This design comes from an exercise in tuning for small area, a short achievable clock period and few clock cycles per item on the open sky130 flow, not from production work.
In this exercise RTL edits were held to simulation tests only and were not proved equivalent to the original.
The series may have gaps, and a smaller design here may also do less where the tests do not look.

## flow/design.v

```verilog
typedef enum logic [16-1:0] {
    MTIME_LOW_R     = 16'hbff8,
    MTIME_HIGH_R    = 16'hbffc,
    MTIMECMP_LOW_R  = 16'h4000,
    MTIMECMP_HIGH_R = 16'h4004
} type_mtime_regs_e;
localparam int unsigned CSR_MTVEC_BASE_ALIGN_VECTOR = 6;
localparam int unsigned CSR_MTVEC_BASE_ALIGN_DIRECT = 2;
localparam int unsigned MODE_BIT = 0;
localparam int unsigned CSR_STVEC_BASE_ALIGN_VECTOR = 6;
localparam int unsigned CSR_STVEC_BASE_ALIGN_DIRECT = 2;
typedef enum logic [11:0] {
    CSR_ADDR_MVENDORID  = 12'hF11,
    CSR_ADDR_MARCHID    = 12'hF12,
    CSR_ADDR_MIMPID     = 12'hF13,
    CSR_ADDR_MHARTID    = 12'hF14,
    CSR_ADDR_MSTATUS    = 12'h300,   
    CSR_ADDR_MISA       = 12'h301,   
    CSR_ADDR_MEDELEG    = 12'h302,   
    CSR_ADDR_MIDELEG    = 12'h303,   
    CSR_ADDR_MIE        = 12'h304,   
    CSR_ADDR_MTVEC      = 12'h305,   
    CSR_ADDR_MCOUNTEREN = 12'h306,   
    CSR_ADDR_MSTATUSH   = 12'h310,   
    CSR_ADDR_MSCRATCH   = 12'h340,   
    CSR_ADDR_MEPC       = 12'h341,   
    CSR_ADDR_MCAUSE     = 12'h342,   
    CSR_ADDR_MTVAL      = 12'h343,   
    CSR_ADDR_MIP        = 12'h344,   
    CSR_ADDR_SSTATUS    = 12'h100,
    CSR_ADDR_SIE        = 12'h104,
    CSR_ADDR_STVEC      = 12'h105,
    CSR_ADDR_SCOUNTEREN = 12'h106,
    CSR_ADDR_SSCRATCH   = 12'h140,
    CSR_ADDR_SEPC       = 12'h141,
    CSR_ADDR_SCAUSE     = 12'h142,
    CSR_ADDR_STVAL      = 12'h143,
    CSR_ADDR_SIP        = 12'h144,
    CSR_ADDR_SATP       = 12'h180,
    CSR_ADDR_PMPCFG0   = 12'h3A0,
    CSR_ADDR_PMPADDR0  = 12'h3B0,
    CSR_ADDR_PMPADDR1  = 12'h3B1,
    CSR_ADDR_PMPADDR2  = 12'h3B2,
    CSR_ADDR_PMPADDR3  = 12'h3B3,
    CSR_ADDR_MCYCLE        = 12'hB00,
    CSR_ADDR_MCYCLEH       = 12'hB80,
    CSR_ADDR_MINSTRET      = 12'hB02,
    CSR_ADDR_MINSTRETH     = 12'hB82,
    CSR_ADDR_MHPMCOUNTER3  = 12'hB03,
    CSR_ADDR_MHPMCOUNTER3H = 12'hB83,
    CSR_ADDR_MCOUNTINHIBIT = 12'h320,
    CSR_ADDR_CYCLE         = 12'hC00,
    CSR_ADDR_TIME          = 12'hC01,
    CSR_ADDR_INSTRET       = 12'hC02,
    CSR_ADDR_CYCLEH        = 12'hC80,
    CSR_ADDR_TIMEH         = 12'hC81,
    CSR_ADDR_INSTRETH      = 12'hC82
} type_csr_addr_e;
localparam int unsigned EXC_CODE_WIDTH = 4;
typedef enum logic [EXC_CODE_WIDTH-1:0] {
    EXC_CODE_INSTR_MISALIGN        = 4'd0,      
    EXC_CODE_INSTR_ACCESS_FAULT    = 4'd1,      
    EXC_CODE_ILLEGAL_INSTR         = 4'd2,      
    EXC_CODE_BREAKPOINT            = 4'd3,      
    EXC_CODE_LD_ADDR_MISALIGN      = 4'd4,      
    EXC_CODE_LD_ACCESS_FAULT       = 4'd5,      
    EXC_CODE_ST_ADDR_MISALIGN      = 4'd6,      
    EXC_CODE_ST_ACCESS_FAULT       = 4'd7,      
    EXC_CODE_ECALL_UMODE           = 4'd8,      
    EXC_CODE_ECALL_SMODE           = 4'd9,      
    EXC_CODE_ECALL_MMODE           = 4'd11,     
    EXC_CODE_INST_PAGE_FAULT       = 4'd12,     
    EXC_CODE_LD_PAGE_FAULT         = 4'd13,     
    EXC_CODE_ST_PAGE_FAULT         = 4'd15,     
    EXC_CODE_NO_EXCEPTION          = 4'd14      
} type_exc_code_e;
localparam int unsigned S_SOFT_INT_IDX  = 1;
localparam int unsigned M_SOFT_INT_IDX  = 3;
localparam int unsigned S_TIMER_INT_IDX = 5;
localparam int unsigned M_TIMER_INT_IDX = 7;
localparam int unsigned S_EXT_INT_IDX   = 9;
localparam int unsigned M_EXT_INT_IDX   = 11;
localparam logic [32-1:0] MIE_SSIP = 1 << S_SOFT_INT_IDX;
localparam logic [32-1:0] MIE_MSIP = 1 << M_SOFT_INT_IDX;
localparam logic [32-1:0] MIE_STIP = 1 << S_TIMER_INT_IDX;
localparam logic [32-1:0] MIE_MTIP = 1 << M_TIMER_INT_IDX;
localparam logic [32-1:0] MIE_SEIP = 1 << S_EXT_INT_IDX;
localparam logic [32-1:0] MIE_MEIP = 1 << M_EXT_INT_IDX;
localparam logic [32-1:0] MIE_MASK = MIE_SSIP | MIE_STIP | MIE_SEIP | MIE_MSIP | MIE_MTIP | MIE_MEIP;
localparam logic [32-1:0] MIP_MASK = MIE_MASK;
localparam logic [32-1:0] SIE_MASK = MIE_SSIP | MIE_STIP | MIE_SEIP;
localparam logic [32-1:0] SIP_MASK = SIE_MASK;
localparam logic [32-1:0] SIE_SSIP = MIE_SSIP;
localparam logic [32-1:0] SIP_SSIP = SIE_SSIP;
localparam int unsigned IRQ_CODE_WIDTH = 4;
typedef enum logic [IRQ_CODE_WIDTH-1:0] {
    IRQ_CODE_NONE       = 4'd0,
    IRQ_CODE_S_SOFTWARE = 4'd1,      
    IRQ_CODE_M_SOFTWARE = 4'd3,      
    IRQ_CODE_S_TIMER    = 4'd5,      
    IRQ_CODE_M_TIMER    = 4'd7,      
    IRQ_CODE_S_EXTERNAL = 4'd9,      
    IRQ_CODE_M_EXTERNAL = 4'd11      
} type_irq_code_e;
typedef enum logic[1:0] {
    PRIV_MODE_M = 2'b11,
    PRIV_MODE_S = 2'b01,
    PRIV_MODE_U = 2'b00
} type_priv_mode_e;
 typedef struct packed {
    logic              sd;      
    logic [7:0]        wpri3;   
    logic              tsr;     
    logic              tw;      
    logic              tvm;     
    logic              mxr;     
    logic              sum;     
    logic              mprv;    
    logic [1:0]        xs;      
    logic [1:0]        fs;      
    type_priv_mode_e   mpp;     
    logic [1:0]        vs;      
    logic              spp;     
    logic              mpie;    
    logic              ube;     
    logic              spie;    
    logic              wpri2;   
    logic              mie;     
    logic              wpri1;   
    logic              sie;     
    logic              wpri0;   
} type_status_reg_s;
localparam logic [32-1:0] STATUS_SIE  = 'h00000002;
localparam logic [32-1:0] STATUS_SPIE = 'h00000020;
localparam logic [32-1:0] STATUS_UBE  = 'h00000040;
localparam logic [32-1:0] STATUS_SPP  = 'h00000100;
localparam logic [32-1:0] STATUS_VS   = 'h00000600;
localparam logic [32-1:0] STATUS_FS   = 'h00006000;
localparam logic [32-1:0] STATUS_XS   = 'h00018000;
localparam logic [32-1:0] STATUS_SUM  = 'h00040000;
localparam logic [32-1:0] STATUS_MXR  = 'h00080000;
localparam logic [32-1:0] STATUS_SD   = 'h80000000;
localparam logic [32-1:0] SSTATUS_READ_MASK  = STATUS_SIE | STATUS_SPIE
                                                | STATUS_UBE | STATUS_SPP
                                                | STATUS_VS  | STATUS_FS
                                                | STATUS_XS  | STATUS_SUM
                                                | STATUS_MXR | STATUS_SD;
localparam logic [32-1:0] SSTATUS_WRITE_MASK = STATUS_SIE | STATUS_SPIE
                                                | STATUS_SPP | STATUS_FS
                                                | STATUS_SUM | STATUS_MXR;
localparam logic [32-1:0] SATP_ASID_MASK  = 'h803FFFFF;
localparam SATP_MODE_WIDTH = 1;
localparam SATP_ASID_WIDTH = 9;
localparam SATP_PPN_WIDTH  = 22;
localparam MODE_SV32       = 1;
typedef struct packed {
    logic [SATP_MODE_WIDTH-1:0] mode;
    logic [SATP_ASID_WIDTH-1:0] asid;
    logic [SATP_PPN_WIDTH-1:0]  ppn;
} type_satp_reg_s;
localparam TVEC_MODE_WIDTH = 2;
localparam TVEC_BASE_WIDTH = 30;
typedef struct packed {
    logic [TVEC_BASE_WIDTH-1:0] base;
    logic [TVEC_MODE_WIDTH-1:0] mode;
} type_tvec_reg_s;
typedef struct packed {
    logic [14:0]                warl7;    
    logic                       uart;
    logic [3:0]                 warl6;
    logic                       meie;     
    logic                       warl5;
    logic                       seie;     
    logic                       warl4;
    logic                       mtie;     
    logic                       warl3;
    logic                       stie;     
    logic                       warl2;
    logic                       msie;     
    logic                       warl1;
    logic                       ssie;     
    logic                       warl0;
} type_mie_reg_s;
typedef struct packed {
    logic [14:0]                warl7;    
    logic                       uart;
    logic [3:0]                 warl6;
    logic                       meip;     
    logic                       warl5;
    logic                       seip;     
    logic                       warl4;
    logic                       mtip;     
    logic                       warl3;
    logic                       stip;     
    logic                       warl2;
    logic                       msip;     
    logic                       warl1;
    logic                       ssip;     
    logic                       warl0;
} type_mip_reg_s;
typedef struct packed {
    logic [14:0]                warl10;    
    logic                       uart;
    logic [3:0]                 warl9;
    logic                       warl8;   
    logic                       warl7;
    logic                       seie;     
    logic                       warl6;
    logic                       warl5;    
    logic                       warl4;
    logic                       stie;     
    logic                       warl3;
    logic                       warl2;    
    logic                       warl1;
    logic                       ssie;     
    logic                       warl0;
} type_sie_reg_s;
typedef struct packed {
    logic [14:0]                warl10;    
    logic                       uart;
    logic [3:0]                 warl9;
    logic                       warl8;   
    logic                       warl7;
    logic                       seip;     
    logic                       warl6;
    logic                       warl5;    
    logic                       warl4;
    logic                       stip;     
    logic                       warl3;
    logic                       warl2;    
    logic                       warl1;
    logic                       ssip;     
    logic                       warl0;
} type_sip_reg_s;
typedef struct packed {
    logic [27:0]               warl1;
    logic                       hpm3;
    logic                       ir;
    logic                       warl0;
    logic                       cy;
} type_mcountinhibit_reg_s;
 typedef enum logic [3:0] {
    AMO_OPS_NONE = '0,
    AMO_OPS_LR,
    AMO_OPS_SC,
    AMO_OPS_SWAP,
    AMO_OPS_ADD,
    AMO_OPS_XOR,
    AMO_OPS_AND,
    AMO_OPS_OR,
    AMO_OPS_MIN,
    AMO_OPS_MAX,
    AMO_OPS_MINU,
    AMO_OPS_MAXU
} type_amo_ops_e;
typedef enum logic [2:0] {
    AMO_IDLE  = 3'h0,
    AMO_LOAD  = 3'h1,
    AMO_OP    = 3'h2,
    AMO_ST    = 3'h3,
    AMO_DONE  = 3'h4
} type_amo_states_e;
typedef struct packed {                            
    type_amo_ops_e                   amo_ops;              
    logic                            is_amo; 
    logic                            amo_flush; 
    logic                            ack;  
} type_lsu2amo_ctrl_s;
typedef struct packed {                            
    logic [32-1:0]                lsu_addr;
    logic [32-1:0]                rs2_operand;
    logic [32-1:0]                r_data; 
} type_lsu2amo_data_s;
typedef struct packed {                      
    logic                            amo_done;      
    logic                            ld_req;     
    logic                            st_req; 
    logic                            rd_wr_req;
} type_amo2lsu_ctrl_s;
typedef struct packed {                            
    logic [32-1:0]                w_data; 
    logic [32-1:0]                amo_wrb_data; 
} type_amo2lsu_data_s;
typedef enum logic [4:0] {
    OPCODE_LOAD_INST      = 5'b00000,
    OPCODE_STORE_INST     = 5'b01000,
    OPCODE_MEM_FENCE_INST = 5'b00011,
    OPCODE_IMM_INST       = 5'b00100,
    OPCODE_AUIPC_INST     = 5'b00101,
    OPCODE_ARITH_INST     = 5'b01100,
    OPCODE_LUI_INST       = 5'b01101,
    OPCODE_BRANCH_INST    = 5'b11000,
    OPCODE_JALR_INST      = 5'b11001,
    OPCODE_JAL_INST       = 5'b11011,
    OPCODE_AMO_INST       = 5'b01011,
    OPCODE_SYSTEM_INST    = 5'b11100
} type_rv_opcode_e;
typedef enum logic {
    ALU_OPR1_PC = '0,        
    ALU_OPR1_REG             
} type_alu_opr1_sel_e;
typedef enum logic {
    ALU_OPR2_IMM = '0,      
    ALU_OPR2_REG            
} type_alu_opr2_sel_e;
typedef enum logic {
    ALU_CMP_OPR2_IMM = '0,  
    ALU_CMP_OPR2_REG        
} type_alu_cmp_opr2_sel_e;
typedef enum logic [3:0] {
    ALU_I_OPS_NONE = '0,    
    ALU_I_OPS_ADD,           
    ALU_I_OPS_SUB,           
    ALU_I_OPS_AND,           
    ALU_I_OPS_OR,            
    ALU_I_OPS_XOR,           
    ALU_I_OPS_SLT,           
    ALU_I_OPS_SLTU,          
    ALU_I_OPS_SLL,           
    ALU_I_OPS_SRL,           
    ALU_I_OPS_SRA,           
    ALU_I_OPS_COPY_OPR1,     
    ALU_I_OPS_COPY_OPR2      
} type_alu_i_ops_e;
typedef enum logic [3:0] {
    ALU_M_OPS_NONE = '0,    
    ALU_M_OPS_MUL    =  4'b0100,         
    ALU_M_OPS_MULH   =  4'b0101,         
    ALU_M_OPS_MULHSU =  4'b0110,         
    ALU_M_OPS_MULHU  =  4'b0111,         
    ALU_M_OPS_DIV    =  4'b1000,           
    ALU_M_OPS_DIVU   =  4'b1001,          
    ALU_M_OPS_REM    =  4'b1010,           
    ALU_M_OPS_REMU   =  4'b1011           
} type_alu_m_ops_e;
typedef enum logic [2:0] {
    BR_OPS_NONE = '0,   
    BR_OPS_EQ,           
    BR_OPS_NE,           
    BR_OPS_GE,           
    BR_OPS_GEU,          
    BR_OPS_LT,           
    BR_OPS_LTU           
} type_br_ops_e;
typedef enum logic [2:0] {
    LD_OPS_NONE = '0,
    LD_OPS_LB,
    LD_OPS_LBU,
    LD_OPS_LH,
    LD_OPS_LHU,
    LD_OPS_LW
} type_ld_ops_e;
typedef enum logic [1:0] {
    ST_OPS_NONE = '0,
    ST_OPS_SB,
    ST_OPS_SH,
    ST_OPS_SW
} type_st_ops_e;
typedef enum logic [2:0] {
    RD_WRB_NONE = '0,
    RD_WRB_ALU,                            
    RD_WRB_INC_PC,                         
    RD_WRB_DMEM,                           
    RD_WRB_CSR,                            
    RD_WRB_M_ALU                           
} type_rd_wrb_sel_e;
 typedef enum logic [2:0] {
    SYS_OPS_NONE = '0,
    SYS_OPS_SFENCE_VMA,
    SYS_OPS_SRET,
    SYS_OPS_MRET,
    SYS_OPS_WFI 
} type_sys_ops_e;
 typedef enum logic [1:0] {
    CSR_OPS_NONE = '0,
    CSR_OPS_WRITE,
    CSR_OPS_SET,
    CSR_OPS_CLEAR
} type_csr_ops_e;
typedef enum logic {
    CSR_OPR_REG = '0,        
    CSR_OPR_IMM              
} type_csr_opr_sel_e;
typedef struct packed {                            
    logic [32-1:0]                addr;
    logic                            req; 
} type_if2imem_s;
typedef struct packed {                            
    logic [32-1:0]                r_data;
    logic                            ack;  
} type_imem2if_s;
typedef struct packed {
    logic [32-1:0]                instr;
} type_pf2if_data_s;
typedef struct packed {
    logic       [1:0]               fifo_valid;
    logic                           stall;
    logic                           ack;
} type_pf2if_ctrl_s;
typedef struct packed {
    logic [32-1:0]               pc_ff;
    logic                           instr_req;
    logic                           is_comp;
    logic                           clear;
} type_if2pf_s;
typedef struct packed {                            
    logic [32-1:0]                instr;
    logic [32-1:0]                pc;
    logic [32-1:0]                pc_next;
    type_exc_code_e                  exc_code;
    logic                            instr_flushed;
} type_if2id_data_s;
typedef struct packed {                            
    logic                            exc_req;
} type_if2id_ctrl_s;
typedef struct packed {                            
    logic [32-1:0]                rs1_data;     
    logic [32-1:0]                rs2_data;
    logic [32-1:0]                instr;
    logic [32-1:0]                pc;
    logic [32-1:0]                pc_next;
    logic [32-1:0]                imm;  
    type_exc_code_e                  exc_code;
    logic                            instr_flushed;   
} type_id2exe_data_s;
typedef struct packed {                           
    type_alu_i_ops_e                 alu_i_ops;
    type_alu_m_ops_e                 alu_m_ops;
    type_ld_ops_e                    ld_ops;
    type_st_ops_e                    st_ops;
    type_br_ops_e                    branch_ops;
    type_csr_ops_e                   csr_ops;
    type_amo_ops_e                   amo_ops;
    type_sys_ops_e                   sys_ops;
    type_alu_opr1_sel_e              alu_opr1_sel;
    type_alu_opr2_sel_e              alu_opr2_sel;
    type_alu_cmp_opr2_sel_e          alu_cmp_opr2_sel;
    type_csr_opr_sel_e               csr_opr_sel;
    type_rd_wrb_sel_e                rd_wrb_sel;
    logic                            exc_req;
    logic                            rd_wr_req;
    logic                            jump_req;
    logic                            branch_req;
    logic                            fence_i_req;
    logic                            fence_req;
} type_id2exe_ctrl_s;
typedef struct packed {                            
    logic [32-1:0]                alu_result;
    logic [32-1:0]                pc_next;
    logic [32-1:0]                rs2_data;
} type_exe2lsu_data_s;
typedef struct packed {  
    logic [4:0]                      rd_addr;                         
    type_rd_wrb_sel_e                rd_wrb_sel;
    type_ld_ops_e                    ld_ops;
    type_st_ops_e                    st_ops;
    type_amo_ops_e                   amo_ops;
    logic                            rd_wr_req;
    logic                            jump_req;
    logic                            branch_req;
    logic                            fence_req;
} type_exe2lsu_ctrl_s;
typedef struct packed {                            
    logic [11:0]                     csr_addr;
    logic [32-1:0]                pc;
    logic [32-1:0]                instr;
    logic [32-1:0]                csr_wdata;  
    type_exc_code_e                  exc_code; 
    logic                            instr_flushed;     
} type_exe2csr_data_s;
typedef struct packed {                           
    type_csr_ops_e                   csr_ops;
    type_sys_ops_e                   sys_ops;
    logic                            exc_req;
    logic                            csr_rd_req;
    logic                            csr_wr_req;
    logic                            fence_i_req;
} type_exe2csr_ctrl_s;
typedef struct packed {                           
    type_ld_ops_e                    ld_ops;
    type_st_ops_e                    st_ops;
    logic                            ld_page_fault;
    logic                            st_page_fault;
    logic                            dcache_flush_ack;  
} type_lsu2csr_ctrl_s;
typedef struct packed {                            
    logic [32-1:0]                dbus_addr;
    logic [32-1:0]                pc_next; 
} type_lsu2csr_data_s;
typedef struct packed {                            
    logic [32-1:0]                csr_rdata;     
} type_csr2wrb_data_s;
typedef struct packed { 
    logic [32-1:0]                csr_mhartid;                           
    logic [1:0]                      ext_irq;   
    logic                            timer_irq;   
    logic                            soft_irq; 
    logic                            uart_irq;    
} type_pipe2csr_s;
typedef struct packed {                            
    logic [32-1:0]                alu_result;
    logic [32-1:0]                pc_next;
    logic [32-1:0]                r_data;  
    logic [5-1:0]           rd_addr; 
} type_lsu2wrb_data_s;
typedef struct packed {                           
    type_rd_wrb_sel_e                rd_wrb_sel;
    logic                            rd_wr_req;
} type_lsu2wrb_ctrl_s;
typedef struct packed {                            
    logic [32-1:0]                addr;
    logic [32-1:0]                w_data;
    type_st_ops_e                    st_ops;
    logic                            ld_req;  
    logic                            st_req;  
} type_lsu2dbus_s;
typedef struct packed {                            
    logic [32-1:0]                r_data;
    logic                            ack;  
} type_dbus2lsu_s;
typedef struct packed {                            
    logic [32-1:0]                addr;
    logic [32-1:0]                w_data;
    logic [3:0]                      sel_byte;  
    logic                            w_en;  
    logic                            req;
} type_dbus2peri_s;
typedef struct packed {                            
    logic [32-1:0]                r_data;
    logic                            ack;  
} type_peri2dbus_s;
typedef struct packed {                            
    logic [32-1:0]                pc_new;
} type_exe2if_fb_s;
typedef struct packed {                            
    logic [32-1:0]                pc_new;
    logic                            icache_flush;  
} type_csr2if_fb_s;
typedef struct packed {                            
    type_priv_mode_e                 priv_mode;
} type_csr2id_fb_s;
typedef struct packed {                            
    logic [32-1:0]                rd_data;
    logic [5-1:0]           rd_addr;
    logic                            rd_wr_req;  
} type_wrb2id_fb_s;
typedef struct packed {                        
    logic [5-1:0]           rd_addr;
    logic                            rd_wr_req;  
    logic                            lsu_req;
    logic                            lsu_ack;   
} type_lsu2fwd_s;
typedef struct packed {                            
    logic [5-1:0]           rd_addr;
    logic                            rd_wr_req;    
} type_wrb2fwd_s;
typedef struct packed {                            
    logic [5-1:0]           rs1_addr;
    logic [5-1:0]           rs2_addr;
    logic                            new_pc_req;  
    logic                            use_rs1;
    logic                            use_rs2; 
} type_exe2fwd_s;
typedef struct packed {                            
    logic                            new_pc_req; 
    logic                            irq_flush_lsu;
    logic                            wfi_req; 
    logic                            csr_read_req;
} type_csr2fwd_s;
typedef struct packed {  
    logic                            exe_new_pc_req;                            
    logic                            csr_new_pc_req;
    logic                            wfi_req; 
    logic                            if_stall;
} type_fwd2if_s;
typedef struct packed {                            
    logic                            fwd_wrb_rs1;
    logic                            fwd_wrb_rs2; 
    logic                            fwd_lsu_rs1;
    logic                            fwd_lsu_rs2; 
} type_fwd2exe_s;
typedef struct packed {  
    logic                            if2id_pipe_flush; 
    logic                            if2id_pipe_stall;
    logic                            id2exe_pipe_flush;  
    logic                            id2exe_pipe_stall; 
    logic                            exe2lsu_pipe_stall;
    logic                            exe2lsu_pipe_flush;
    logic                            lsu2wrb_pipe_flush; 
    logic                            pipe_fwd_wrb_rs1; 
    logic                            pipe_fwd_wrb_rs2;                          
} type_fwd2ptop_s;
typedef struct packed {  
    logic                            pipe_stall; 
    logic                            irq_stall;                           
} type_fwd2csr_s;
typedef struct packed {  
    logic                            lsu_flush;                           
} type_fwd2lsu_s;
typedef struct packed {                            
    logic [22-1:0]           satp_ppn;  
    logic                            en_vaddr;
    logic                            en_ld_st_vaddr;
    logic                            mxr; 
    logic                            lsu_flush;  
    logic                            tlb_flush;
    logic                            dcache_flush;
} type_csr2lsu_data_s;
typedef struct packed {                            
    logic [32-1:0]                timer_val;  
    logic                            flag;
} type_clint2csr_s;
typedef struct packed {                            
    logic [32-1:0]                reg_data;
    logic [5-1:0]           reg_addr;
    logic                            reg_wr_req;  
} type_debug_port_s;
typedef struct packed {                            
    logic [32-1:0]                alu_operand_1;     
    logic [32-1:0]                alu_operand_2; 
    type_alu_m_ops_e                 alu_m_ops;
} type_exe2mul_s;
typedef struct packed {                            
    logic                            mul_req;
    logic                            mul_ack;
} type_mul2fwd_s;
typedef struct packed {                            
    logic  [32-1:0]                alu_m_result;   
} type_mul2wrb_s;
typedef enum logic [1:0] {
    MULDIV_IDLE  = 2'h0,
    MULDIV_START = 2'h1,
    MULDIV_DONE  = 2'h2
} type_muldiv_states_e;
module divider (     
    input wire logic                        clk,      
    input wire logic                        rst,      
    input wire logic                        start_i,  
    input wire logic [32-1:0]            opr1_i,   
    input wire logic [32-1:0]            opr2_i,   
    output     logic                        done_o,   
    output     logic [32-1:0]            quo_o,    
    output     logic [32-1:0]            rem_o     
);
    logic                       busy_ff;
    logic                       done_ff;
    logic [32-1:0]           opr2_ff;              
    logic [32-1:0]           quo_ff, quo_next;     
    logic [32:0]             acc_ff, acc_next;     
    logic [32:0]             rem_ff;               
    logic [$clog2(32)-1:0]   counter;              
    always_comb begin
        if (acc_ff >= {1'b0, opr2_ff}) begin
            acc_next = acc_ff - opr2_ff;
            {acc_next, quo_next} = {acc_next[32-1:0], quo_ff, 1'b1};
        end else begin
            {acc_next, quo_next} = {acc_ff, quo_ff} << 1;
        end
    end
    always_ff @(posedge clk) begin
        done_ff <= 0;
        if (!rst) begin
            busy_ff <= 0;
            done_ff <= 0;
            quo_ff  <= 0;
            rem_ff  <= 0;
        end else if (busy_ff) begin
            if (counter == (32-1)) begin                 
                busy_ff <= 0;
                done_ff <= 1;
                quo_ff  <= quo_next;
                rem_ff  <= {1'b0, acc_next[32:1]};     
            end else begin                                
                counter <= counter + 1;
                acc_ff  <= acc_next;
                quo_ff  <= quo_next;
            end
        end else if (start_i) begin
            counter <= 0;
            if (opr2_i == 0) begin                        
                busy_ff <= 0;
                done_ff <= 1;
                quo_ff  <= {32{1'b1}};
                rem_ff  <= {1'b0, opr1_i};
            end else begin
                busy_ff <= 1;
                opr2_ff <= opr2_i;
                {acc_ff, quo_ff} <= {{32{1'b0}}, opr1_i, 1'b0};   
            end
        end
    end
assign rem_o  = rem_ff[32-1:0];
assign quo_o  = quo_ff;
assign done_o = done_ff;
endmodule
module muldiv (
    input   logic                        rst_n,                     
    input   logic                        clk,                       
    input  wire type_exe2mul_s           exe2mul_i,
    input wire                           fwd2mul_stall_i,
    input wire                           fwd2mul_flush_i,
    output type_mul2fwd_s                mul2fwd_o,
    output type_mul2wrb_s                mul2wrb_o
);
type_exe2mul_s                       exe2mul;
type_mul2fwd_s                       mul2fwd;
type_mul2wrb_s                       mul2wrb;
type_alu_m_ops_e                     alu_m_ops, alu_m_ops_next, alu_m_ops_ff;
logic  [32-1:0]                   alu_opr_1, alu_m_opr_1, alu_m_opr1_next, alu_m_opr1_ff;
logic  [32-1:0]                   alu_opr_2, alu_m_opr_2, alu_m_opr2_next, alu_m_opr2_ff;
logic                                alu_m_opr1_sign_next, alu_m_opr1_sign_ff;
logic                                alu_m_opr2_sign_next, alu_m_opr2_sign_ff;
logic                                alu_m_req;
logic                                alu_m_ack_next, alu_m_ack_ff;
logic  [32-1:0]                   alu_m_result_next;
logic  [2*32-1:0]                 mult;
logic  [2*32-1:0]                 mult_ss;
logic  [2*32-1:0]                 mult_su;
logic  [2*32-1:0]                 mult_su_int;
logic  [32-1:0]                   div;
logic  [32-1:0]                   div_u;
logic  [32-1:0]                   rem;
logic  [32-1:0]                   rem_u;
logic                                div_done;
logic                                div_valid;
assign exe2mul = exe2mul_i;
assign alu_m_ops = type_alu_m_ops_e'(exe2mul.alu_m_ops);
assign alu_opr_1 = exe2mul.alu_operand_1;
assign alu_opr_2 = exe2mul.alu_operand_2;
assign alu_m_req = |alu_m_ops_ff;
always_comb begin
    if (alu_m_ops == ALU_M_OPS_DIV || alu_m_ops == ALU_M_OPS_REM || alu_m_ops == ALU_M_OPS_MULHSU) begin
        alu_m_opr_1 = alu_opr_1[32-1] ? (~alu_opr_1 + 1) : alu_opr_1;
    end else begin
        alu_m_opr_1 = alu_opr_1;
    end
end
always_comb begin
    if (alu_m_ops == ALU_M_OPS_DIV || alu_m_ops == ALU_M_OPS_REM) begin
        alu_m_opr_2 = alu_opr_2[32-1] ? (~alu_opr_2+1) : alu_opr_2;
    end else begin
        alu_m_opr_2 = alu_opr_2;
    end
end
always_ff @(negedge rst_n, posedge clk ) begin
    if (~rst_n) begin
        alu_m_ops_ff       <= type_alu_m_ops_e'(0);
        alu_m_opr1_ff      <= '0;
        alu_m_opr2_ff      <= '0;
        alu_m_opr1_sign_ff <= '0;
        alu_m_opr2_sign_ff <= '0;
    end else if (fwd2mul_flush_i) begin
        alu_m_ops_ff       <= type_alu_m_ops_e'(0);
        alu_m_opr1_ff      <= '0;
        alu_m_opr2_ff      <= '0;
        alu_m_opr1_sign_ff <= '0;
        alu_m_opr2_sign_ff <= '0;
    end else begin
        alu_m_ops_ff       <= alu_m_ops_next; 
        alu_m_opr1_ff      <= alu_m_opr1_next;
        alu_m_opr2_ff      <= alu_m_opr2_next;
        alu_m_opr1_sign_ff <= alu_m_opr1_sign_next;
        alu_m_opr2_sign_ff <= alu_m_opr2_sign_next;
    end 
end
always_comb begin
    if (fwd2mul_stall_i) begin
        alu_m_ops_next       = alu_m_ops_ff; 
        alu_m_opr1_next      = alu_m_opr1_ff;
        alu_m_opr2_next      = alu_m_opr2_ff;
        alu_m_opr1_sign_next = alu_m_opr1_sign_ff;
        alu_m_opr2_sign_next = alu_m_opr2_sign_ff;
    end else begin
        alu_m_ops_next       = alu_m_ops;
        alu_m_opr1_next      = alu_m_opr_1;
        alu_m_opr2_next      = alu_m_opr_2;
        alu_m_opr1_sign_next = alu_opr_1[32-1];
        alu_m_opr2_sign_next = alu_opr_2[32-1];
    end
end
always_comb begin
    mult    = alu_m_opr1_ff          * alu_m_opr2_ff;
    mult_ss = $signed(alu_m_opr1_ff) * $signed(alu_m_opr2_ff);
end
always_comb begin
    alu_m_result_next = '0;
    alu_m_ack_next    = '0;
    mult_su_int       = alu_m_opr1_sign_ff ? (~mult + 1) : mult;
    case (alu_m_ops_ff)
        ALU_M_OPS_MUL    : begin
            alu_m_ack_next    = 1'b1;
            alu_m_result_next = mult_ss[31:0];
        end
        ALU_M_OPS_MULH   : begin
            alu_m_ack_next    = 1'b1;
            alu_m_result_next = mult_ss[63:32];
        end
        ALU_M_OPS_MULHSU : begin
            alu_m_ack_next    = 1'b1;
            alu_m_result_next = mult_su_int[63:32];
        end
        ALU_M_OPS_MULHU  : begin
            alu_m_ack_next    = 1'b1;
            alu_m_result_next = mult[63:32];
        end
        ALU_M_OPS_DIV  : begin
            alu_m_ack_next    = div_done; 
            alu_m_result_next = ((alu_m_opr1_sign_ff ^ alu_m_opr2_sign_ff) && ~div_u[32-1]) 
                              ? (~div_u+1): div_u;
        end
        ALU_M_OPS_DIVU  : begin
            alu_m_ack_next    = div_done; 
            alu_m_result_next = div_u;
        end
        ALU_M_OPS_REM  : begin
            alu_m_ack_next    = div_done; 
            alu_m_result_next = ((alu_m_opr1_sign_ff && ~alu_m_opr2_sign_ff) || (alu_m_opr1_sign_ff && alu_m_opr2_sign_ff)) 
                              ? (~rem_u+1): rem_u;
        end
        ALU_M_OPS_REMU  : begin
            alu_m_ack_next    = div_done; 
            alu_m_result_next = rem_u;
        end
        default : begin
            alu_m_ack_next    = 1'b0;
            alu_m_result_next = '0;
        end
    endcase
end
always_ff @(negedge rst_n, posedge clk ) begin
    if (~rst_n) begin
        alu_m_ack_ff <= 1'b0;       
    end else begin
        alu_m_ack_ff <= alu_m_ack_next & ~(~fwd2mul_stall_i & ~fwd2mul_flush_i & alu_m_ops[3]); 
    end
end
assign mul2fwd.mul_req = alu_m_req; 
assign mul2wrb.alu_m_result = alu_m_result_next; 
assign mul2fwd.mul_ack      = alu_m_ack_ff;
assign mul2fwd_o = mul2fwd;
assign mul2wrb_o = mul2wrb;
divider divider_module(                                                         
    .clk                (clk),                                                  
    .rst                (rst_n & ~fwd2mul_flush_i),                             
    .start_i            (alu_m_ops_ff[3] & ~(alu_m_ack_next | alu_m_ack_ff)),   
    .opr1_i             (alu_m_opr1_ff),                                        
    .opr2_i             (alu_m_opr2_ff),                                        
    .done_o             (div_done),                                             
    .quo_o              (div_u),                                                
    .rem_o              (rem_u)                                                 
);
endmodule
module muldiv_top (
    input  logic               clk,
    input  logic               rst_n,
    input  logic [3:0]         op_i,        
    input  logic [32-1:0]   opr1_i,
    input  logic [32-1:0]   opr2_i,
    input  logic               flush_i,
    output logic               busy_o,
    output logic               done_o,
    output logic [32-1:0]   result_o
);
type_exe2mul_s                 exe2mul;
type_mul2fwd_s                 mul2fwd;
type_mul2wrb_s                 mul2wrb;
logic                          mul_stall;
assign exe2mul.alu_operand_1 = opr1_i;
assign exe2mul.alu_operand_2 = opr2_i;
assign exe2mul.alu_m_ops     = type_alu_m_ops_e'(op_i);
assign mul_stall = mul2fwd.mul_req & ~mul2fwd.mul_ack;
muldiv muldiv_module (
    .rst_n           (rst_n),
    .clk             (clk),
    .exe2mul_i       (exe2mul),
    .fwd2mul_stall_i (mul_stall),
    .fwd2mul_flush_i (flush_i),
    .mul2fwd_o       (mul2fwd),
    .mul2wrb_o       (mul2wrb)
);
assign busy_o   = mul_stall;
assign done_o   = mul2fwd.mul_req & mul2fwd.mul_ack;
assign result_o = mul2wrb.alu_m_result;
endmodule
```

## flow/run.sh

```bash
#!/bin/bash
# synth_recipe.tcl (not shown) runs the flow's synth.tcl, then flattens the netlist and writes it again
# the make line also repeats each setting of config.mk as NAME=value (left out here)
make -C /OpenROAD-flow-scripts/flow DESIGN_CONFIG=/design/flow/config.mk WORK_HOME=/design/flow/orfs CLKGATE_MAP_FILE= SYNTH_SCRIPT=/design/flow/synth_recipe.tcl finish
```

## flow/config.mk

```make
export PLATFORM = sky130hd
export DESIGN_NAME = muldiv_top
export DESIGN_NICKNAME = muldiv_top
export VERILOG_FILES = /design/flow/design.v
export SDC_FILE = /design/flow/constraint.sdc
export NUM_CORES = 4
export LEC_CHECK = 0
export CAP_MARGIN = 20
export CORE_MARGIN = 2
export CORE_UTILIZATION = 40
export PLACE_DENSITY = 0.6
export SLEW_MARGIN = 20
```

## flow/constraint.sdc

```tcl
create_clock -name core_clock -period 14.0 [get_ports {clk}]
set_input_delay 2.8000 -clock core_clock [delete_from_list [all_inputs] [get_ports {clk}]]
set_output_delay 2.8000 -clock core_clock [all_outputs]
set_load 0.01 [all_outputs]
```

==> reports/summary.log, run 1 <==
INFO  status         status=no timing/DRC/antenna violations
INFO  layout         final_area=72060squm
INFO  logic_synthesis synth_simple_gate_area_share=15.12%
INFO  global_routing grt.met2_usage=42.84%
INFO  sta            timing.setup.tns=0ns
INFO  global_routing globalRouteTotalUtil=27.10%
INFO  cts            clock_sink_count=207
INFO  die            pin_count=105
INFO  logic_synthesis synth-seq-cells=207
INFO  setup_path     worstPathMaxFanout=23
INFO  layout         ratio_of_cells_with_drive_above_1_in_the_final_layout=4.713%
INFO  logic_synthesis post_synth_inst_count=7495
INFO  setup_path     r2r_slack=9.42ns
INFO  layout         regArea=5293squm
INFO  logic_synthesis synth_edf_count=70
INFO  cts            cts_buffer_depth=3
INFO  drt            detail_route.first_pass.iterations=7
INFO  layout         nNonClkBuffers=281
INFO  placement      pre_cts_setup_slack=0.3355ns
INFO  sta            period_minus_slack=13.68ns
INFO  cts            hold_buffers=0
INFO  sta            finalHoldWorstSlack=0.5124ns
INFO  logic_synthesis synthesis.nets=9470
INFO  logic_synthesis netlist-cell-type-count=101
INFO  logic_synthesis post_synth_mux_area_share=0.5507%
INFO  layout         final_common_cell=sky130_fd_sc_hd__inv_1
INFO  sta            timing_hold_violations_final=0
INFO  logic_synthesis largest_family_of_logic_cells_by_synthesized_area=adder cells
INFO  sta            timing.final.setup_violations=0
INFO  drt            drcViolationCount=0
INFO  drt            avgRoutedWirePerCell=23.43microns
INFO  die            start_util=40.17%
INFO  setup_path     crit_path_frequent_cell=sky130_fd_sc_hd__fa_1
INFO  layout         final_cell_mix=1715 x sky130_fd_sc_hd__inv_1, 1473 x sky130_fd_sc_hd__fa_1, 711 x sky130_fd_sc_hd__nand2_1, 552 x sky130_fd_sc_hd__and2_1, 424 x sky130_fd_sc_hd__ha_1
INFO  sta            period_utilisation_layout=97.69%
INFO  logic_synthesis synth_largest_type_area_fraction=44.00%
INFO  logic_synthesis post-synth-top-count-cell=sky130_fd_sc_hd__inv_1
INFO  setup_path     worst_ep_arrival_time=10.88ns
INFO  global_routing grt_start_max_net_pins=81
INFO  setup_path     crit_path_top_delay_cell=sky130_fd_sc_hd__clkdlybuf4s50_1
INFO  setup_path     max_stage_delay=0.61ns
INFO  die            fp.dieArea=170800squm
INFO  layout         flip_flop_and_latch_count=207
INFO  sta            drv_slew=0
INFO  layout         multi_input_comb_area=54060squm
INFO  layout         nClkBuffers=32
INFO  logic_synthesis syn_avg_cell_area=8.942squm
INFO  cts            cts.htree.levels=1
INFO  global_routing grtUsageMet1=37.48%
INFO  setup_path     critical_path.reg2reg.startpoint=muldiv_module.divider_module.opr2_ff[10]$_DFFE_PP_
INFO  cts            post_cts.resized_instances=31
INFO  drt            top_layer=met5
INFO  worst_hold_path holdCritPathClass=reg2reg
INFO  cts            ctsRootBufferMaster=sky130_fd_sc_hd__clkbuf_16
INFO  placement      placedInstanceArea=70810squm
INFO  logic_synthesis synth_xor_area_share=3.385%
INFO  sta            worst_margin_pin_slew=1.085ns
INFO  global_routing globalRouteMet3Util=5.602%
INFO  logic_synthesis ys_top_cells_by_area=sky130_fd_sc_hd__fa_1 44%, sky130_fd_sc_hd__inv_1 9.6%, sky130_fd_sc_hd__ha_1 8.0%, sky130_fd_sc_hd__and2_1 5.2%, sky130_fd_sc_hd__nand2_1 4.0%
INFO  layout         clock_area_share=1.408%
INFO  setup_path     timing.setup.critical_path_class=reg2out
INFO  logic_synthesis async_reset_ff_share=34.30%
INFO  logic_synthesis synth-seq-area-share=7.759%
INFO  global_routing grt_pass1_vias=55558
INFO  layout         syn2layout_area_growth=7.508%
INFO  sta            max_clock_freq=73.11MHz
INFO  setup_path     setup.worst_path.start_class=flip-flop
INFO  drt            detailed_routing_wirelength_on_met1=95690microns
INFO  global_routing initial_antenna_violation_count=9
INFO  global_routing global_route.peak_usage_layer=met2
INFO  setup_path     crit_path_end_kind=primary output
INFO  logic_synthesis dominantRegCellSynth=sky130_fd_sc_hd__dfrtp_1
INFO  drt            drt_first_iter_violations=4440
INFO  layout         layout.buffer.nonclock.area_share=3.452%
INFO  layout         fill_cells=16316
INFO  worst_hold_path whs_endpoint=muldiv_module.divider_module.rem_ff[12]$_SDFFE_PN0P_
INFO  die            core-area=166800squm
INFO  placement      dp_hpwl=190400microns
INFO  drt            met2_length=102700microns
INFO  layout         fin_nets=9399
INFO  flow_run       cap_viol_max_count=0
INFO  logic_synthesis synth_compound_gate_area_share=9.370%
INFO  setup_path     worst_setup_path_endpoint=result_o[26]
INFO  global_routing grt_first_pass_wirelength=348400microns
INFO  layout         multi_input_area_share=75.02%
INFO  logic_synthesis netlist_area=67020squm
INFO  placement      numPlacedInstances=9594
INFO  logic_synthesis synth.top_cells.by_count=1715 x sky130_fd_sc_hd__inv_1, 1473 x sky130_fd_sc_hd__fa_1, 712 x sky130_fd_sc_hd__nand2_1
INFO  layout         most_flops_register=muldiv_module.divider_module.acc_ff
INFO  cts            cts_setup_buffers=0
INFO  cts            clock_latency=0.66ns
INFO  layout         antenna_cells=1
INFO  worst_hold_path hp-start=muldiv_module.divider_module.rem_ff[12]$_SDFFE_PN0P_
INFO  setup_path     critical-path-top-delay-family=adder cells
INFO  placement      gpl.final_weighted_congestion=0.9702
INFO  die            placement_rows=150
INFO  layout         seq_area_share=7.345%
INFO  die            floorplan.tapcells=2204
INFO  setup_path     worst_r2r_endpoint=muldiv_module.divider_module.acc_ff[31]$_SDFFCE_PN0P_
INFO  cts            clock_slew_at_reported_path_ffs=0.06ns
INFO  logic_synthesis synthesis.yosys.warnings=2
INFO  global_routing globalRoute.totalOverflow=0
INFO  setup_path     worst-r2r-cell-count=16
Testbench counts for the RTL of run 1, summed over its fixed seeds: cycles 42,244, ops 2,400.
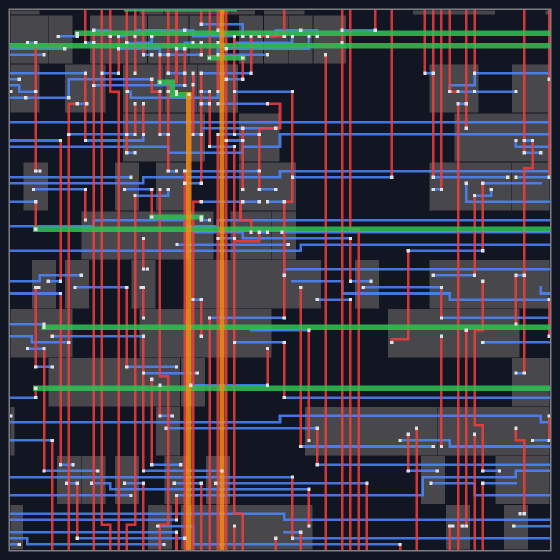
run_1/zoom.png
Region (192, 109) to (222, 139) microns. Cells in gray, sequential cells in the stronger gray; small squares are vias.
legend:
  red:
    layer: met2
  orange:
    layer: met4
  green:
    layer: met3
  blue:
    layer: met1
cells with their middle in the window: 49
sequential cells in the window: 0
most frequent: inv_1 (19), fa_1 (9), o21ai_1 (3)

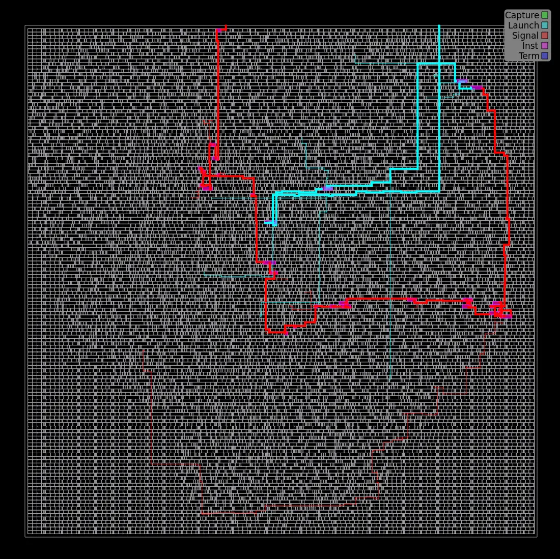
run_1/final_worst_path.png
Layout Utilization: 43.19%
Finished Layout Cells: 9652

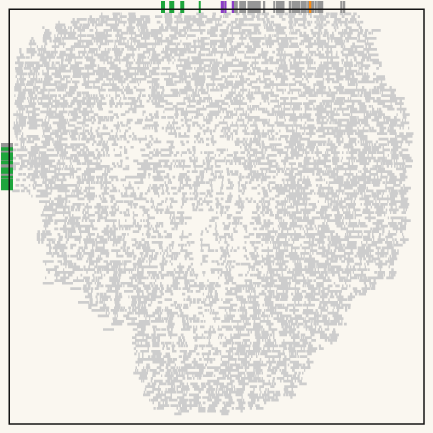
run_1/pins.png
Drawn at 1 px/micron. Pins as bars across the die edge, other pins in gray.
legend:
  purple:
    port: op_i
    pins: 4
    direction: input
    edge: north
  orange:
    port: flush_i
    pins: 1
    direction: input
    edge: north
  green:
    port: result_o
    pins: 32
    direction: output
    edge: 22 west, 10 north
die width: 413.3 microns
Port Buf Inserts: 104

run_1/pdn.png
Drawn at 1 px/micron. Pins as bars on the die edge. Tap cells in gray.
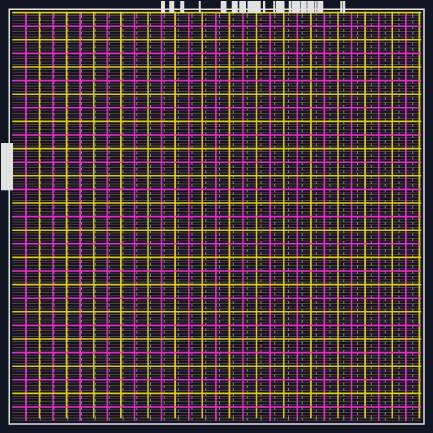

==> run 1 -> run 2 <==
--- a/flow/design.v
+++ b/flow/design.v
@@ -633,252 +633,143 @@
     MULDIV_DONE  = 2'h2
 } type_muldiv_states_e;
-module divider (     
-    input wire logic                        clk,      
-    input wire logic                        rst,      
-    input wire logic                        start_i,  
-    input wire logic [32-1:0]            opr1_i,   
-    input wire logic [32-1:0]            opr2_i,   
-    output     logic                        done_o,   
-    output     logic [32-1:0]            quo_o,    
-    output     logic [32-1:0]            rem_o     
-);
-    logic                       busy_ff;
-    logic                       done_ff;
-    logic [32-1:0]           opr2_ff;              
-    logic [32-1:0]           quo_ff, quo_next;     
-    logic [32:0]             acc_ff, acc_next;     
-    logic [32:0]             rem_ff;               
-    logic [$clog2(32)-1:0]   counter;              
-    always_comb begin
-        if (acc_ff >= {1'b0, opr2_ff}) begin
-            acc_next = acc_ff - opr2_ff;
-            {acc_next, quo_next} = {acc_next[32-1:0], quo_ff, 1'b1};
-        end else begin
-            {acc_next, quo_next} = {acc_ff, quo_ff} << 1;
-        end
-    end
-    always_ff @(posedge clk) begin
-        done_ff <= 0;
-        if (!rst) begin
-            busy_ff <= 0;
-            done_ff <= 0;
-            quo_ff  <= 0;
-            rem_ff  <= 0;
-        end else if (busy_ff) begin
-            if (counter == (32-1)) begin                 
-                busy_ff <= 0;
-                done_ff <= 1;
-                quo_ff  <= quo_next;
-                rem_ff  <= {1'b0, acc_next[32:1]};     
-            end else begin                                
-                counter <= counter + 1;
-                acc_ff  <= acc_next;
-                quo_ff  <= quo_next;
-            end
-        end else if (start_i) begin
-            counter <= 0;
-            if (opr2_i == 0) begin                        
-                busy_ff <= 0;
-                done_ff <= 1;
-                quo_ff  <= {32{1'b1}};
-                rem_ff  <= {1'b0, opr1_i};
-            end else begin
-                busy_ff <= 1;
-                opr2_ff <= opr2_i;
-                {acc_ff, quo_ff} <= {{32{1'b0}}, opr1_i, 1'b0};   
-            end
-        end
-    end
-assign rem_o  = rem_ff[32-1:0];
-assign quo_o  = quo_ff;
-assign done_o = done_ff;
-endmodule
-module muldiv (
-    input   logic                        rst_n,                     
-    input   logic                        clk,                       
-    input  wire type_exe2mul_s           exe2mul_i,
-    input wire                           fwd2mul_stall_i,
-    input wire                           fwd2mul_flush_i,
-    output type_mul2fwd_s                mul2fwd_o,
-    output type_mul2wrb_s                mul2wrb_o
+module muldiv_top (
+    input  logic               clk,
+    input  logic               rst_n,
+    input  logic [3:0]         op_i,
+    input  logic [31:0]        opr1_i,
+    input  logic [31:0]        opr2_i,
+    input  logic               flush_i,
+    output logic               busy_o,
+    output logic               done_o,
+    output logic [31:0]        result_o
 );
-type_exe2mul_s                       exe2mul;
-type_mul2fwd_s                       mul2fwd;
-type_mul2wrb_s                       mul2wrb;
-type_alu_m_ops_e                     alu_m_ops, alu_m_ops_next, alu_m_ops_ff;
-logic  [32-1:0]                   alu_opr_1, alu_m_opr_1, alu_m_opr1_next, alu_m_opr1_ff;
-logic  [32-1:0]                   alu_opr_2, alu_m_opr_2, alu_m_opr2_next, alu_m_opr2_ff;
-logic                                alu_m_opr1_sign_next, alu_m_opr1_sign_ff;
-logic                                alu_m_opr2_sign_next, alu_m_opr2_sign_ff;
-logic                                alu_m_req;
-logic                                alu_m_ack_next, alu_m_ack_ff;
-logic  [32-1:0]                   alu_m_result_next;
-logic  [2*32-1:0]                 mult;
-logic  [2*32-1:0]                 mult_ss;
-logic  [2*32-1:0]                 mult_su;
-logic  [2*32-1:0]                 mult_su_int;
-logic  [32-1:0]                   div;
-logic  [32-1:0]                   div_u;
-logic  [32-1:0]                   rem;
-logic  [32-1:0]                   rem_u;
-logic                                div_done;
-logic                                div_valid;
-assign exe2mul = exe2mul_i;
-assign alu_m_ops = type_alu_m_ops_e'(exe2mul.alu_m_ops);
-assign alu_opr_1 = exe2mul.alu_operand_1;
-assign alu_opr_2 = exe2mul.alu_operand_2;
-assign alu_m_req = |alu_m_ops_ff;
+localparam int S  = 4;            
+localparam int LS = $clog2(S);
+localparam int BW = 32 + S - 1;   
+function automatic logic [5:0] clz32(input logic [31:0] x);
+    logic [5:0] n;
+    n = 6'd32;
+    for (int i = 0; i < 32; i++)
+        if (x[i]) n = 6'(31 - i);
+    clz32 = n;
+endfunction
+logic              mul_q;       
+logic              div_q;       
+logic              sh_q;        
+logic              imm_q;       
+logic              rem_q;       
+logic              bz_q;        
+logic              hi_q;        
+logic [3:0]        cnt_q;       
+logic [5:0]        clza_q, clzb_q;
+logic [32:0]       a_q;         
+logic [BW-1:0]     b_q;         
+logic [31:0]       q_q;         
+logic              done_q;
+logic              neg_q;       
+logic              oneg_q;      
+logic [31:0]       res_q;
+logic        last_iter;
+logic        take;
+logic        is_div;
+logic        sgn_a, sgn_b;      
+logic [31:0] ua, ub;
+logic [5:0]  clza, clzb;
+assign last_iter = ~sh_q & ~imm_q & (cnt_q == 4'd1);
+assign busy_o    = div_q & ~imm_q & ~last_iter;
+assign take      = ~busy_o & ~flush_i & (op_i != 4'b0000);
+assign is_div    = op_i[3];
 always_comb begin
-    if (alu_m_ops == ALU_M_OPS_DIV || alu_m_ops == ALU_M_OPS_REM || alu_m_ops == ALU_M_OPS_MULHSU) begin
-        alu_m_opr_1 = alu_opr_1[32-1] ? (~alu_opr_1 + 1) : alu_opr_1;
+    if (is_div) begin
+        sgn_a = ~op_i[0];
+        sgn_b = ~op_i[0];
     end else begin
-        alu_m_opr_1 = alu_opr_1;
+        sgn_a = (op_i[1:0] == 2'b01) | (op_i[1:0] == 2'b10);
+        sgn_b = (op_i[1:0] == 2'b01);
     end
 end
+assign ua   = (sgn_a & opr1_i[31]) ? (~opr1_i + 32'd1) : opr1_i;
+assign ub   = (sgn_b & opr2_i[31]) ? (~opr2_i + 32'd1) : opr2_i;
+assign clza = clz32(ua);
+assign clzb = clz32(ub);
+logic signed [65:0] prod;
+assign prod = $signed(a_q) * $signed(b_q[32:0]);
+logic [5:0]     dsh;
+logic [BW-1:0]  b_al;
+logic [31:0]    r_it;
+logic [S-1:0]   qb_it;
+assign dsh  = (clzb_q - clza_q) | 6'(S - 1);
+assign b_al = b_q << dsh[4:0];
 always_comb begin
-    if (alu_m_ops == ALU_M_OPS_DIV || alu_m_ops == ALU_M_OPS_REM) begin
-        alu_m_opr_2 = alu_opr_2[32-1] ? (~alu_opr_2+1) : alu_opr_2;
-    end else begin
-        alu_m_opr_2 = alu_opr_2;
+    logic [31:0]   r;
+    logic [BW-1:0] d;
+    logic [BW:0]   diff;
+    r = a_q[31:0];
+    for (int j = 0; j < S; j++) begin
+        d    = b_q >> j;
+        diff = {1'b0, {(BW-32){1'b0}}, r} - {1'b0, d};
+        qb_it[S-1-j] = ~diff[BW];
+        if (~diff[BW]) r = diff[31:0];
     end
+    r_it = r;
 end
-always_ff @(negedge rst_n, posedge clk ) begin
+always_ff @(posedge clk or negedge rst_n) begin
     if (~rst_n) begin
-        alu_m_ops_ff       <= type_alu_m_ops_e'(0);
-        alu_m_opr1_ff      <= '0;
-        alu_m_opr2_ff      <= '0;
-        alu_m_opr1_sign_ff <= '0;
-        alu_m_opr2_sign_ff <= '0;
-    end else if (fwd2mul_flush_i) begin
-        alu_m_ops_ff       <= type_alu_m_ops_e'(0);
-        alu_m_opr1_ff      <= '0;
-        alu_m_opr2_ff      <= '0;
-        alu_m_opr1_sign_ff <= '0;
-        alu_m_opr2_sign_ff <= '0;
-    end else begin
-        alu_m_ops_ff       <= alu_m_ops_next; 
-        alu_m_opr1_ff      <= alu_m_opr1_next;
-        alu_m_opr2_ff      <= alu_m_opr2_next;
-        alu_m_opr1_sign_ff <= alu_m_opr1_sign_next;
-        alu_m_opr2_sign_ff <= alu_m_opr2_sign_next;
-    end 
-end
-always_comb begin
-    if (fwd2mul_stall_i) begin
-        alu_m_ops_next       = alu_m_ops_ff; 
-        alu_m_opr1_next      = alu_m_opr1_ff;
-        alu_m_opr2_next      = alu_m_opr2_ff;
-        alu_m_opr1_sign_next = alu_m_opr1_sign_ff;
-        alu_m_opr2_sign_next = alu_m_opr2_sign_ff;
+        mul_q  <= 1'b0;
+        div_q  <= 1'b0;
+        done_q <= 1'b0;
+    end else if (flush_i) begin
+        mul_q  <= 1'b0;
+        div_q  <= 1'b0;
+        done_q <= 1'b0;
     end else begin
-        alu_m_ops_next       = alu_m_ops;
-        alu_m_opr1_next      = alu_m_opr_1;
-        alu_m_opr2_next      = alu_m_opr_2;
-        alu_m_opr1_sign_next = alu_opr_1[32-1];
-        alu_m_opr2_sign_next = alu_opr_2[32-1];
-    end
-end
-always_comb begin
-    mult    = alu_m_opr1_ff          * alu_m_opr2_ff;
-    mult_ss = $signed(alu_m_opr1_ff) * $signed(alu_m_opr2_ff);
-end
-always_comb begin
-    alu_m_result_next = '0;
-    alu_m_ack_next    = '0;
-    mult_su_int       = alu_m_opr1_sign_ff ? (~mult + 1) : mult;
-    case (alu_m_ops_ff)
-        ALU_M_OPS_MUL    : begin
-            alu_m_ack_next    = 1'b1;
-            alu_m_result_next = mult_ss[31:0];
-        end
-        ALU_M_OPS_MULH   : begin
-            alu_m_ack_next    = 1'b1;
-            alu_m_result_next = mult_ss[63:32];
-        end
-        ALU_M_OPS_MULHSU : begin
-            alu_m_ack_next    = 1'b1;
-            alu_m_result_next = mult_su_int[63:32];
-        end
-        ALU_M_OPS_MULHU  : begin
-            alu_m_ack_next    = 1'b1;
-            alu_m_result_next = mult[63:32];
-        end
-        ALU_M_OPS_DIV  : begin
-            alu_m_ack_next    = div_done; 
-            alu_m_result_next = ((alu_m_opr1_sign_ff ^ alu_m_opr2_sign_ff) && ~div_u[32-1]) 
-                              ? (~div_u+1): div_u;
-        end
-        ALU_M_OPS_DIVU  : begin
-            alu_m_ack_next    = div_done; 
-            alu_m_result_next = div_u;
-        end
-        ALU_M_OPS_REM  : begin
-            alu_m_ack_next    = div_done; 
-            alu_m_result_next = ((alu_m_opr1_sign_ff && ~alu_m_opr2_sign_ff) || (alu_m_opr1_sign_ff && alu_m_opr2_sign_ff)) 
-                              ? (~rem_u+1): rem_u;
-        end
-        ALU_M_OPS_REMU  : begin
-            alu_m_ack_next    = div_done; 
-            alu_m_result_next = rem_u;
-        end
-        default : begin
-            alu_m_ack_next    = 1'b0;
-            alu_m_result_next = '0;
+        done_q <= mul_q | (div_q & (imm_q | last_iter));
+        mul_q  <= take & ~is_div;
+        if (take)
+            div_q <= is_div;
+        else if (imm_q | last_iter)
+            div_q <= 1'b0;
+    end
+end
+always_ff @(posedge clk) begin
+    if (take) begin
+        hi_q   <= (op_i[1:0] != 2'b00);
+        rem_q  <= op_i[1];
+        bz_q   <= (opr2_i == 32'd0);
+        imm_q  <= (opr2_i == 32'd0) | (ua == 32'd0) | (clza > clzb);
+        sh_q   <= 1'b1;
+        clza_q <= clza;
+        clzb_q <= clzb;
+        if (is_div) begin
+            a_q <= {1'b0, ua};
+            b_q <= BW'(ub);
+        end else begin
+            a_q <= {sgn_a & opr1_i[31], opr1_i};
+            b_q <= BW'({sgn_b & opr2_i[31], opr2_i});
         end
-    endcase
-end
-always_ff @(negedge rst_n, posedge clk ) begin
-    if (~rst_n) begin
-        alu_m_ack_ff <= 1'b0;       
-    end else begin
-        alu_m_ack_ff <= alu_m_ack_next & ~(~fwd2mul_stall_i & ~fwd2mul_flush_i & alu_m_ops[3]); 
-    end
+    end else if (div_q & sh_q) begin
+        sh_q  <= 1'b0;
+        b_q   <= b_al;
+        q_q   <= '0;
+        cnt_q <= 4'((clzb_q - clza_q) >> LS) + 4'd1;
+    end else if (div_q & ~imm_q) begin
+        a_q   <= {1'b0, r_it};
+        b_q   <= b_q >> S;
+        q_q   <= {q_q[31-S:0], qb_it};
+        cnt_q <= cnt_q - 4'd1;
+    end
+    if (take)
+        neg_q <= is_div & (op_i[1] ? (sgn_a & opr1_i[31])
+                                   : (sgn_a & (opr1_i[31] ^ opr2_i[31]) & (opr2_i != 32'd0)));
+    if (mul_q | (div_q & (imm_q | last_iter)))
+        oneg_q <= div_q & neg_q;
+    if (mul_q)
+        res_q <= hi_q ? prod[63:32] : prod[31:0];
+    else if (div_q & imm_q)
+        res_q <= rem_q ? a_q[31:0] : {32{bz_q}};
+    else if (last_iter)
+        res_q <= rem_q ? r_it : {q_q[31-S:0], qb_it};
 end
-assign mul2fwd.mul_req = alu_m_req; 
-assign mul2wrb.alu_m_result = alu_m_result_next; 
-assign mul2fwd.mul_ack      = alu_m_ack_ff;
-assign mul2fwd_o = mul2fwd;
-assign mul2wrb_o = mul2wrb;
-divider divider_module(                                                         
-    .clk                (clk),                                                  
-    .rst                (rst_n & ~fwd2mul_flush_i),                             
-    .start_i            (alu_m_ops_ff[3] & ~(alu_m_ack_next | alu_m_ack_ff)),   
-    .opr1_i             (alu_m_opr1_ff),                                        
-    .opr2_i             (alu_m_opr2_ff),                                        
-    .done_o             (div_done),                                             
-    .quo_o              (div_u),                                                
-    .rem_o              (rem_u)                                                 
-);
-endmodule
-module muldiv_top (
-    input  logic               clk,
-    input  logic               rst_n,
-    input  logic [3:0]         op_i,        
-    input  logic [32-1:0]   opr1_i,
-    input  logic [32-1:0]   opr2_i,
-    input  logic               flush_i,
-    output logic               busy_o,
-    output logic               done_o,
-    output logic [32-1:0]   result_o
-);
-type_exe2mul_s                 exe2mul;
-type_mul2fwd_s                 mul2fwd;
-type_mul2wrb_s                 mul2wrb;
-logic                          mul_stall;
-assign exe2mul.alu_operand_1 = opr1_i;
-assign exe2mul.alu_operand_2 = opr2_i;
-assign exe2mul.alu_m_ops     = type_alu_m_ops_e'(op_i);
-assign mul_stall = mul2fwd.mul_req & ~mul2fwd.mul_ack;
-muldiv muldiv_module (
-    .rst_n           (rst_n),
-    .clk             (clk),
-    .exe2mul_i       (exe2mul),
-    .fwd2mul_stall_i (mul_stall),
-    .fwd2mul_flush_i (flush_i),
-    .mul2fwd_o       (mul2fwd),
-    .mul2wrb_o       (mul2wrb)
-);
-assign busy_o   = mul_stall;
-assign done_o   = mul2fwd.mul_req & mul2fwd.mul_ack;
-assign result_o = mul2wrb.alu_m_result;
+assign done_o   = done_q;
+assign result_o = oneg_q ? (~res_q + 32'd1) : res_q;
 endmodule
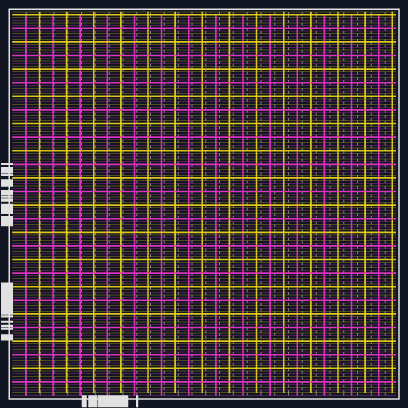
run_2/pdn.png
Drawn at 1 px/micron. Pins as bars on the die edge. Tap cells in gray.
legend:
  magenta:
    net: VSS
  yellow:
    net: VDD
met1 rails: 142
signal pins: 105
met4 straps: 28
tap cells: 1930
die width: 388.2 microns
core region area: 147100 sq um

==> run 2 against run 1 <==
  * Core utilization fell by 0.55 points
  * Clock skew fell by 0.031 ns
  * Flip-flop and latch count fell by 53
  * Critical path depth rose by 11
  * Cell count fell by 9.1%
  * Wire length fell by 1.8%
  * Hold slack improved by 0.043 ns
  * First-iteration DRC count rose by 15%
  * Clock-buffer cell count fell by 14
  * Global-route usage rose by 2.6 points
==> reports/summary.log, run 2 <==
INFO  placement      numPlacedInstances=8740
INFO  layout         syn2layout_area_growth=6.212%
INFO  setup_path     r2r_slack=0.77ns
INFO  setup_path     setup.worst_path.start_class=flip-flop
INFO  layout         seq_area_share=7.332%
INFO  layout         flip_flop_and_latch_count=154
INFO  cts            post_cts.resized_instances=0
INFO  global_routing globalRouteTotalUtil=29.73%
INFO  cts            cts_setup_buffers=0
INFO  layout         fill_cells=14828
INFO  logic_synthesis synth_largest_type_area_fraction=38.27%
INFO  setup_path     crit_path_top_delay_cell=sky130_fd_sc_hd__o311ai_0
INFO  placement      dp_hpwl=174700microns
INFO  sta            period_utilisation_layout=94.47%
INFO  logic_synthesis async_reset_ff_share=1.948%
INFO  logic_synthesis synthesis.yosys.warnings=1
INFO  worst_hold_path holdCritPathClass=reg2reg
INFO  logic_synthesis largest_family_of_logic_cells_by_synthesized_area=adder cells
INFO  drt            met2_length=98840microns
INFO  layout         regArea=4599squm
INFO  logic_synthesis synth_simple_gate_area_share=16.62%
INFO  layout         fin_nets=8419
INFO  global_routing grtUsageMet1=41.37%
INFO  sta            period_minus_slack=13.23ns
INFO  cts            clock_sink_count=154
INFO  setup_path     crit_path_end_kind=flip-flop
INFO  global_routing global_route.peak_usage_layer=met2
INFO  placement      gpl.final_weighted_congestion=1.038
INFO  sta            timing_hold_violations_final=0
INFO  worst_hold_path hp-start=neg_q$_DFFE_PP_
INFO  layout         postLayoutCoreUtil=42.63%
INFO  die            placement_rows=141
INFO  cts            cts.htree.levels=4
INFO  logic_synthesis syn_avg_cell_area=8.498squm
INFO  status         status=no timing/DRC/antenna violations
INFO  logic_synthesis synthesis.nets=8540
INFO  setup_path     critical-path-top-delay-family=compound AO/OA/AOI/OAI gates
INFO  placement      placedInstanceArea=62170squm
INFO  layout         multi_input_comb_area=48690squm
INFO  drt            drt_first_iter_violations=5123
INFO  setup_path     max_stage_delay=0.55ns
INFO  die            start_util=40.14%
INFO  flow_run       cap_viol_max_count=0
INFO  setup_path     critical_path.reg2reg.startpoint=b_q[8]$_DFFE_PP_
INFO  sta            drv_slew=0
INFO  logic_synthesis dominantRegCellSynth=sky130_fd_sc_hd__edfxtp_1
INFO  logic_synthesis netlist_area=59060squm
INFO  logic_synthesis synth_compound_gate_area_share=13.30%
INFO  sta            finalHoldWorstSlack=0.5555ns
INFO  layout         multi_input_area_share=77.62%
INFO  die            fp.dieArea=150700squm
INFO  drt            avgRoutedWirePerCell=25.30microns
INFO  layout         layout.buffer.nonclock.area_share=3.455%
INFO  global_routing globalRouteMet3Util=5.185%
INFO  layout         final_cell_mix=1141 x sky130_fd_sc_hd__inv_1, 1129 x sky130_fd_sc_hd__fa_1, 1048 x sky130_fd_sc_hd__nand2_1, 390 x sky130_fd_sc_hd__ha_1, 377 x sky130_fd_sc_hd__nor2_1
INFO  placement      pre_cts_setup_slack=0.9870ns
INFO  logic_synthesis synth-seq-cells=154
INFO  layout         most_flops_register=b_q
INFO  drt            drcViolationCount=0
Testbench counts for the RTL of run 2, summed over its fixed seeds: cycles 4,379, ops 2,400.
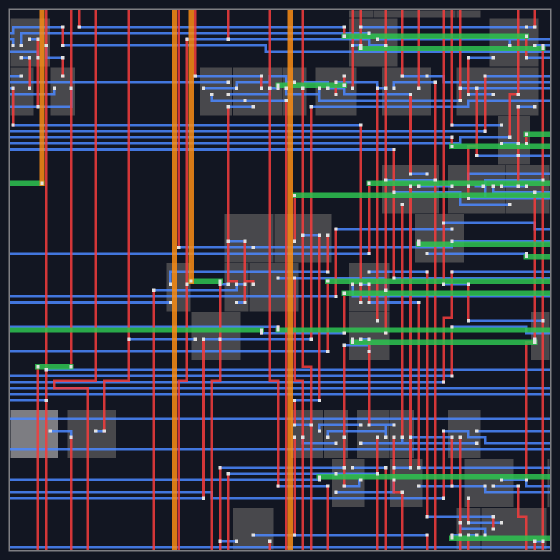
run_2/zoom.png
Region (179, 101) to (209, 131) microns. Cells in gray, sequential cells in the stronger gray; small squares are vias.
legend:
  green:
    layer: met3
  blue:
    layer: met1
  red:
    layer: met2
  orange:
    layer: met4
cells with their middle in the window: 37
sequential cells in the window: 0
most frequent: nand2_1 (5), nor2_1 (4), buf_4 (4)

run_2/final_worst_path.png
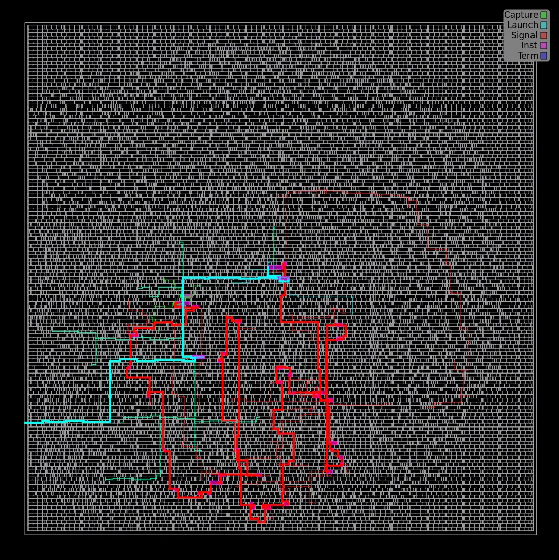

==> run 2 -> run 3 <==
--- a/flow/design.v
+++ b/flow/design.v
@@ -645,27 +645,49 @@
 );
 localparam int S  = 4;            
-localparam int LS = $clog2(S);
-localparam int BW = 32 + S - 1;   
+localparam int BW = 36;           
+localparam int CW = 4;            
 function automatic logic [5:0] clz32(input logic [31:0] x);
-    logic [5:0] n;
-    n = 6'd32;
-    for (int i = 0; i < 32; i++)
-        if (x[i]) n = 6'(31 - i);
-    clz32 = n;
+    logic [15:0]      v1;
+    logic [15:0][0:0] c1;
+    logic [7:0]       v2;
+    logic [7:0][1:0]  c2;
+    logic [3:0]       v3;
+    logic [3:0][2:0]  c3;
+    logic [1:0]       v4;
+    logic [1:0][3:0]  c4;
+    logic             v5;
+    logic [4:0]       c5;
+    for (int k = 0; k < 16; k++) begin
+        v1[k] = x[2*k+1] | x[2*k];
+        c1[k] = ~x[2*k+1];
+    end
+    for (int k = 0; k < 8; k++) begin
+        v2[k] = v1[2*k+1] | v1[2*k];
+        c2[k] = v1[2*k+1] ? {1'b0, c1[2*k+1]} : {1'b1, c1[2*k]};
+    end
+    for (int k = 0; k < 4; k++) begin
+        v3[k] = v2[2*k+1] | v2[2*k];
+        c3[k] = v2[2*k+1] ? {1'b0, c2[2*k+1]} : {1'b1, c2[2*k]};
+    end
+    for (int k = 0; k < 2; k++) begin
+        v4[k] = v3[2*k+1] | v3[2*k];
+        c4[k] = v3[2*k+1] ? {1'b0, c3[2*k+1]} : {1'b1, c3[2*k]};
+    end
+    v5 = v4[1] | v4[0];
+    c5 = v4[1] ? {1'b0, c4[1]} : {1'b1, c4[0]};
+    clz32 = v5 ? {1'b0, c5} : 6'd32;
 endfunction
 logic              mul_q;       
 logic              div_q;       
-logic              sh_q;        
 logic              imm_q;       
 logic              rem_q;       
 logic              bz_q;        
 logic              hi_q;        
-logic [3:0]        cnt_q;       
-logic [5:0]        clza_q, clzb_q;
+logic              neg_q;       
+logic [CW-1:0]     cnt_q;       
 logic [32:0]       a_q;         
 logic [BW-1:0]     b_q;         
 logic [31:0]       q_q;         
 logic              done_q;
-logic              neg_q;       
 logic              oneg_q;      
 logic [31:0]       res_q;
@@ -674,7 +696,12 @@
 logic        is_div;
 logic        sgn_a, sgn_b;      
+logic        na, nb;            
 logic [31:0] ua, ub;
-logic [5:0]  clza, clzb;
-assign last_iter = ~sh_q & ~imm_q & (cnt_q == 4'd1);
+logic [5:0]  lza, lzb;          
+logic [5:0]  clza, clzb;        
+logic [5:0]  dd;
+logic        bz, imm;
+logic [3:0]  dsh4;              
+assign last_iter = ~imm_q & (cnt_q == CW'(1));
 assign busy_o    = div_q & ~imm_q & ~last_iter;
 assign take      = ~busy_o & ~flush_i & (op_i != 4'b0000);
@@ -689,29 +716,43 @@
     end
 end
-assign ua   = (sgn_a & opr1_i[31]) ? (~opr1_i + 32'd1) : opr1_i;
-assign ub   = (sgn_b & opr2_i[31]) ? (~opr2_i + 32'd1) : opr2_i;
-assign clza = clz32(ua);
-assign clzb = clz32(ub);
-logic signed [65:0] prod;
-assign prod = $signed(a_q) * $signed(b_q[32:0]);
-logic [5:0]     dsh;
-logic [BW-1:0]  b_al;
+assign na   = sgn_a & opr1_i[31];
+assign nb   = sgn_b & opr2_i[31];
+assign ua   = na ? (~opr1_i + 32'd1) : opr1_i;
+assign ub   = nb ? (~opr2_i + 32'd1) : opr2_i;
+assign lza  = clz32(na ? ~opr1_i : opr1_i);
+assign lzb  = clz32(nb ? ~opr2_i : opr2_i);
+assign clza = na ? (lza - 6'd1) : lza;
+assign clzb = lzb;
+assign bz   = (opr2_i == 32'd0);
+assign imm  = bz | (clza > clzb);
+assign dd   = clzb - clza;
+assign dsh4 = dd[5:2];
+logic [63:0] prod;
+booth33 mul_u (.a(a_q), .b(b_q[32:0]), .p(prod));
 logic [31:0]    r_it;
 logic [S-1:0]   qb_it;
-assign dsh  = (clzb_q - clza_q) | 6'(S - 1);
-assign b_al = b_q << dsh[4:0];
-always_comb begin
-    logic [31:0]   r;
-    logic [BW-1:0] d;
-    logic [BW:0]   diff;
-    r = a_q[31:0];
-    for (int j = 0; j < S; j++) begin
-        d    = b_q >> j;
-        diff = {1'b0, {(BW-32){1'b0}}, r} - {1'b0, d};
-        qb_it[S-1-j] = ~diff[BW];
-        if (~diff[BW]) r = diff[31:0];
-    end
-    r_it = r;
+localparam int DW = BW + 2;       
+logic [31:0]    r_k  [3];           
+logic [DW-1:0]  bh_k [2], bf_k [2];
+logic [DW-1:0]  d1_k [2], d2_k [2], d3_k [2];
+logic           ge1_k [2], ge2_k [2], ge3_k [2];
+assign r_k[0] = a_q[31:0];
+for (genvar k = 0; k < 2; k++) begin : g_r4
+    assign bf_k[k] = DW'(b_q >> (2*k));         
+    assign bh_k[k] = DW'(b_q >> (2*k+1));       
+    logic [DW-1:0] cs_s, cs_c;
+    assign cs_s = DW'(r_k[k]) ^ ~bf_k[k] ^ ~bh_k[k];
+    assign cs_c = (DW'(r_k[k]) & ~bf_k[k]) | (DW'(r_k[k]) & ~bh_k[k]) | (~bf_k[k] & ~bh_k[k]);
+    sub_ge #(.W(DW)) s1 (.a(DW'(r_k[k])), .b(bh_k[k]), .d(d1_k[k]), .ge(ge1_k[k]));
+    sub_ge #(.W(DW)) s2 (.a(DW'(r_k[k])), .b(bf_k[k]), .d(d2_k[k]), .ge(ge2_k[k]));
+    add_pf #(.W(DW)) s3 (.a(cs_s), .b({cs_c[DW-2:0], 1'b1}), .s(d3_k[k]));
+    assign ge3_k[k] = ~d3_k[k][DW-1];
+    assign qb_it[3-2*k] = ge2_k[k];
+    assign qb_it[2-2*k] = ge3_k[k] | (ge1_k[k] & ~ge2_k[k]);
+    assign r_k[k+1]     = ge3_k[k] ? d3_k[k][31:0] :
+                          ge2_k[k] ? d2_k[k][31:0] :
+                          ge1_k[k] ? d1_k[k][31:0] : r_k[k];
 end
+assign r_it = r_k[2];
 always_ff @(posedge clk or negedge rst_n) begin
     if (~rst_n) begin
@@ -734,32 +775,24 @@
 always_ff @(posedge clk) begin
     if (take) begin
-        hi_q   <= (op_i[1:0] != 2'b00);
-        rem_q  <= op_i[1];
-        bz_q   <= (opr2_i == 32'd0);
-        imm_q  <= (opr2_i == 32'd0) | (ua == 32'd0) | (clza > clzb);
-        sh_q   <= 1'b1;
-        clza_q <= clza;
-        clzb_q <= clzb;
+        hi_q  <= (op_i[1:0] != 2'b00);
+        rem_q <= op_i[1];
+        bz_q  <= bz;
+        imm_q <= ~is_div | imm;
+        cnt_q <= dsh4 + 4'd1;
+        neg_q <= op_i[1] ? na : ((na ^ nb) & ~bz);
+        q_q   <= '0;
         if (is_div) begin
             a_q <= {1'b0, ua};
-            b_q <= BW'(ub);
+            b_q <= BW'({ub, 3'b000}) << {dsh4, 2'b00};
         end else begin
-            a_q <= {sgn_a & opr1_i[31], opr1_i};
-            b_q <= BW'({sgn_b & opr2_i[31], opr2_i});
+            a_q <= {na, opr1_i};
+            b_q <= BW'({nb, opr2_i});
         end
-    end else if (div_q & sh_q) begin
-        sh_q  <= 1'b0;
-        b_q   <= b_al;
-        q_q   <= '0;
-        cnt_q <= 4'((clzb_q - clza_q) >> LS) + 4'd1;
     end else if (div_q & ~imm_q) begin
         a_q   <= {1'b0, r_it};
         b_q   <= b_q >> S;
         q_q   <= {q_q[31-S:0], qb_it};
-        cnt_q <= cnt_q - 4'd1;
+        cnt_q <= cnt_q - CW'(1);
     end
-    if (take)
-        neg_q <= is_div & (op_i[1] ? (sgn_a & opr1_i[31])
-                                   : (sgn_a & (opr1_i[31] ^ opr2_i[31]) & (opr2_i != 32'd0)));
     if (mul_q | (div_q & (imm_q | last_iter)))
         oneg_q <= div_q & neg_q;
@@ -768,5 +801,5 @@
     else if (div_q & imm_q)
         res_q <= rem_q ? a_q[31:0] : {32{bz_q}};
-    else if (last_iter)
+    else if (div_q & last_iter)
         res_q <= rem_q ? r_it : {q_q[31-S:0], qb_it};
 end
@@ -774,2 +807,73 @@
 assign result_o = oneg_q ? (~res_q + 32'd1) : res_q;
 endmodule
+module booth33 (
+    input  logic [32:0] a,
+    input  logic [32:0] b,
+    output logic [63:0] p
+);
+    logic [35:0] bx;
+    logic [33:0] ax;
+    logic [63:0] rows [17];
+    logic [63:0] negs;
+    logic [63:0] kconst;
+    assign bx = {b[32], b[32], b, 1'b0};
+    assign ax = {a[32], a};
+    always_comb begin
+        logic [33:0] pp;
+        logic        s1, s2, ng;
+        negs   = '0;
+        kconst = '0;
+        for (int i = 0; i < 17; i++) begin
+            s1 = bx[2*i+1] ^ bx[2*i];
+            s2 = (bx[2*i+2] & ~bx[2*i+1] & ~bx[2*i]) | (~bx[2*i+2] & bx[2*i+1] & bx[2*i]);
+            ng = bx[2*i+2];
+            for (int j = 0; j < 34; j++)
+                pp[j] = ((s1 & ax[j]) | (s2 & (j == 0 ? 1'b0 : ax[j-1]))) ^ ng;
+            rows[i]   = 64'({~pp[33], pp[32:0]}) << (2*i);
+            negs[2*i] = ng;
+            kconst    = kconst - (64'd1 << (33 + 2*i));
+        end
+    end
+    always_comb begin
+        p = negs + kconst;
+        for (int i = 0; i < 17; i++)
+            p = p + rows[i];
+    end
+endmodule
+module sub_ge #(parameter int W = 38) (
+    input  logic [W-1:0] a,
+    input  logic [W-1:0] b,
+    output logic [W-1:0] d,
+    output logic         ge
+);
+    localparam int L = $clog2(W);
+    logic [W-1:0] p0;
+    logic [W-1:0] g [L+1];
+    logic [W-1:0] p [L+1];
+    assign p0   = a ^ ~b;
+    assign p[0] = p0;
+    assign g[0] = (a & ~b) | {{(W-1){1'b0}}, p0[0]};
+    for (genvar l = 0; l < L; l++) begin : g_lvl
+        for (genvar i = 0; i < W; i++) begin : g_bit
+            if ((i >> l) & 1) begin : g_m
+                localparam int J = ((i >> l) << l) - 1;
+                assign g[l+1][i] = g[l][i] | (p[l][i] & g[l][J]);
+                assign p[l+1][i] = p[l][i] & p[l][J];
+            end else begin : g_t
+                assign g[l+1][i] = g[l][i];
+                assign p[l+1][i] = p[l][i];
+            end
+        end
+    end
+    assign d  = p0 ^ {g[L][W-2:0], 1'b1};
+    assign ge = g[L][W-1];
+endmodule
+module add_pf #(parameter int W = 38) (
+    input  logic [W-1:0] a,
+    input  logic [W-1:0] b,
+    output logic [W-1:0] s
+);
+    logic [W-1:0] d;
+    logic         ge;
+    sub_ge #(.W(W)) u (.a(a), .b(~b), .d(s), .ge(ge));
+endmodule
--- a/flow/config.mk
+++ b/flow/config.mk
@@ -8,5 +8,7 @@
 export CAP_MARGIN = 20
 export CORE_MARGIN = 2
-export CORE_UTILIZATION = 40
-export PLACE_DENSITY = 0.6
+export CORE_UTILIZATION = 55
+export PLACE_DENSITY = 0.7
+export SETUP_SLACK_MARGIN = 5
 export SLEW_MARGIN = 20
+export TNS_END_PERCENT = 100
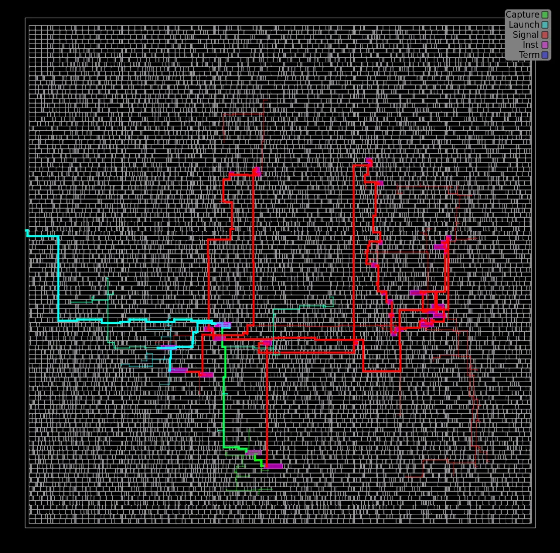
run_3/final_worst_path.png
setup slack after layout: 5.008 ns
Layout Utilization: 60.90%
final worst path period need: 8.992 ns

==> run 3 against run 2 <==
  * Hold slack got worse by 0.091 ns
  * Critical path depth fell by 10
  * Via count fell by 5.5%
  * Synthesized cell count fell by 15%
  * Clock-buffer cell count rose by 1
  * Sequential share of layout area barely moved
  * Critical path type unchanged
  * Critical endpoint is now res_q[16]$_DFFE_PP_
  * Largest cell class unchanged
==> reports/summary.log, run 3 <==
INFO  worst_hold_path whs_endpoint=q_q[0]$_SDFFE_PP0P_
INFO  setup_path     timing.setup.critical_path_class=reg2reg
INFO  layout         final_common_cell=sky130_fd_sc_hd__xnor2_1
INFO  setup_path     worst_setup_path_endpoint=res_q[16]$_DFFE_PP_
INFO  setup_path     crit_path_frequent_cell=sky130_fd_sc_hd__fa_1
INFO  layout         most_flops_register=b_q
INFO  sta            worst_margin_pin_slew=0.9747ns
INFO  layout         nNonClkBuffers=372
INFO  logic_synthesis post-synth-top-count-cell=sky130_fd_sc_hd__xnor2_1
INFO  logic_synthesis synth-seq-area-share=8.032%
INFO  die            fp.dieArea=92260squm
INFO  drt            drcViolationCount=0
INFO  setup_path     crit_path_end_kind=flip-flop
INFO  layout         fill_cells=8050
INFO  die            pin_count=105
INFO  setup_path     max_stage_delay=0.56ns
INFO  cts            tritoncts_clock_tree=yes
INFO  sta            timing.final.setup_violations=0
INFO  global_routing grt.met2_usage=67.27%
INFO  setup_path     worst-path-stages=32
INFO  layout         flip_flop_and_latch_count=142
INFO  logic_synthesis syn_avg_cell_area=8.384squm
INFO  logic_synthesis synth_largest_type_area_fraction=22.00%
INFO  placement      placedInstanceArea=51260squm
INFO  die            floorplan.tapcells=1165
INFO  logic_synthesis largest_family_of_logic_cells_by_synthesized_area=adder cells
INFO  drt            drt_first_iter_violations=6247
INFO  global_routing initial_antenna_violation_count=5
INFO  drt            detailed_routing_wirelength_on_met1=73640microns
INFO  cts            ctsRootBufferMaster=sky130_fd_sc_hd__clkbuf_16
INFO  sta            period_utilisation_layout=64.23%
INFO  layout         finish.cell_count_without_fillers=6981
INFO  logic_synthesis synth_edf_count=111
INFO  die            core-area=88650squm
INFO  die            start_util=55.74%
INFO  global_routing grt_first_pass_wirelength=297600microns
INFO  drt            detail_route.first_pass.iterations=7
INFO  logic_synthesis post_synth_mux_area_share=2.633%
INFO  global_routing grt_start_max_net_pins=74
INFO  layout         multi_input_area_share=77.48%
INFO  layout         layout.buffer.nonclock.area_share=6.844%
INFO  setup_path     crit_path_top_delay_cell=sky130_fd_sc_hd__fa_1
INFO  sta            timing.setup.tns=0ns
INFO  layout         clock_area_share=1.057%
INFO  cts            clock_slew_at_reported_path_ffs=0.07ns
INFO  setup_path     setup.worst_path.start_class=flip-flop
INFO  drt            met2_length=90460microns
INFO  cts            cts.htree.levels=4
INFO  sta            timing_hold_violations_final=0
INFO  worst_hold_path hp-start=q_q[0]$_SDFFE_PP0P_
INFO  logic_synthesis async_reset_ff_share=2.113%
INFO  layout         multi_input_comb_area=41830squm
INFO  layout         final_area=53980squm
INFO  setup_path     worst_ep_arrival_time=9.20ns
INFO  placement      dp_hpwl=148300microns
INFO  setup_path     worst-r2r-cell-count=32
INFO  logic_synthesis synth.top_cells.by_count=674 x sky130_fd_sc_hd__xnor2_1, 623 x sky130_fd_sc_hd__inv_1, 543 x sky130_fd_sc_hd__fa_1
INFO  sta            drv_slew=0
INFO  logic_synthesis synth-seq-cells=142
INFO  logic_synthesis ys_top_cells_by_area=sky130_fd_sc_hd__fa_1 22%, sky130_fd_sc_hd__xnor2_1 12%, sky130_fd_sc_hd__ha_1 11%, sky130_fd_sc_hd__a22oi_1 7.7%, sky130_fd_sc_hd__edfxtp_1 6.7%
INFO  global_routing globalRoute.totalOverflow=0
INFO  cts            clock_latency=0.44ns
INFO  sta            finalHoldWorstSlack=0.4649ns
INFO  placement      pre_cts_setup_slack=3.122ns
INFO  drt            avgRoutedWirePerCell=29.22microns
INFO  global_routing global_route.peak_usage_layer=met2
INFO  logic_synthesis netlist_area=49410squm
INFO  cts            clock_sink_count=142
INFO  setup_path     r2r_slack=5.01ns
INFO  status         status=no timing/DRC/antenna violations
INFO  logic_synthesis post_synth_inst_count=5894
INFO  drt            wl=204000microns
INFO  setup_path     worstPathMaxFanout=33
INFO  setup_path     worst_r2r_endpoint=res_q[16]$_DFFE_PP_
INFO  global_routing grt_pass1_vias=46362
INFO  flow_run       cap_viol_max_count=0
INFO  sta            max_clock_freq=111.2MHz
INFO  layout         fin_nets=6858
INFO  logic_synthesis synthesis.yosys.warnings=19
INFO  drt            top_layer=met5
INFO  layout         layout.comb_gates.multi_input=4635
INFO  global_routing globalRouteMet3Util=11.30%
INFO  setup_path     critical_path_required=14.21ns
INFO  die            placement_rows=109
INFO  logic_synthesis netlist-cell-type-count=94
INFO  cts            cts_setup_buffers=27
INFO  layout         syn2layout_area_growth=9.244%
INFO  logic_synthesis synthesis.nets=6950
INFO  cts            post_cts.resized_instances=115
INFO  layout         seq_area_share=7.354%
INFO  placement      numPlacedInstances=6826
INFO  placement      gpl.final_weighted_congestion=1.060
INFO  logic_synthesis dominantRegCellSynth=sky130_fd_sc_hd__edfxtp_1
INFO  logic_synthesis synth_simple_gate_area_share=9.685%
INFO  worst_hold_path holdCritPathClass=reg2reg
INFO  logic_synthesis synth_xor_area_share=13.96%
INFO  setup_path     critical-path-top-delay-family=adder cells
INFO  logic_synthesis synth_compound_gate_area_share=23.94%
INFO  layout         final_cell_mix=672 x sky130_fd_sc_hd__xnor2_1, 607 x sky130_fd_sc_hd__inv_1, 543 x sky130_fd_sc_hd__fa_1, 503 x sky130_fd_sc_hd__a22oi_1, 434 x sky130_fd_sc_hd__ha_1
INFO  global_routing grtUsageMet1=51.67%
INFO  layout         nClkBuffers=19
INFO  cts            cts_buffer_depth=2
INFO  layout         antenna_cells=1
INFO  setup_path     critical_path.reg2reg.startpoint=b_q[11]$_DFFE_PP_
INFO  cts            hold_buffers=0
Testbench counts for the RTL of run 3, summed over its fixed seeds: cycles 3,733, ops 2,400.
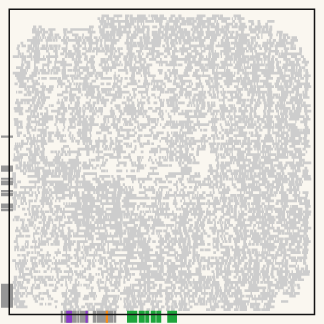
run_3/pins.png
Drawn at 1 px/micron. Pins as bars across the die edge, other pins in gray.
legend:
  purple:
    port: op_i
    pins: 4
    direction: input
    edge: south
  orange:
    port: flush_i
    pins: 1
    direction: input
    edge: south
  green:
    port: result_o
    pins: 32
    direction: output
    edge: south
all pins by edge: 72 south, 33 west
overall die height: 303.7 microns
die width: 303.7 microns

run_3/zoom.png
Region (137, 76) to (167, 106) microns. Cells in gray, sequential cells in the stronger gray; small squares are vias.
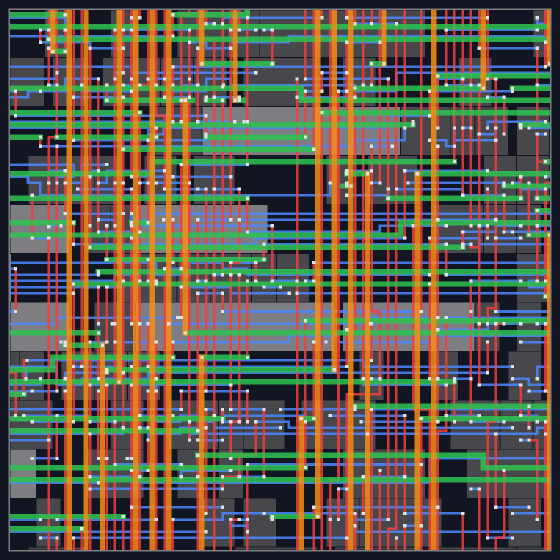

==> run 3 -> run 4 <==
--- a/flow/config.mk
+++ b/flow/config.mk
@@ -8,7 +8,5 @@
 export CAP_MARGIN = 20
 export CORE_MARGIN = 2
-export CORE_UTILIZATION = 55
-export PLACE_DENSITY = 0.7
-export SETUP_SLACK_MARGIN = 5
+export CORE_UTILIZATION = 40
+export PLACE_DENSITY = 0.6
 export SLEW_MARGIN = 20
-export TNS_END_PERCENT = 100
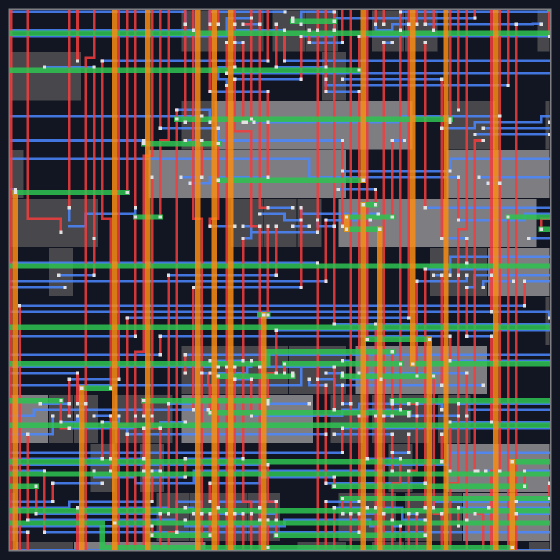
run_4/zoom.png
Region (163, 92) to (193, 122) microns. Cells in gray, sequential cells in the stronger gray; small squares are vias.
legend:
  green:
    layer: met3
  orange:
    layer: met4
  red:
    layer: met2
  blue:
    layer: met1
netlist names of flops here include: res_q (4), q_q (3)
sequential cells in the window: 8
cells with their middle in the window: 42
most frequent: o21ai_0 (7), a21oi_1 (5), edfxtp_1 (5)

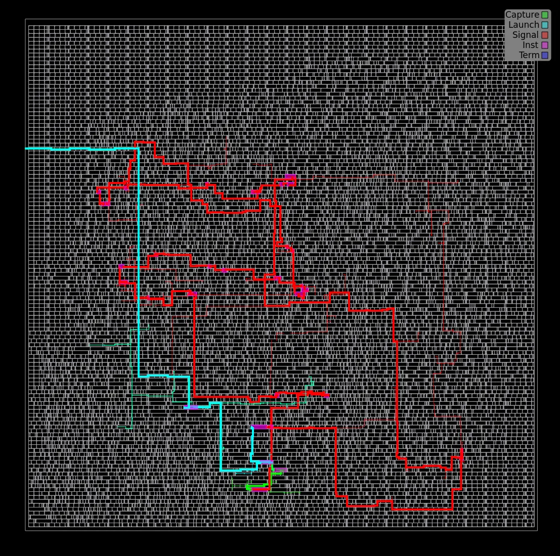
run_4/final_worst_path.png
Layout Utilization: 42.93%
setup tns final: 0 ns
Finished Layout Cells: 7330
final worst path period need: 10.63 ns

==> run 4 against run 3 <==
  * Register-to-register slack got worse by 1.6 ns
  * Synthesized cell count unchanged
  * Die area increased by 37%
  * Largest cell class unchanged
  * First-iteration DRC count decreased by 7.1%
  * Fmax decreased by 15%
  * Flip-flop and latch count unchanged
  * Clock-buffer cell count increased by 4
  * Wire length increased by 4.2%
  * Core utilization decreased by 18 points
  * Critical path depth decreased by 1
  * Worst setup slack got worse by 1.6 ns
  * Still clean
==> reports/summary.log, run 4 <==
INFO  logic_synthesis synth_largest_type_area_fraction=22.00%
INFO  sta            worst_margin_pin_slew=1.079ns
INFO  cts            cts.htree.levels=4
INFO  die            fp.dieArea=126400squm
INFO  setup_path     crit_path_start=b_q[7]$_DFFE_PP_
INFO  setup_path     worst_ep_arrival_time=10.79ns
INFO  global_routing globalRouteTotalUtil=33.05%
INFO  logic_synthesis synthesis.nets=6950
INFO  cts            hold_buffers=0
INFO  worst_hold_path hold_path_depth=2
INFO  layout         multi_input_area_share=78.71%
INFO  sta            timing_hold_violations_final=0
INFO  die            pin_count=105
INFO  placement      dp_hpwl=154000microns
INFO  die            chipHeight=355.5microns
INFO  logic_synthesis async_reset_ff_share=2.113%
INFO  global_routing grt.met2_usage=53.28%
INFO  logic_synthesis synth_simple_gate_area_share=9.685%
INFO  sta            drv_slew=0
INFO  drt            wl=212400microns
INFO  layout         antenna_cells=5
INFO  layout         layout.buffer.nonclock.area_share=4.188%
INFO  global_routing global_route.peak_usage_layer=met2
INFO  setup_path     critical-path-top-delay-family=compound AO/OA/AOI/OAI gates
INFO  drt            route.detailed.vias_per_inst=6.388
INFO  placement      placedInstanceArea=51870squm
INFO  cts            clock_slew_at_reported_path_ffs=0.07ns
INFO  die            floorplan.tapcells=1625
INFO  layout         fin_nets=6743
INFO  sta            max-slew-margin-rel=27.78%
INFO  layout         biggestRegsByFlops=b_q (36), a_q (33), res_q (32)
INFO  placement      pre_cts_setup_slack=3.807ns
INFO  layout         nClkBuffers=23
INFO  layout         most_flops_register=b_q
INFO  logic_synthesis post_synth_mux_area_share=2.633%
INFO  global_routing initial_antenna_violation_count=11
INFO  sta            period_utilisation_layout=75.92%
INFO  cts            post_cts.resized_instances=0
INFO  setup_path     critical_path.reg2reg.startpoint=b_q[7]$_DFFE_PP_
INFO  drt            detailed_routing_wirelength_on_met1=80280microns
INFO  logic_synthesis netlist_area=49410squm
INFO  worst_hold_path whs_endpoint=q_q[0]$_SDFFE_PP0P_
INFO  logic_synthesis ys_top_cells_by_area=sky130_fd_sc_hd__fa_1 22%, sky130_fd_sc_hd__xnor2_1 12%, sky130_fd_sc_hd__ha_1 11%, sky130_fd_sc_hd__a22oi_1 7.7%, sky130_fd_sc_hd__edfxtp_1 6.7%
INFO  setup_path     max_stage_delay=0.85ns
INFO  layout         final_area=52460squm
INFO  logic_synthesis synth-seq-cells=142
INFO  logic_synthesis synth_largest_area_cell=sky130_fd_sc_hd__fa_1
INFO  cts            ctsRootBufferMaster=sky130_fd_sc_hd__clkbuf_16
INFO  setup_path     worst-path-stages=31
INFO  placement      numPlacedInstances=7293
INFO  placement      gpl.final_weighted_congestion=1.064
INFO  setup_path     timing.setup.critical_path_class=reg2reg
INFO  logic_synthesis post_synth_inst_count=5894
INFO  setup_path     crit_path_top_delay_cell=sky130_fd_sc_hd__nor2_1
INFO  logic_synthesis synth.top_cells.by_count=674 x sky130_fd_sc_hd__xnor2_1, 623 x sky130_fd_sc_hd__inv_1, 543 x sky130_fd_sc_hd__fa_1
INFO  logic_synthesis largest_family_of_logic_cells_by_synthesized_area=adder cells
INFO  drt            met2_length=96550microns
INFO  global_routing grt_pass1_vias=46249
INFO  worst_hold_path holdCritPathClass=reg2reg
INFO  layout         layout.comb_gates.multi_input=4634
INFO  status         status=no timing/DRC/antenna violations
INFO  drt            top_layer=met5
INFO  logic_synthesis syn_avg_cell_area=8.384squm
INFO  layout         multi_input_comb_area=41290squm
INFO  global_routing grtUsageMet1=40.95%
INFO  sta            grt_setup_unrepaired=false
INFO  setup_path     setup.worst_path.start_class=flip-flop
INFO  flow_run       cap_viol_max_count=0
INFO  sta            max_clock_freq=94.08MHz
INFO  layout         final_cell_mix=674 x sky130_fd_sc_hd__xnor2_1, 621 x sky130_fd_sc_hd__inv_1, 543 x sky130_fd_sc_hd__fa_1, 507 x sky130_fd_sc_hd__a22oi_1, 442 x sky130_fd_sc_hd__ha_1
INFO  setup_path     crit_path_frequent_cell=sky130_fd_sc_hd__a21oi_1
INFO  layout         flip_flop_and_latch_count=142
INFO  cts            cts_setup_buffers=0
INFO  logic_synthesis dominantRegCellSynth=sky130_fd_sc_hd__edfxtp_1
INFO  die            die_width=355.5microns
INFO  setup_path     r2r_slack=3.37ns
INFO  die            start_util=40.44%
INFO  drt            detail_route.first_pass.iterations=6
INFO  layout         syn2layout_area_growth=6.163%
INFO  sta            setup_ws=3.371ns
INFO  global_routing grt_first_pass_wirelength=311500microns
INFO  drt            num_vias=46824
INFO  drt            avgRoutedWirePerCell=28.98microns
INFO  cts            cts_buffer_depth=2
INFO  logic_synthesis synth-seq-area-share=8.032%
INFO  cts            clock_sink_count=142
INFO  logic_synthesis post-synth-top-count-cell=sky130_fd_sc_hd__xnor2_1
INFO  logic_synthesis synth_edf_count=111
INFO  global_routing globalRoute.totalOverflow=0
INFO  layout         clock_area_share=1.095%
INFO  global_routing grt_start_max_net_pins=71
INFO  worst_hold_path hp-start=q_q[0]$_SDFFE_PP0P_
INFO  layout         nNonClkBuffers=258
INFO  logic_synthesis netlist-cell-type-count=94
INFO  logic_synthesis synthesis.yosys.warnings=19
INFO  layout         ratio_of_cells_with_drive_above_1_in_the_final_layout=5.228%
INFO  placement      place.port_buffers=104
INFO  layout         regArea=3970squm
INFO  cts            cts_made_buffers=17
INFO  layout         final_common_cell=sky130_fd_sc_hd__xnor2_1
INFO  die            core-area=122200squm
INFO  setup_path     worst_r2r_endpoint=res_q[15]$_DFFE_PP_
INFO  logic_synthesis synth_compound_gate_area_share=23.94%
INFO  die            placement_rows=128
INFO  setup_path     worst-r2r-cell-count=31
INFO  setup_path     critical_path_required=14.16ns
INFO  cts            clock_latency=0.45ns
INFO  drt            drcViolationCount=0
INFO  drt            drt_first_iter_violations=5801
INFO  layout         seq_area_share=7.568%
INFO  sta            timing.final.setup_violations=0
INFO  sta            finalHoldWorstSlack=0.4620ns
INFO  setup_path     crit_path_end_kind=flip-flop
INFO  logic_synthesis synth_xor_area_share=13.96%
INFO  setup_path     worst_setup_path_endpoint=res_q[15]$_DFFE_PP_
INFO  global_routing globalRouteMet3Util=7.186%
INFO  setup_path     worstPathMaxFanout=33
INFO  cts            tritoncts_clock_tree=yes
INFO  layout         fill_cells=12303
run_4/pins.png
Drawn at 1 px/micron. Pins as bars across the die edge, other pins in gray.
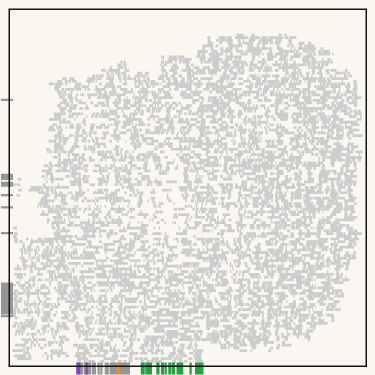

## Run 5: large edit since run 4, in outline
flow/design.v: 879 -> 2508 lines; modules unchanged: 2
  mul33: new, 1629 lines
  add64: new, 23 lines
  muldiv_top: edited, 174 -> 185 lines
  removed: booth33
==> module add64 as of run 5 <==
module add64 (
    input  logic [63:0] a,
    input  logic [63:0] b,
    output logic [63:0] s
);
    logic [63:0] g [7];
    logic [63:0] p [7];
    assign g[0] = a & b;
    assign p[0] = a ^ b;
    for (genvar l = 0; l < 6; l++) begin : g_lvl
        for (genvar i = 0; i < 64; i++) begin : g_bit
            if ((i >> l) & 1) begin : g_m
                localparam int J = ((i >> l) << l) - 1;
                assign g[l+1][i] = g[l][i] | (p[l][i] & g[l][J]);
                assign p[l+1][i] = p[l][i] & p[l][J];
            end else begin : g_t
                assign g[l+1][i] = g[l][i];
                assign p[l+1][i] = p[l][i];
            end
        end
    end
    assign s = p[0] ^ {g[6][62:0], 1'b0};
endmodule
==> flow/flow/run.sh (new file) <==
#!/bin/bash
set -euo pipefail
bash standard.sh finish SETUP_SLACK_MARGIN=7 > standard_flow.log 2>&1
==> flow/standard.sh (new file) <==
#!/bin/bash
# synth_recipe.tcl (not shown) runs the flow's synth.tcl, then flattens the netlist and writes it again
# the make line also repeats each setting of config.mk as NAME=value (left out here)
make -C /OpenROAD-flow-scripts/flow DESIGN_CONFIG=/design/flow/config.mk WORK_HOME=/design/flow/orfs CLKGATE_MAP_FILE= SYNTH_SCRIPT=/design/flow/synth_recipe.tcl "${@:-finish}"
--- a/flow/config.mk
+++ b/flow/config.mk
@@ -8,5 +8,6 @@
 export CAP_MARGIN = 20
 export CORE_MARGIN = 2
-export CORE_UTILIZATION = 40
-export PLACE_DENSITY = 0.6
+export CORE_UTILIZATION = 55
+export PLACE_DENSITY = 0.7
 export SLEW_MARGIN = 20
+export TNS_END_PERCENT = 100
removed: flow/run.sh
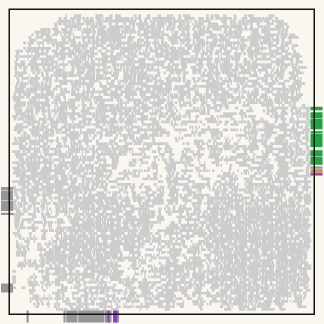
run_5/pins.png
Drawn at 1 px/micron. Pins as bars across the die edge, other pins in gray.
legend:
  green:
    port: result_o
    pins: 32
    direction: output
    edge: east
  purple:
    port: op_i
    pins: 4
    direction: input
    edge: 3 south, 1 east
  orange:
    port: flush_i
    pins: 1
    direction: input
    edge: east
all pins by edge: 46 south, 37 east, 22 west
overall die height: 303.6 microns
die width: 303.6 microns

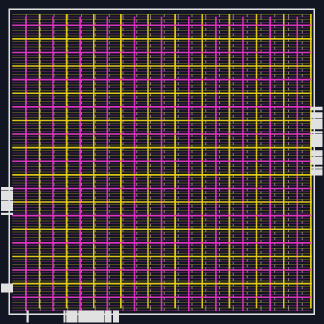
run_5/pdn.png
Drawn at 1 px/micron. Pins as bars on the die edge. Tap cells in gray.
legend:
  magenta:
    net: VSS
  yellow:
    net: VDD
signal pins: 105
met5 straps: 21
core region area: 88650 sq um

==> run 5 against run 4 <==
  * Still clean
  * Core utilization increased by 24 points
  * Flip-flop and latch count increased by 50
  * Area after synthesis shrank 0.13%
  * Critical endpoint is now res_q[27]$_DFFE_PP_
  * Cell count shrank 1.4%
  * Die area decreased by 27%
  * Wire length grew 7.0%
  * First-iteration DRC count is 28% higher
  * Synthesized cell count shrank 0.25%
==> reports/summary.log, run 5 <==
INFO  layout         finish.cell_count_without_fillers=7227
INFO  cts            clock_latency=0.50ns
INFO  global_routing initial_antenna_violation_count=13
INFO  layout         ratio_of_cells_with_drive_above_1_in_the_final_layout=17.84%
INFO  layout         nNonClkBuffers=600
INFO  setup_path     max_stage_delay=1.05ns
INFO  sta            finalHoldWorstSlack=0.4749ns
INFO  drt            met3_wirelength=35840microns
INFO  setup_path     critical-path-top-delay-family=compound AO/OA/AOI/OAI gates
INFO  drt            wl=227300microns
INFO  drt            met2_length=93280microns
INFO  setup_path     critical_path.reg2reg.startpoint=a_q[11]$_DFFE_PP_
INFO  drt            avgRoutedWirePerCell=31.45microns
INFO  logic_synthesis synth_simple_gate_area_share=9.819%
INFO  drt            route.detailed.vias_per_inst=7.003
INFO  worst_hold_path hp-start=q_q[2]$_SDFFE_PP0P_
INFO  die            floorplan.tapcells=1165
INFO  cts            ctsRootBufferMaster=sky130_fd_sc_hd__clkbuf_16
INFO  sta            max-slew-margin-rel=10.64%
INFO  logic_synthesis synth_xor_area_share=14.67%
INFO  drt            ant_nets=0
INFO  global_routing grtUsageMet1=60.72%
INFO  global_routing globalRouteTotalUtil=47.42%
INFO  setup_path     timing.setup.critical_path_class=reg2reg
INFO  worst_hold_path holdCritPathClass=reg2reg
INFO  layout         top_area_cell_class=multi-input gates
INFO  cts            hold_buffers=0
INFO  cts            cts_buffer_depth=2
INFO  layout         nClkBuffers=18
INFO  sta            timing_hold_violations_final=0
INFO  logic_synthesis post_synth_mux_area_share=1.085%
INFO  global_routing grt_pass1_vias=48297
INFO  layout         fin_nets=7016
INFO  cts            cts_setup_buffers=204
INFO  logic_synthesis synth_largest_type_area_fraction=22.55%
INFO  setup_path     crit_path_top_delay_cell=sky130_fd_sc_hd__a31oi_1
INFO  die            pin_count=105
INFO  global_routing grt_start_max_net_pins=70
INFO  layout         flip_flop_and_latch_count=192
INFO  setup_path     worst_ep_arrival_time=8.32ns
INFO  setup_path     crit_path_start=a_q[11]$_DFFE_PP_
INFO  setup_path     r2r_slack=5.91ns
INFO  cts            tritoncts_clock_tree=yes
INFO  layout         clock_area_share=0.9639%
INFO  global_routing global_route.peak_usage_layer=met2
INFO  logic_synthesis synth.top_cells.by_count=744 x sky130_fd_sc_hd__inv_1, 556 x sky130_fd_sc_hd__fa_1, 529 x sky130_fd_sc_hd__a22oi_1
INFO  layout         multi_input_area_share=72.25%
INFO  sta            timing.final.setup_violations=0
INFO  logic_synthesis synth_edf_count=111
INFO  setup_path     worst-path-stages=27
INFO  global_routing globalRouteMet3Util=19.23%
INFO  layout         antenna_cells=9
INFO  logic_synthesis synthesis.nets=6855
INFO  layout         fill_cells=7126
INFO  setup_path     worst_r2r_endpoint=res_q[27]$_DFFE_PP_
INFO  layout         final_cell_mix=699 x sky130_fd_sc_hd__inv_1, 547 x sky130_fd_sc_hd__fa_1, 500 x sky130_fd_sc_hd__a22oi_1, 431 x sky130_fd_sc_hd__xnor2_1, 378 x sky130_fd_sc_hd__xor2_1
INFO  die            placement_rows=109
INFO  sta            period_utilisation_layout=57.81%
INFO  status         status=no timing/DRC/antenna violations
INFO  layout         layout.comb_gates.multi_input=4481
INFO  setup_path     worst_setup_path_endpoint=res_q[27]$_DFFE_PP_
INFO  logic_synthesis post_synth_inst_count=5879
INFO  layout         syn2layout_area_growth=20.46%
INFO  layout         inv_count=748
INFO  placement      dp_hpwl=148000microns
INFO  layout         multi_input_comb_area=42950squm
INFO  logic_synthesis dominantRegCellSynth=sky130_fd_sc_hd__edfxtp_1
INFO  layout         most_flops_register=b_q
INFO  layout         final_area=59450squm
INFO  setup_path     crit_path_end_kind=flip-flop
INFO  setup_path     critical_path_required=14.23ns
INFO  sta            drv_slew=0
INFO  placement      numPlacedInstances=6810
INFO  layout         final_common_cell=sky130_fd_sc_hd__inv_1
INFO  placement      place.port_buffers=104
INFO  placement      pre_cts_setup_slack=4.374ns
INFO  layout         postLayoutCoreUtil=67.06%
INFO  cts            cts_made_buffers=17
INFO  die            start_util=55.67%
INFO  logic_synthesis synth_adder_area_share=31.40%
INFO  setup_path     crit_path_frequent_cell=sky130_fd_sc_hd__buf_4
INFO  logic_synthesis netlist-cell-type-count=105
INFO  drt            detail_route.first_pass.iterations=9
INFO  global_routing globalRoute.totalOverflow=0
INFO  layout         largest_register_ffs=36
INFO  layout         regArea=4991squm
INFO  sta            timing.setup.tns=0ns
INFO  layout         seq_area_share=8.395%
INFO  drt            num_vias=50608
INFO  sta            setup_ws=5.906ns
INFO  layout         biggestRegsByFlops=b_q (36), a_q (33), res_q (32)
INFO  drt            detailed_routing_wirelength_on_met1=81040microns
INFO  logic_synthesis async_reset_ff_share=1.563%
INFO  cts            clock_slew_at_reported_path_ffs=0.09ns
INFO  placement      placedInstanceArea=51090squm
INFO  worst_hold_path whs_endpoint=q_q[2]$_SDFFE_PP0P_
INFO  cts            cts.htree.levels=4
INFO  sta            max_clock_freq=123.6MHz
INFO  global_routing grt.met2_usage=67.20%
INFO  sta            grt_setup_unrepaired=true
INFO  drt            drcViolationCount=0
INFO  logic_synthesis syn_avg_cell_area=8.394squm
INFO  logic_synthesis synth-seq-area-share=10.07%
INFO  sta            worst_clock_skew=0.02068ns
INFO  layout         layout.buffer.nonclock.area_share=10.99%
INFO  logic_synthesis ys_top_cells_by_area=sky130_fd_sc_hd__fa_1 23%, sky130_fd_sc_hd__ha_1 8.8%, sky130_fd_sc_hd__a22oi_1 8.0%, sky130_fd_sc_hd__xnor2_1 7.8%, sky130_fd_sc_hd__xor2_1 6.8%
INFO  setup_path     worst-path-buf-inv=7
INFO  die            fp.dieArea=92140squm
INFO  placement      gpl.final_weighted_congestion=1.064
INFO  sta            period_minus_slack=8.094ns
INFO  flow_run       cap_viol_max_count=0
INFO  logic_synthesis netlist_area=49350squm
INFO  global_routing grt_first_pass_wirelength=319600microns
INFO  cts            clock_sink_count=192
INFO  logic_synthesis synth_compound_gate_area_share=23.58%
INFO  drt            drt_first_iter_violations=7418
INFO  sta            worst_margin_pin_slew=1.334ns
INFO  logic_synthesis largest_family_of_logic_cells_by_synthesized_area=adder cells
INFO  logic_synthesis synthesis.yosys.warnings=20
INFO  logic_synthesis post-synth-top-count-cell=sky130_fd_sc_hd__inv_1
INFO  logic_synthesis synth_largest_area_cell=sky130_fd_sc_hd__fa_1
INFO  setup_path     worstPathMaxFanout=24
INFO  logic_synthesis synth-seq-cells=192
INFO  setup_path     worst-r2r-cell-count=27
INFO  worst_hold_path hold_path_depth=2
INFO  drt            top_layer=met5
INFO  setup_path     setup.worst_path.start_class=flip-flop
INFO  cts            post_cts.resized_instances=508
Testbench counts for the RTL of run 5, summed over its fixed seeds: cycles 3,733, ops 2,400.
run_5/final_worst_path.png
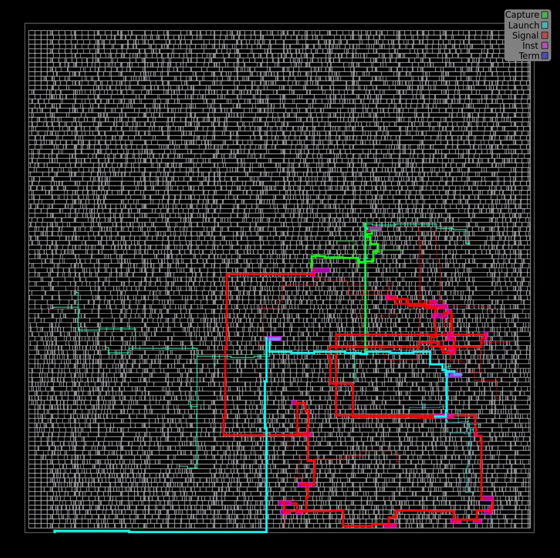

==> run 5 -> run 6 <==
==> flow/run.sh (new file) <==
#!/bin/bash
# synth_recipe.tcl (not shown) runs the flow's synth.tcl, then flattens the netlist and writes it again
# the make line also repeats each setting of config.mk as NAME=value (left out here)
make -C /OpenROAD-flow-scripts/flow DESIGN_CONFIG=/design/flow/config.mk WORK_HOME=/design/flow/orfs CLKGATE_MAP_FILE= SYNTH_SCRIPT=/design/flow/synth_recipe.tcl finish
--- a/flow/config.mk
+++ b/flow/config.mk
@@ -10,4 +10,5 @@
 export CORE_UTILIZATION = 55
 export PLACE_DENSITY = 0.7
+export SETUP_SLACK_MARGIN = 5
 export SLEW_MARGIN = 20
 export TNS_END_PERCENT = 100
removed: flow/flow/run.sh
removed: flow/standard.sh
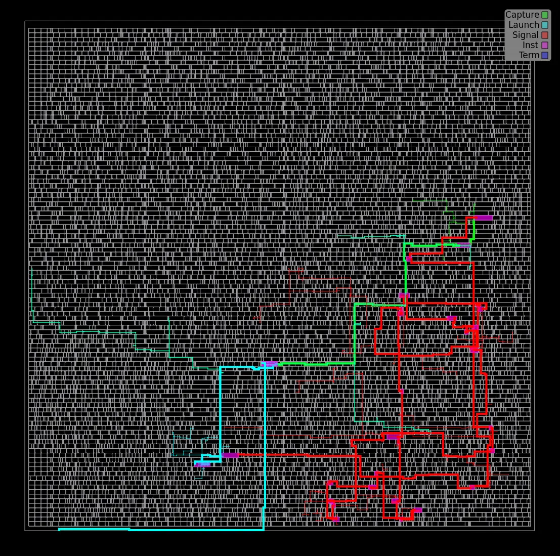
run_6/final_worst_path.png
Layout Utilization: 58.52%
setup slack after layout: 5.001 ns
Finished Layout Cells: 6870
final worst path period need: 8.999 ns

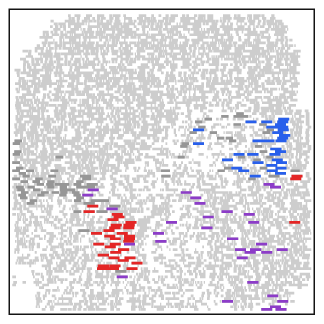
run_6/registers.png
Drawn at 1 px/micron. Other sequential cells in the stronger gray, the rest of the logic in the fainter gray.
legend:
  red:
    netlist_name: b_q
    placed_flops: 36
  purple:
    netlist_name: a_q
    placed_flops: 33
  blue:
    netlist_name: res_q
    placed_flops: 32
    where: east
not colored: 91
area used by sequential logic in the layout: 4995 sq um

==> run 6 against run 5 <==
  * Still clean on timing, DRC and antenna
  * Core utilization fell by 8.5 points
  * Die area did not move
  * Synthesized cell count did not move
  * First-iteration DRC count fell by 7.6%
  * Via count fell by 6.1%
==> reports/summary.log, run 6 <==
INFO  status         status=no timing/DRC/antenna violations
INFO  die            placement_rows=109
INFO  setup_path     worstPathMaxFanout=24
INFO  drt            met3_wirelength=29630microns
INFO  layout         layout.comb_gates.multi_input=4476
INFO  setup_path     worst-path-stages=25
INFO  layout         biggestRegsByFlops=b_q (36), a_q (33), res_q (32)
INFO  layout         nNonClkBuffers=248
INFO  layout         nClkBuffers=21
INFO  layout         final_common_cell=sky130_fd_sc_hd__inv_1
INFO  worst_hold_path hp-start=q_q[24]$_SDFFE_PP0P_
INFO  layout         largest_register_ffs=36
INFO  global_routing global_route.peak_usage_layer=met2
INFO  sta            finalHoldWorstSlack=0.4939ns
INFO  logic_synthesis synth-seq-cells=192
INFO  layout         clock_area_share=1.117%
INFO  sta            timing.final.setup_violations=0
INFO  setup_path     worst_setup_path_endpoint=res_q[3]$_DFFE_PP_
INFO  logic_synthesis synth-seq-area-share=10.07%
INFO  drt            avgRoutedWirePerCell=30.18microns
INFO  logic_synthesis async_reset_ff_share=1.563%
INFO  setup_path     max_stage_delay=0.61ns
INFO  layout         layout.buffer.nonclock.area_share=4.098%
INFO  global_routing globalRouteTotalUtil=44.57%
INFO  cts            cts_setup_buffers=0
INFO  global_routing grt.met2_usage=64.23%
INFO  setup_path     setup.worst_path.start_class=flip-flop
INFO  logic_synthesis synth_largest_area_cell=sky130_fd_sc_hd__fa_1
INFO  die            chipHeight=303.6microns
INFO  die            die_width=303.6microns
INFO  layout         ratio_of_cells_with_drive_above_1_in_the_final_layout=5.126%
INFO  drt            detail_route.first_pass.iterations=10
INFO  drt            ant_nets=0
INFO  sta            worst_clock_skew=0.02215ns
INFO  layout         final_area=51880squm
INFO  placement      gpl.final_weighted_congestion=1.047
INFO  layout         inv_count=748
INFO  cts            clock_slew_at_reported_path_ffs=0.07ns
INFO  layout         antenna_cells=9
INFO  logic_synthesis ys_top_cells_by_area=sky130_fd_sc_hd__fa_1 23%, sky130_fd_sc_hd__ha_1 8.8%, sky130_fd_sc_hd__a22oi_1 8.0%, sky130_fd_sc_hd__xnor2_1 7.8%, sky130_fd_sc_hd__xor2_1 6.8%
INFO  layout         fill_cells=8192
INFO  setup_path     r2r_slack=5.00ns
INFO  logic_synthesis netlist_area=49350squm
INFO  setup_path     worst_ep_arrival_time=9.16ns
INFO  placement      place.port_buffers=104
INFO  logic_synthesis dominantRegCellSynth=sky130_fd_sc_hd__edfxtp_1
INFO  logic_synthesis post_synth_mux_area_share=1.085%
INFO  placement      placedInstanceArea=51060squm
INFO  layout         seq_area_share=9.628%
INFO  layout         syn2layout_area_growth=5.121%
INFO  sta            max-slew-margin-rel=21.39%
INFO  global_routing initial_antenna_violation_count=11
INFO  logic_synthesis post_synth_inst_count=5879
INFO  sta            period_utilisation_layout=64.28%
INFO  logic_synthesis syn_avg_cell_area=8.394squm
INFO  logic_synthesis post-synth-top-count-cell=sky130_fd_sc_hd__inv_1
INFO  logic_synthesis netlist-cell-type-count=105
run_6/zoom.png
Region (137, 76) to (167, 106) microns. Cells in gray, sequential cells in the stronger gray; small squares are vias.
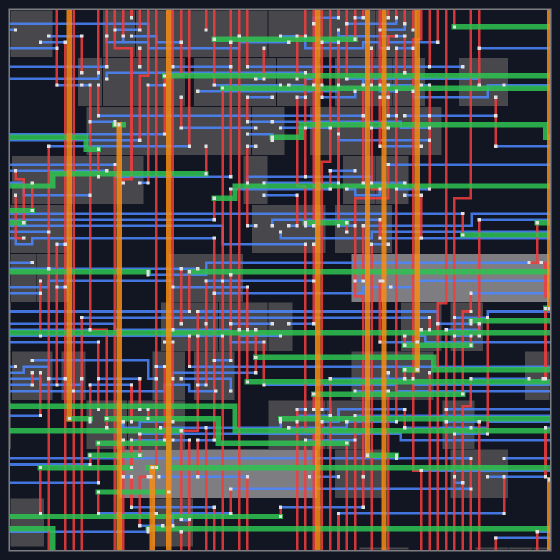

==> run 6 -> run 7 <==
--- a/flow/config.mk
+++ b/flow/config.mk
@@ -12,3 +12,3 @@
 export SETUP_SLACK_MARGIN = 5
 export SLEW_MARGIN = 20
-export TNS_END_PERCENT = 100
+export TNS_END_PERCENT = 5
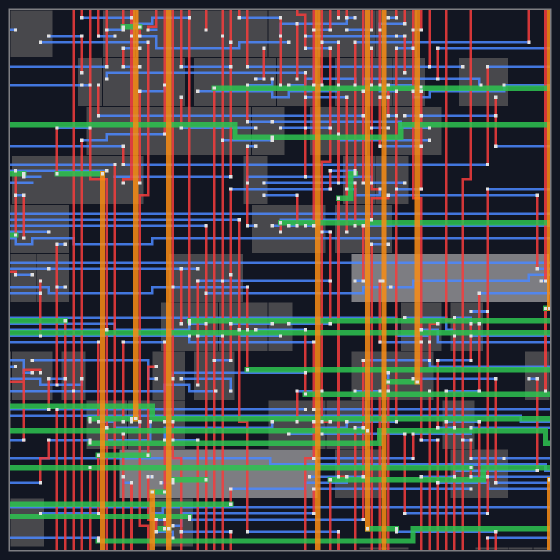
run_7/zoom.png
Region (137, 76) to (167, 106) microns. Cells in gray, sequential cells in the stronger gray; small squares are vias.
legend:
  orange:
    layer: met4
  red:
    layer: met2
  blue:
    layer: met1
  green:
    layer: met3
sequential cells in the window: 2
netlist names of flops here include: a_q (2)
cells with their middle in the window: 47
most frequent: ha_1 (4)

==> run 7 against run 6 <==
  * Critical endpoint is now res_q[23]$_DFFE_PP_
  * Clock-buffer cell count unchanged
  * First-iteration DRC count increased by 2.6%
  * Clock skew hardly changed
  * Wire length about the same
  * Cell area fell by 0.33%
  * Critical path depth unchanged
  * Still clean
==> reports/summary.log, run 7 <==
INFO  status         status=no timing/DRC/antenna violations
INFO  sta            finalHoldWorstSlack=0.4913ns
INFO  layout         layout.comb_gates.multi_input=4476
INFO  placement      gpl.final_weighted_congestion=1.047
INFO  drt            drt_first_iter_violations=7033
INFO  sta            timing_hold_violations_final=0
INFO  cts            hold_buffers=0
INFO  die            floorplan.tapcells=1165
INFO  cts            cts_setup_buffers=0
INFO  die            fp.dieArea=92140squm
INFO  die            chipHeight=303.6microns
INFO  cts            ctsRootBufferMaster=sky130_fd_sc_hd__clkbuf_16
INFO  cts            clock_latency=0.51ns
INFO  logic_synthesis post_synth_mux_area_share=1.085%
INFO  global_routing grt_first_pass_wirelength=301000microns
INFO  logic_synthesis synth_largest_type_area_fraction=22.55%
INFO  layout         ratio_of_cells_with_drive_above_1_in_the_final_layout=4.716%
INFO  setup_path     worst_setup_path_endpoint=res_q[23]$_DFFE_PP_
INFO  setup_path     max_stage_delay=0.72ns
INFO  layout         finish.cell_count_without_fillers=6855
INFO  logic_synthesis synthesis.yosys.warnings=20
INFO  global_routing globalRouteMet3Util=15.70%
INFO  cts            tritoncts_clock_tree=yes
INFO  die            die_width=303.6microns
INFO  drt            num_vias=47512
INFO  worst_hold_path holdCritPathClass=reg2reg
INFO  layout         flip_flop_and_latch_count=192
INFO  sta            timing.final.setup_violations=0
INFO  setup_path     setup.worst_path.start_class=flip-flop
INFO  layout         clock_area_share=1.120%
INFO  setup_path     critical_path.reg2reg.startpoint=b_q[16]$_DFFE_PP_
INFO  cts            cts_made_buffers=17
INFO  placement      pre_cts_setup_slack=4.410ns
INFO  sta            max-slew-margin-rel=16.79%
INFO  layout         most_flops_register=b_q
INFO  logic_synthesis async_reset_ff_share=1.563%
INFO  sta            worst_clock_skew=0.02176ns
INFO  drt            drcViolationCount=0
INFO  logic_synthesis netlist-cell-type-count=105
INFO  layout         largest_register_ffs=36
INFO  setup_path     crit_path_start=b_q[16]$_DFFE_PP_
INFO  sta            setup_ws=4.826ns
INFO  layout         antenna_cells=7
INFO  layout         biggestRegsByFlops=b_q (36), a_q (33), res_q (32)
INFO  cts            post_cts.resized_instances=1
INFO  logic_synthesis post-synth-top-count-cell=sky130_fd_sc_hd__inv_1
INFO  layout         fin_nets=6646
INFO  logic_synthesis post_synth_inst_count=5879
INFO  drt            route.detailed.vias_per_inst=6.931
INFO  worst_hold_path hold_path_depth=1
INFO  global_routing initial_antenna_violation_count=11
INFO  sta            drv_slew=0
INFO  logic_synthesis largest_family_of_logic_cells_by_synthesized_area=adder cells
INFO  layout         final_area=51710squm
INFO  flow_run       cap_viol_max_count=0
INFO  placement      dp_hpwl=146200microns
INFO  setup_path     crit_path_frequent_cell=sky130_fd_sc_hd__inv_1
INFO  layout         regArea=4995squm
INFO  setup_path     timing.setup.critical_path_class=reg2reg
INFO  setup_path     worst-path-stages=25
INFO  layout         layout.buffer.nonclock.area_share=3.915%
INFO  layout         multi_input_area_share=77.02%
INFO  global_routing global_route.peak_usage_layer=met2
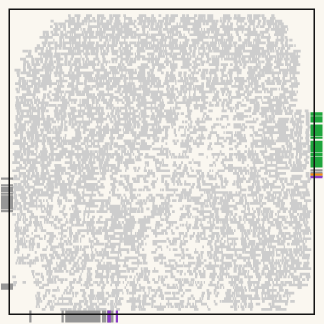
run_7/pins.png
Drawn at 1 px/micron. Pins as bars across the die edge, other pins in gray.
legend:
  green:
    port: result_o
    pins: 32
    direction: output
    edge: east
  purple:
    port: op_i
    pins: 4
    direction: input
    edge: 3 south, 1 east
  orange:
    port: flush_i
    pins: 1
    direction: input
    edge: east
all pins by edge: 47 south, 37 east, 21 west


==> screenshots <==
Sequential cells grouped by signal name.
Drawn at 1 px/micron. Other sequential cells in the stronger gray, the rest of the logic in the fainter gray.
image #1
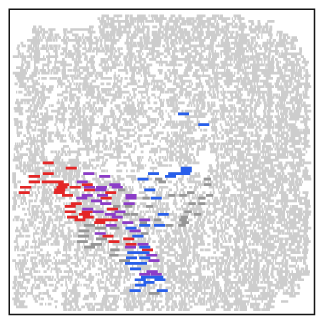
image #2
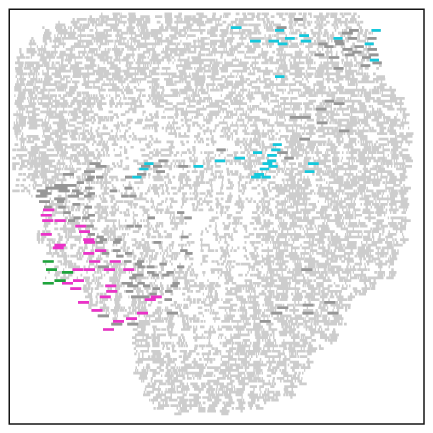
image #3
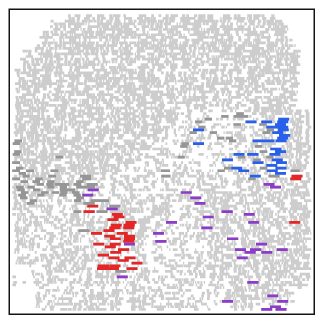
image #4
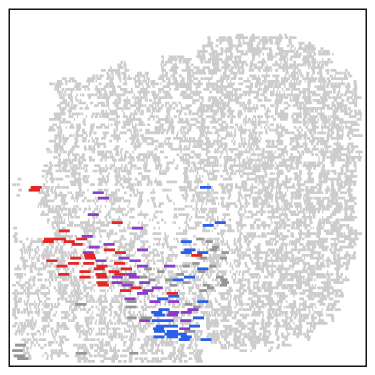
image #5
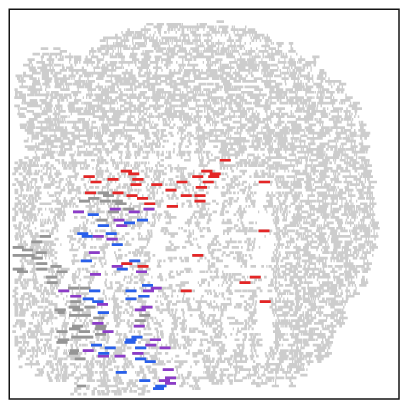
image #5: run 2
image #2: run 1
image #4: run 4
image #1: run 3
image #3: run 7

Key to image #2:
legend:
  magenta:
    netlist_name: muldiv_module.divider_module.acc_ff
    placed_flops: 33
  cyan:
    netlist_name: muldiv_module.alu_m_opr1_ff
    placed_flops: 32
  green:
    netlist_name: muldiv_module.divider_module.counter
    placed_flops: 5
not colored: 137


==> screenshots <==
PDN straps and rails.
Drawn at 1 px/micron. Pins as bars on the die edge. Tap cells in gray.
picture 1
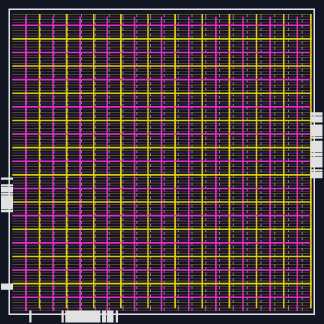
picture 2
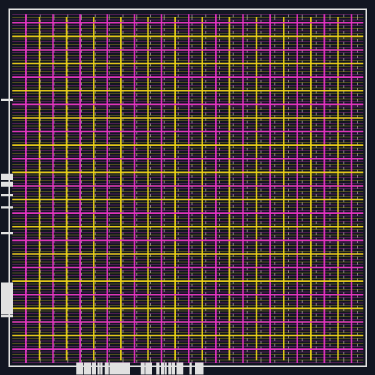
picture 3
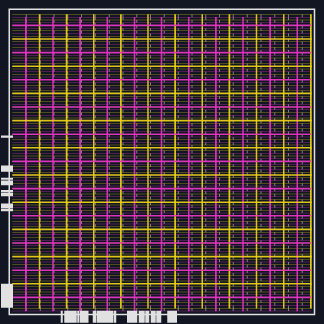
picture 1: run 7
picture 3: run 3
picture 2: run 4
Of these, largest die: picture 2

Key to picture 1:
legend:
  magenta:
    net: VSS
  yellow:
    net: VDD
met1 rails: 110
tap cells: 1165
rows: 109
met5 straps: 21

## static timing again, ports no longer ideal
In the flow no input, the clock included, has a driving cell. The finished layouts below were timed again as built, in two steps. Step 1 assumes that a clkbuf_16 drives the clock port and a buf_2 every other input. Step 2 also shifts input and output timing later by t, the mid clock arrival at the registers, as if the neighbouring blocks saw the same clock. a / b / c = ideal ports / drivers / drivers and shift; a / b = the first two.
run | t (ns) | setup WS [ns] | hold slack, ns
run 1 | 0.712 | 0.323 / 0.243 / 0.955 | 0.512 / 0.512 / 0.512
run 2 | 0.554 | 0.774 / 0.774 / 0.774 | 0.556 / 0.556 / 0.556
run 3 | 0.490 | 5.008 / 5.008 / 4.832 | 0.465 / 0.465 / 0.465
run 4 | 0.516 | 3.371 / 3.371 / 3.371 | 0.462 / 0.462 / 0.462
run 5 | 0.550 | 5.906 / 5.906 / 5.906 | 0.475 / 0.475 / 0.475
run 6 | 0.552 | 5.001 / 5.001 / 4.979 | 0.494 / 0.494 / 0.494
run 7 | 0.552 | 4.826 / 4.826 / 4.826 | 0.491 / 0.491 / 0.491
After both steps every run listed still meets setup and hold. The setup slack of run 3, which loses most, moves by 0.000 ns with the drivers and by -0.176 ns with both steps.
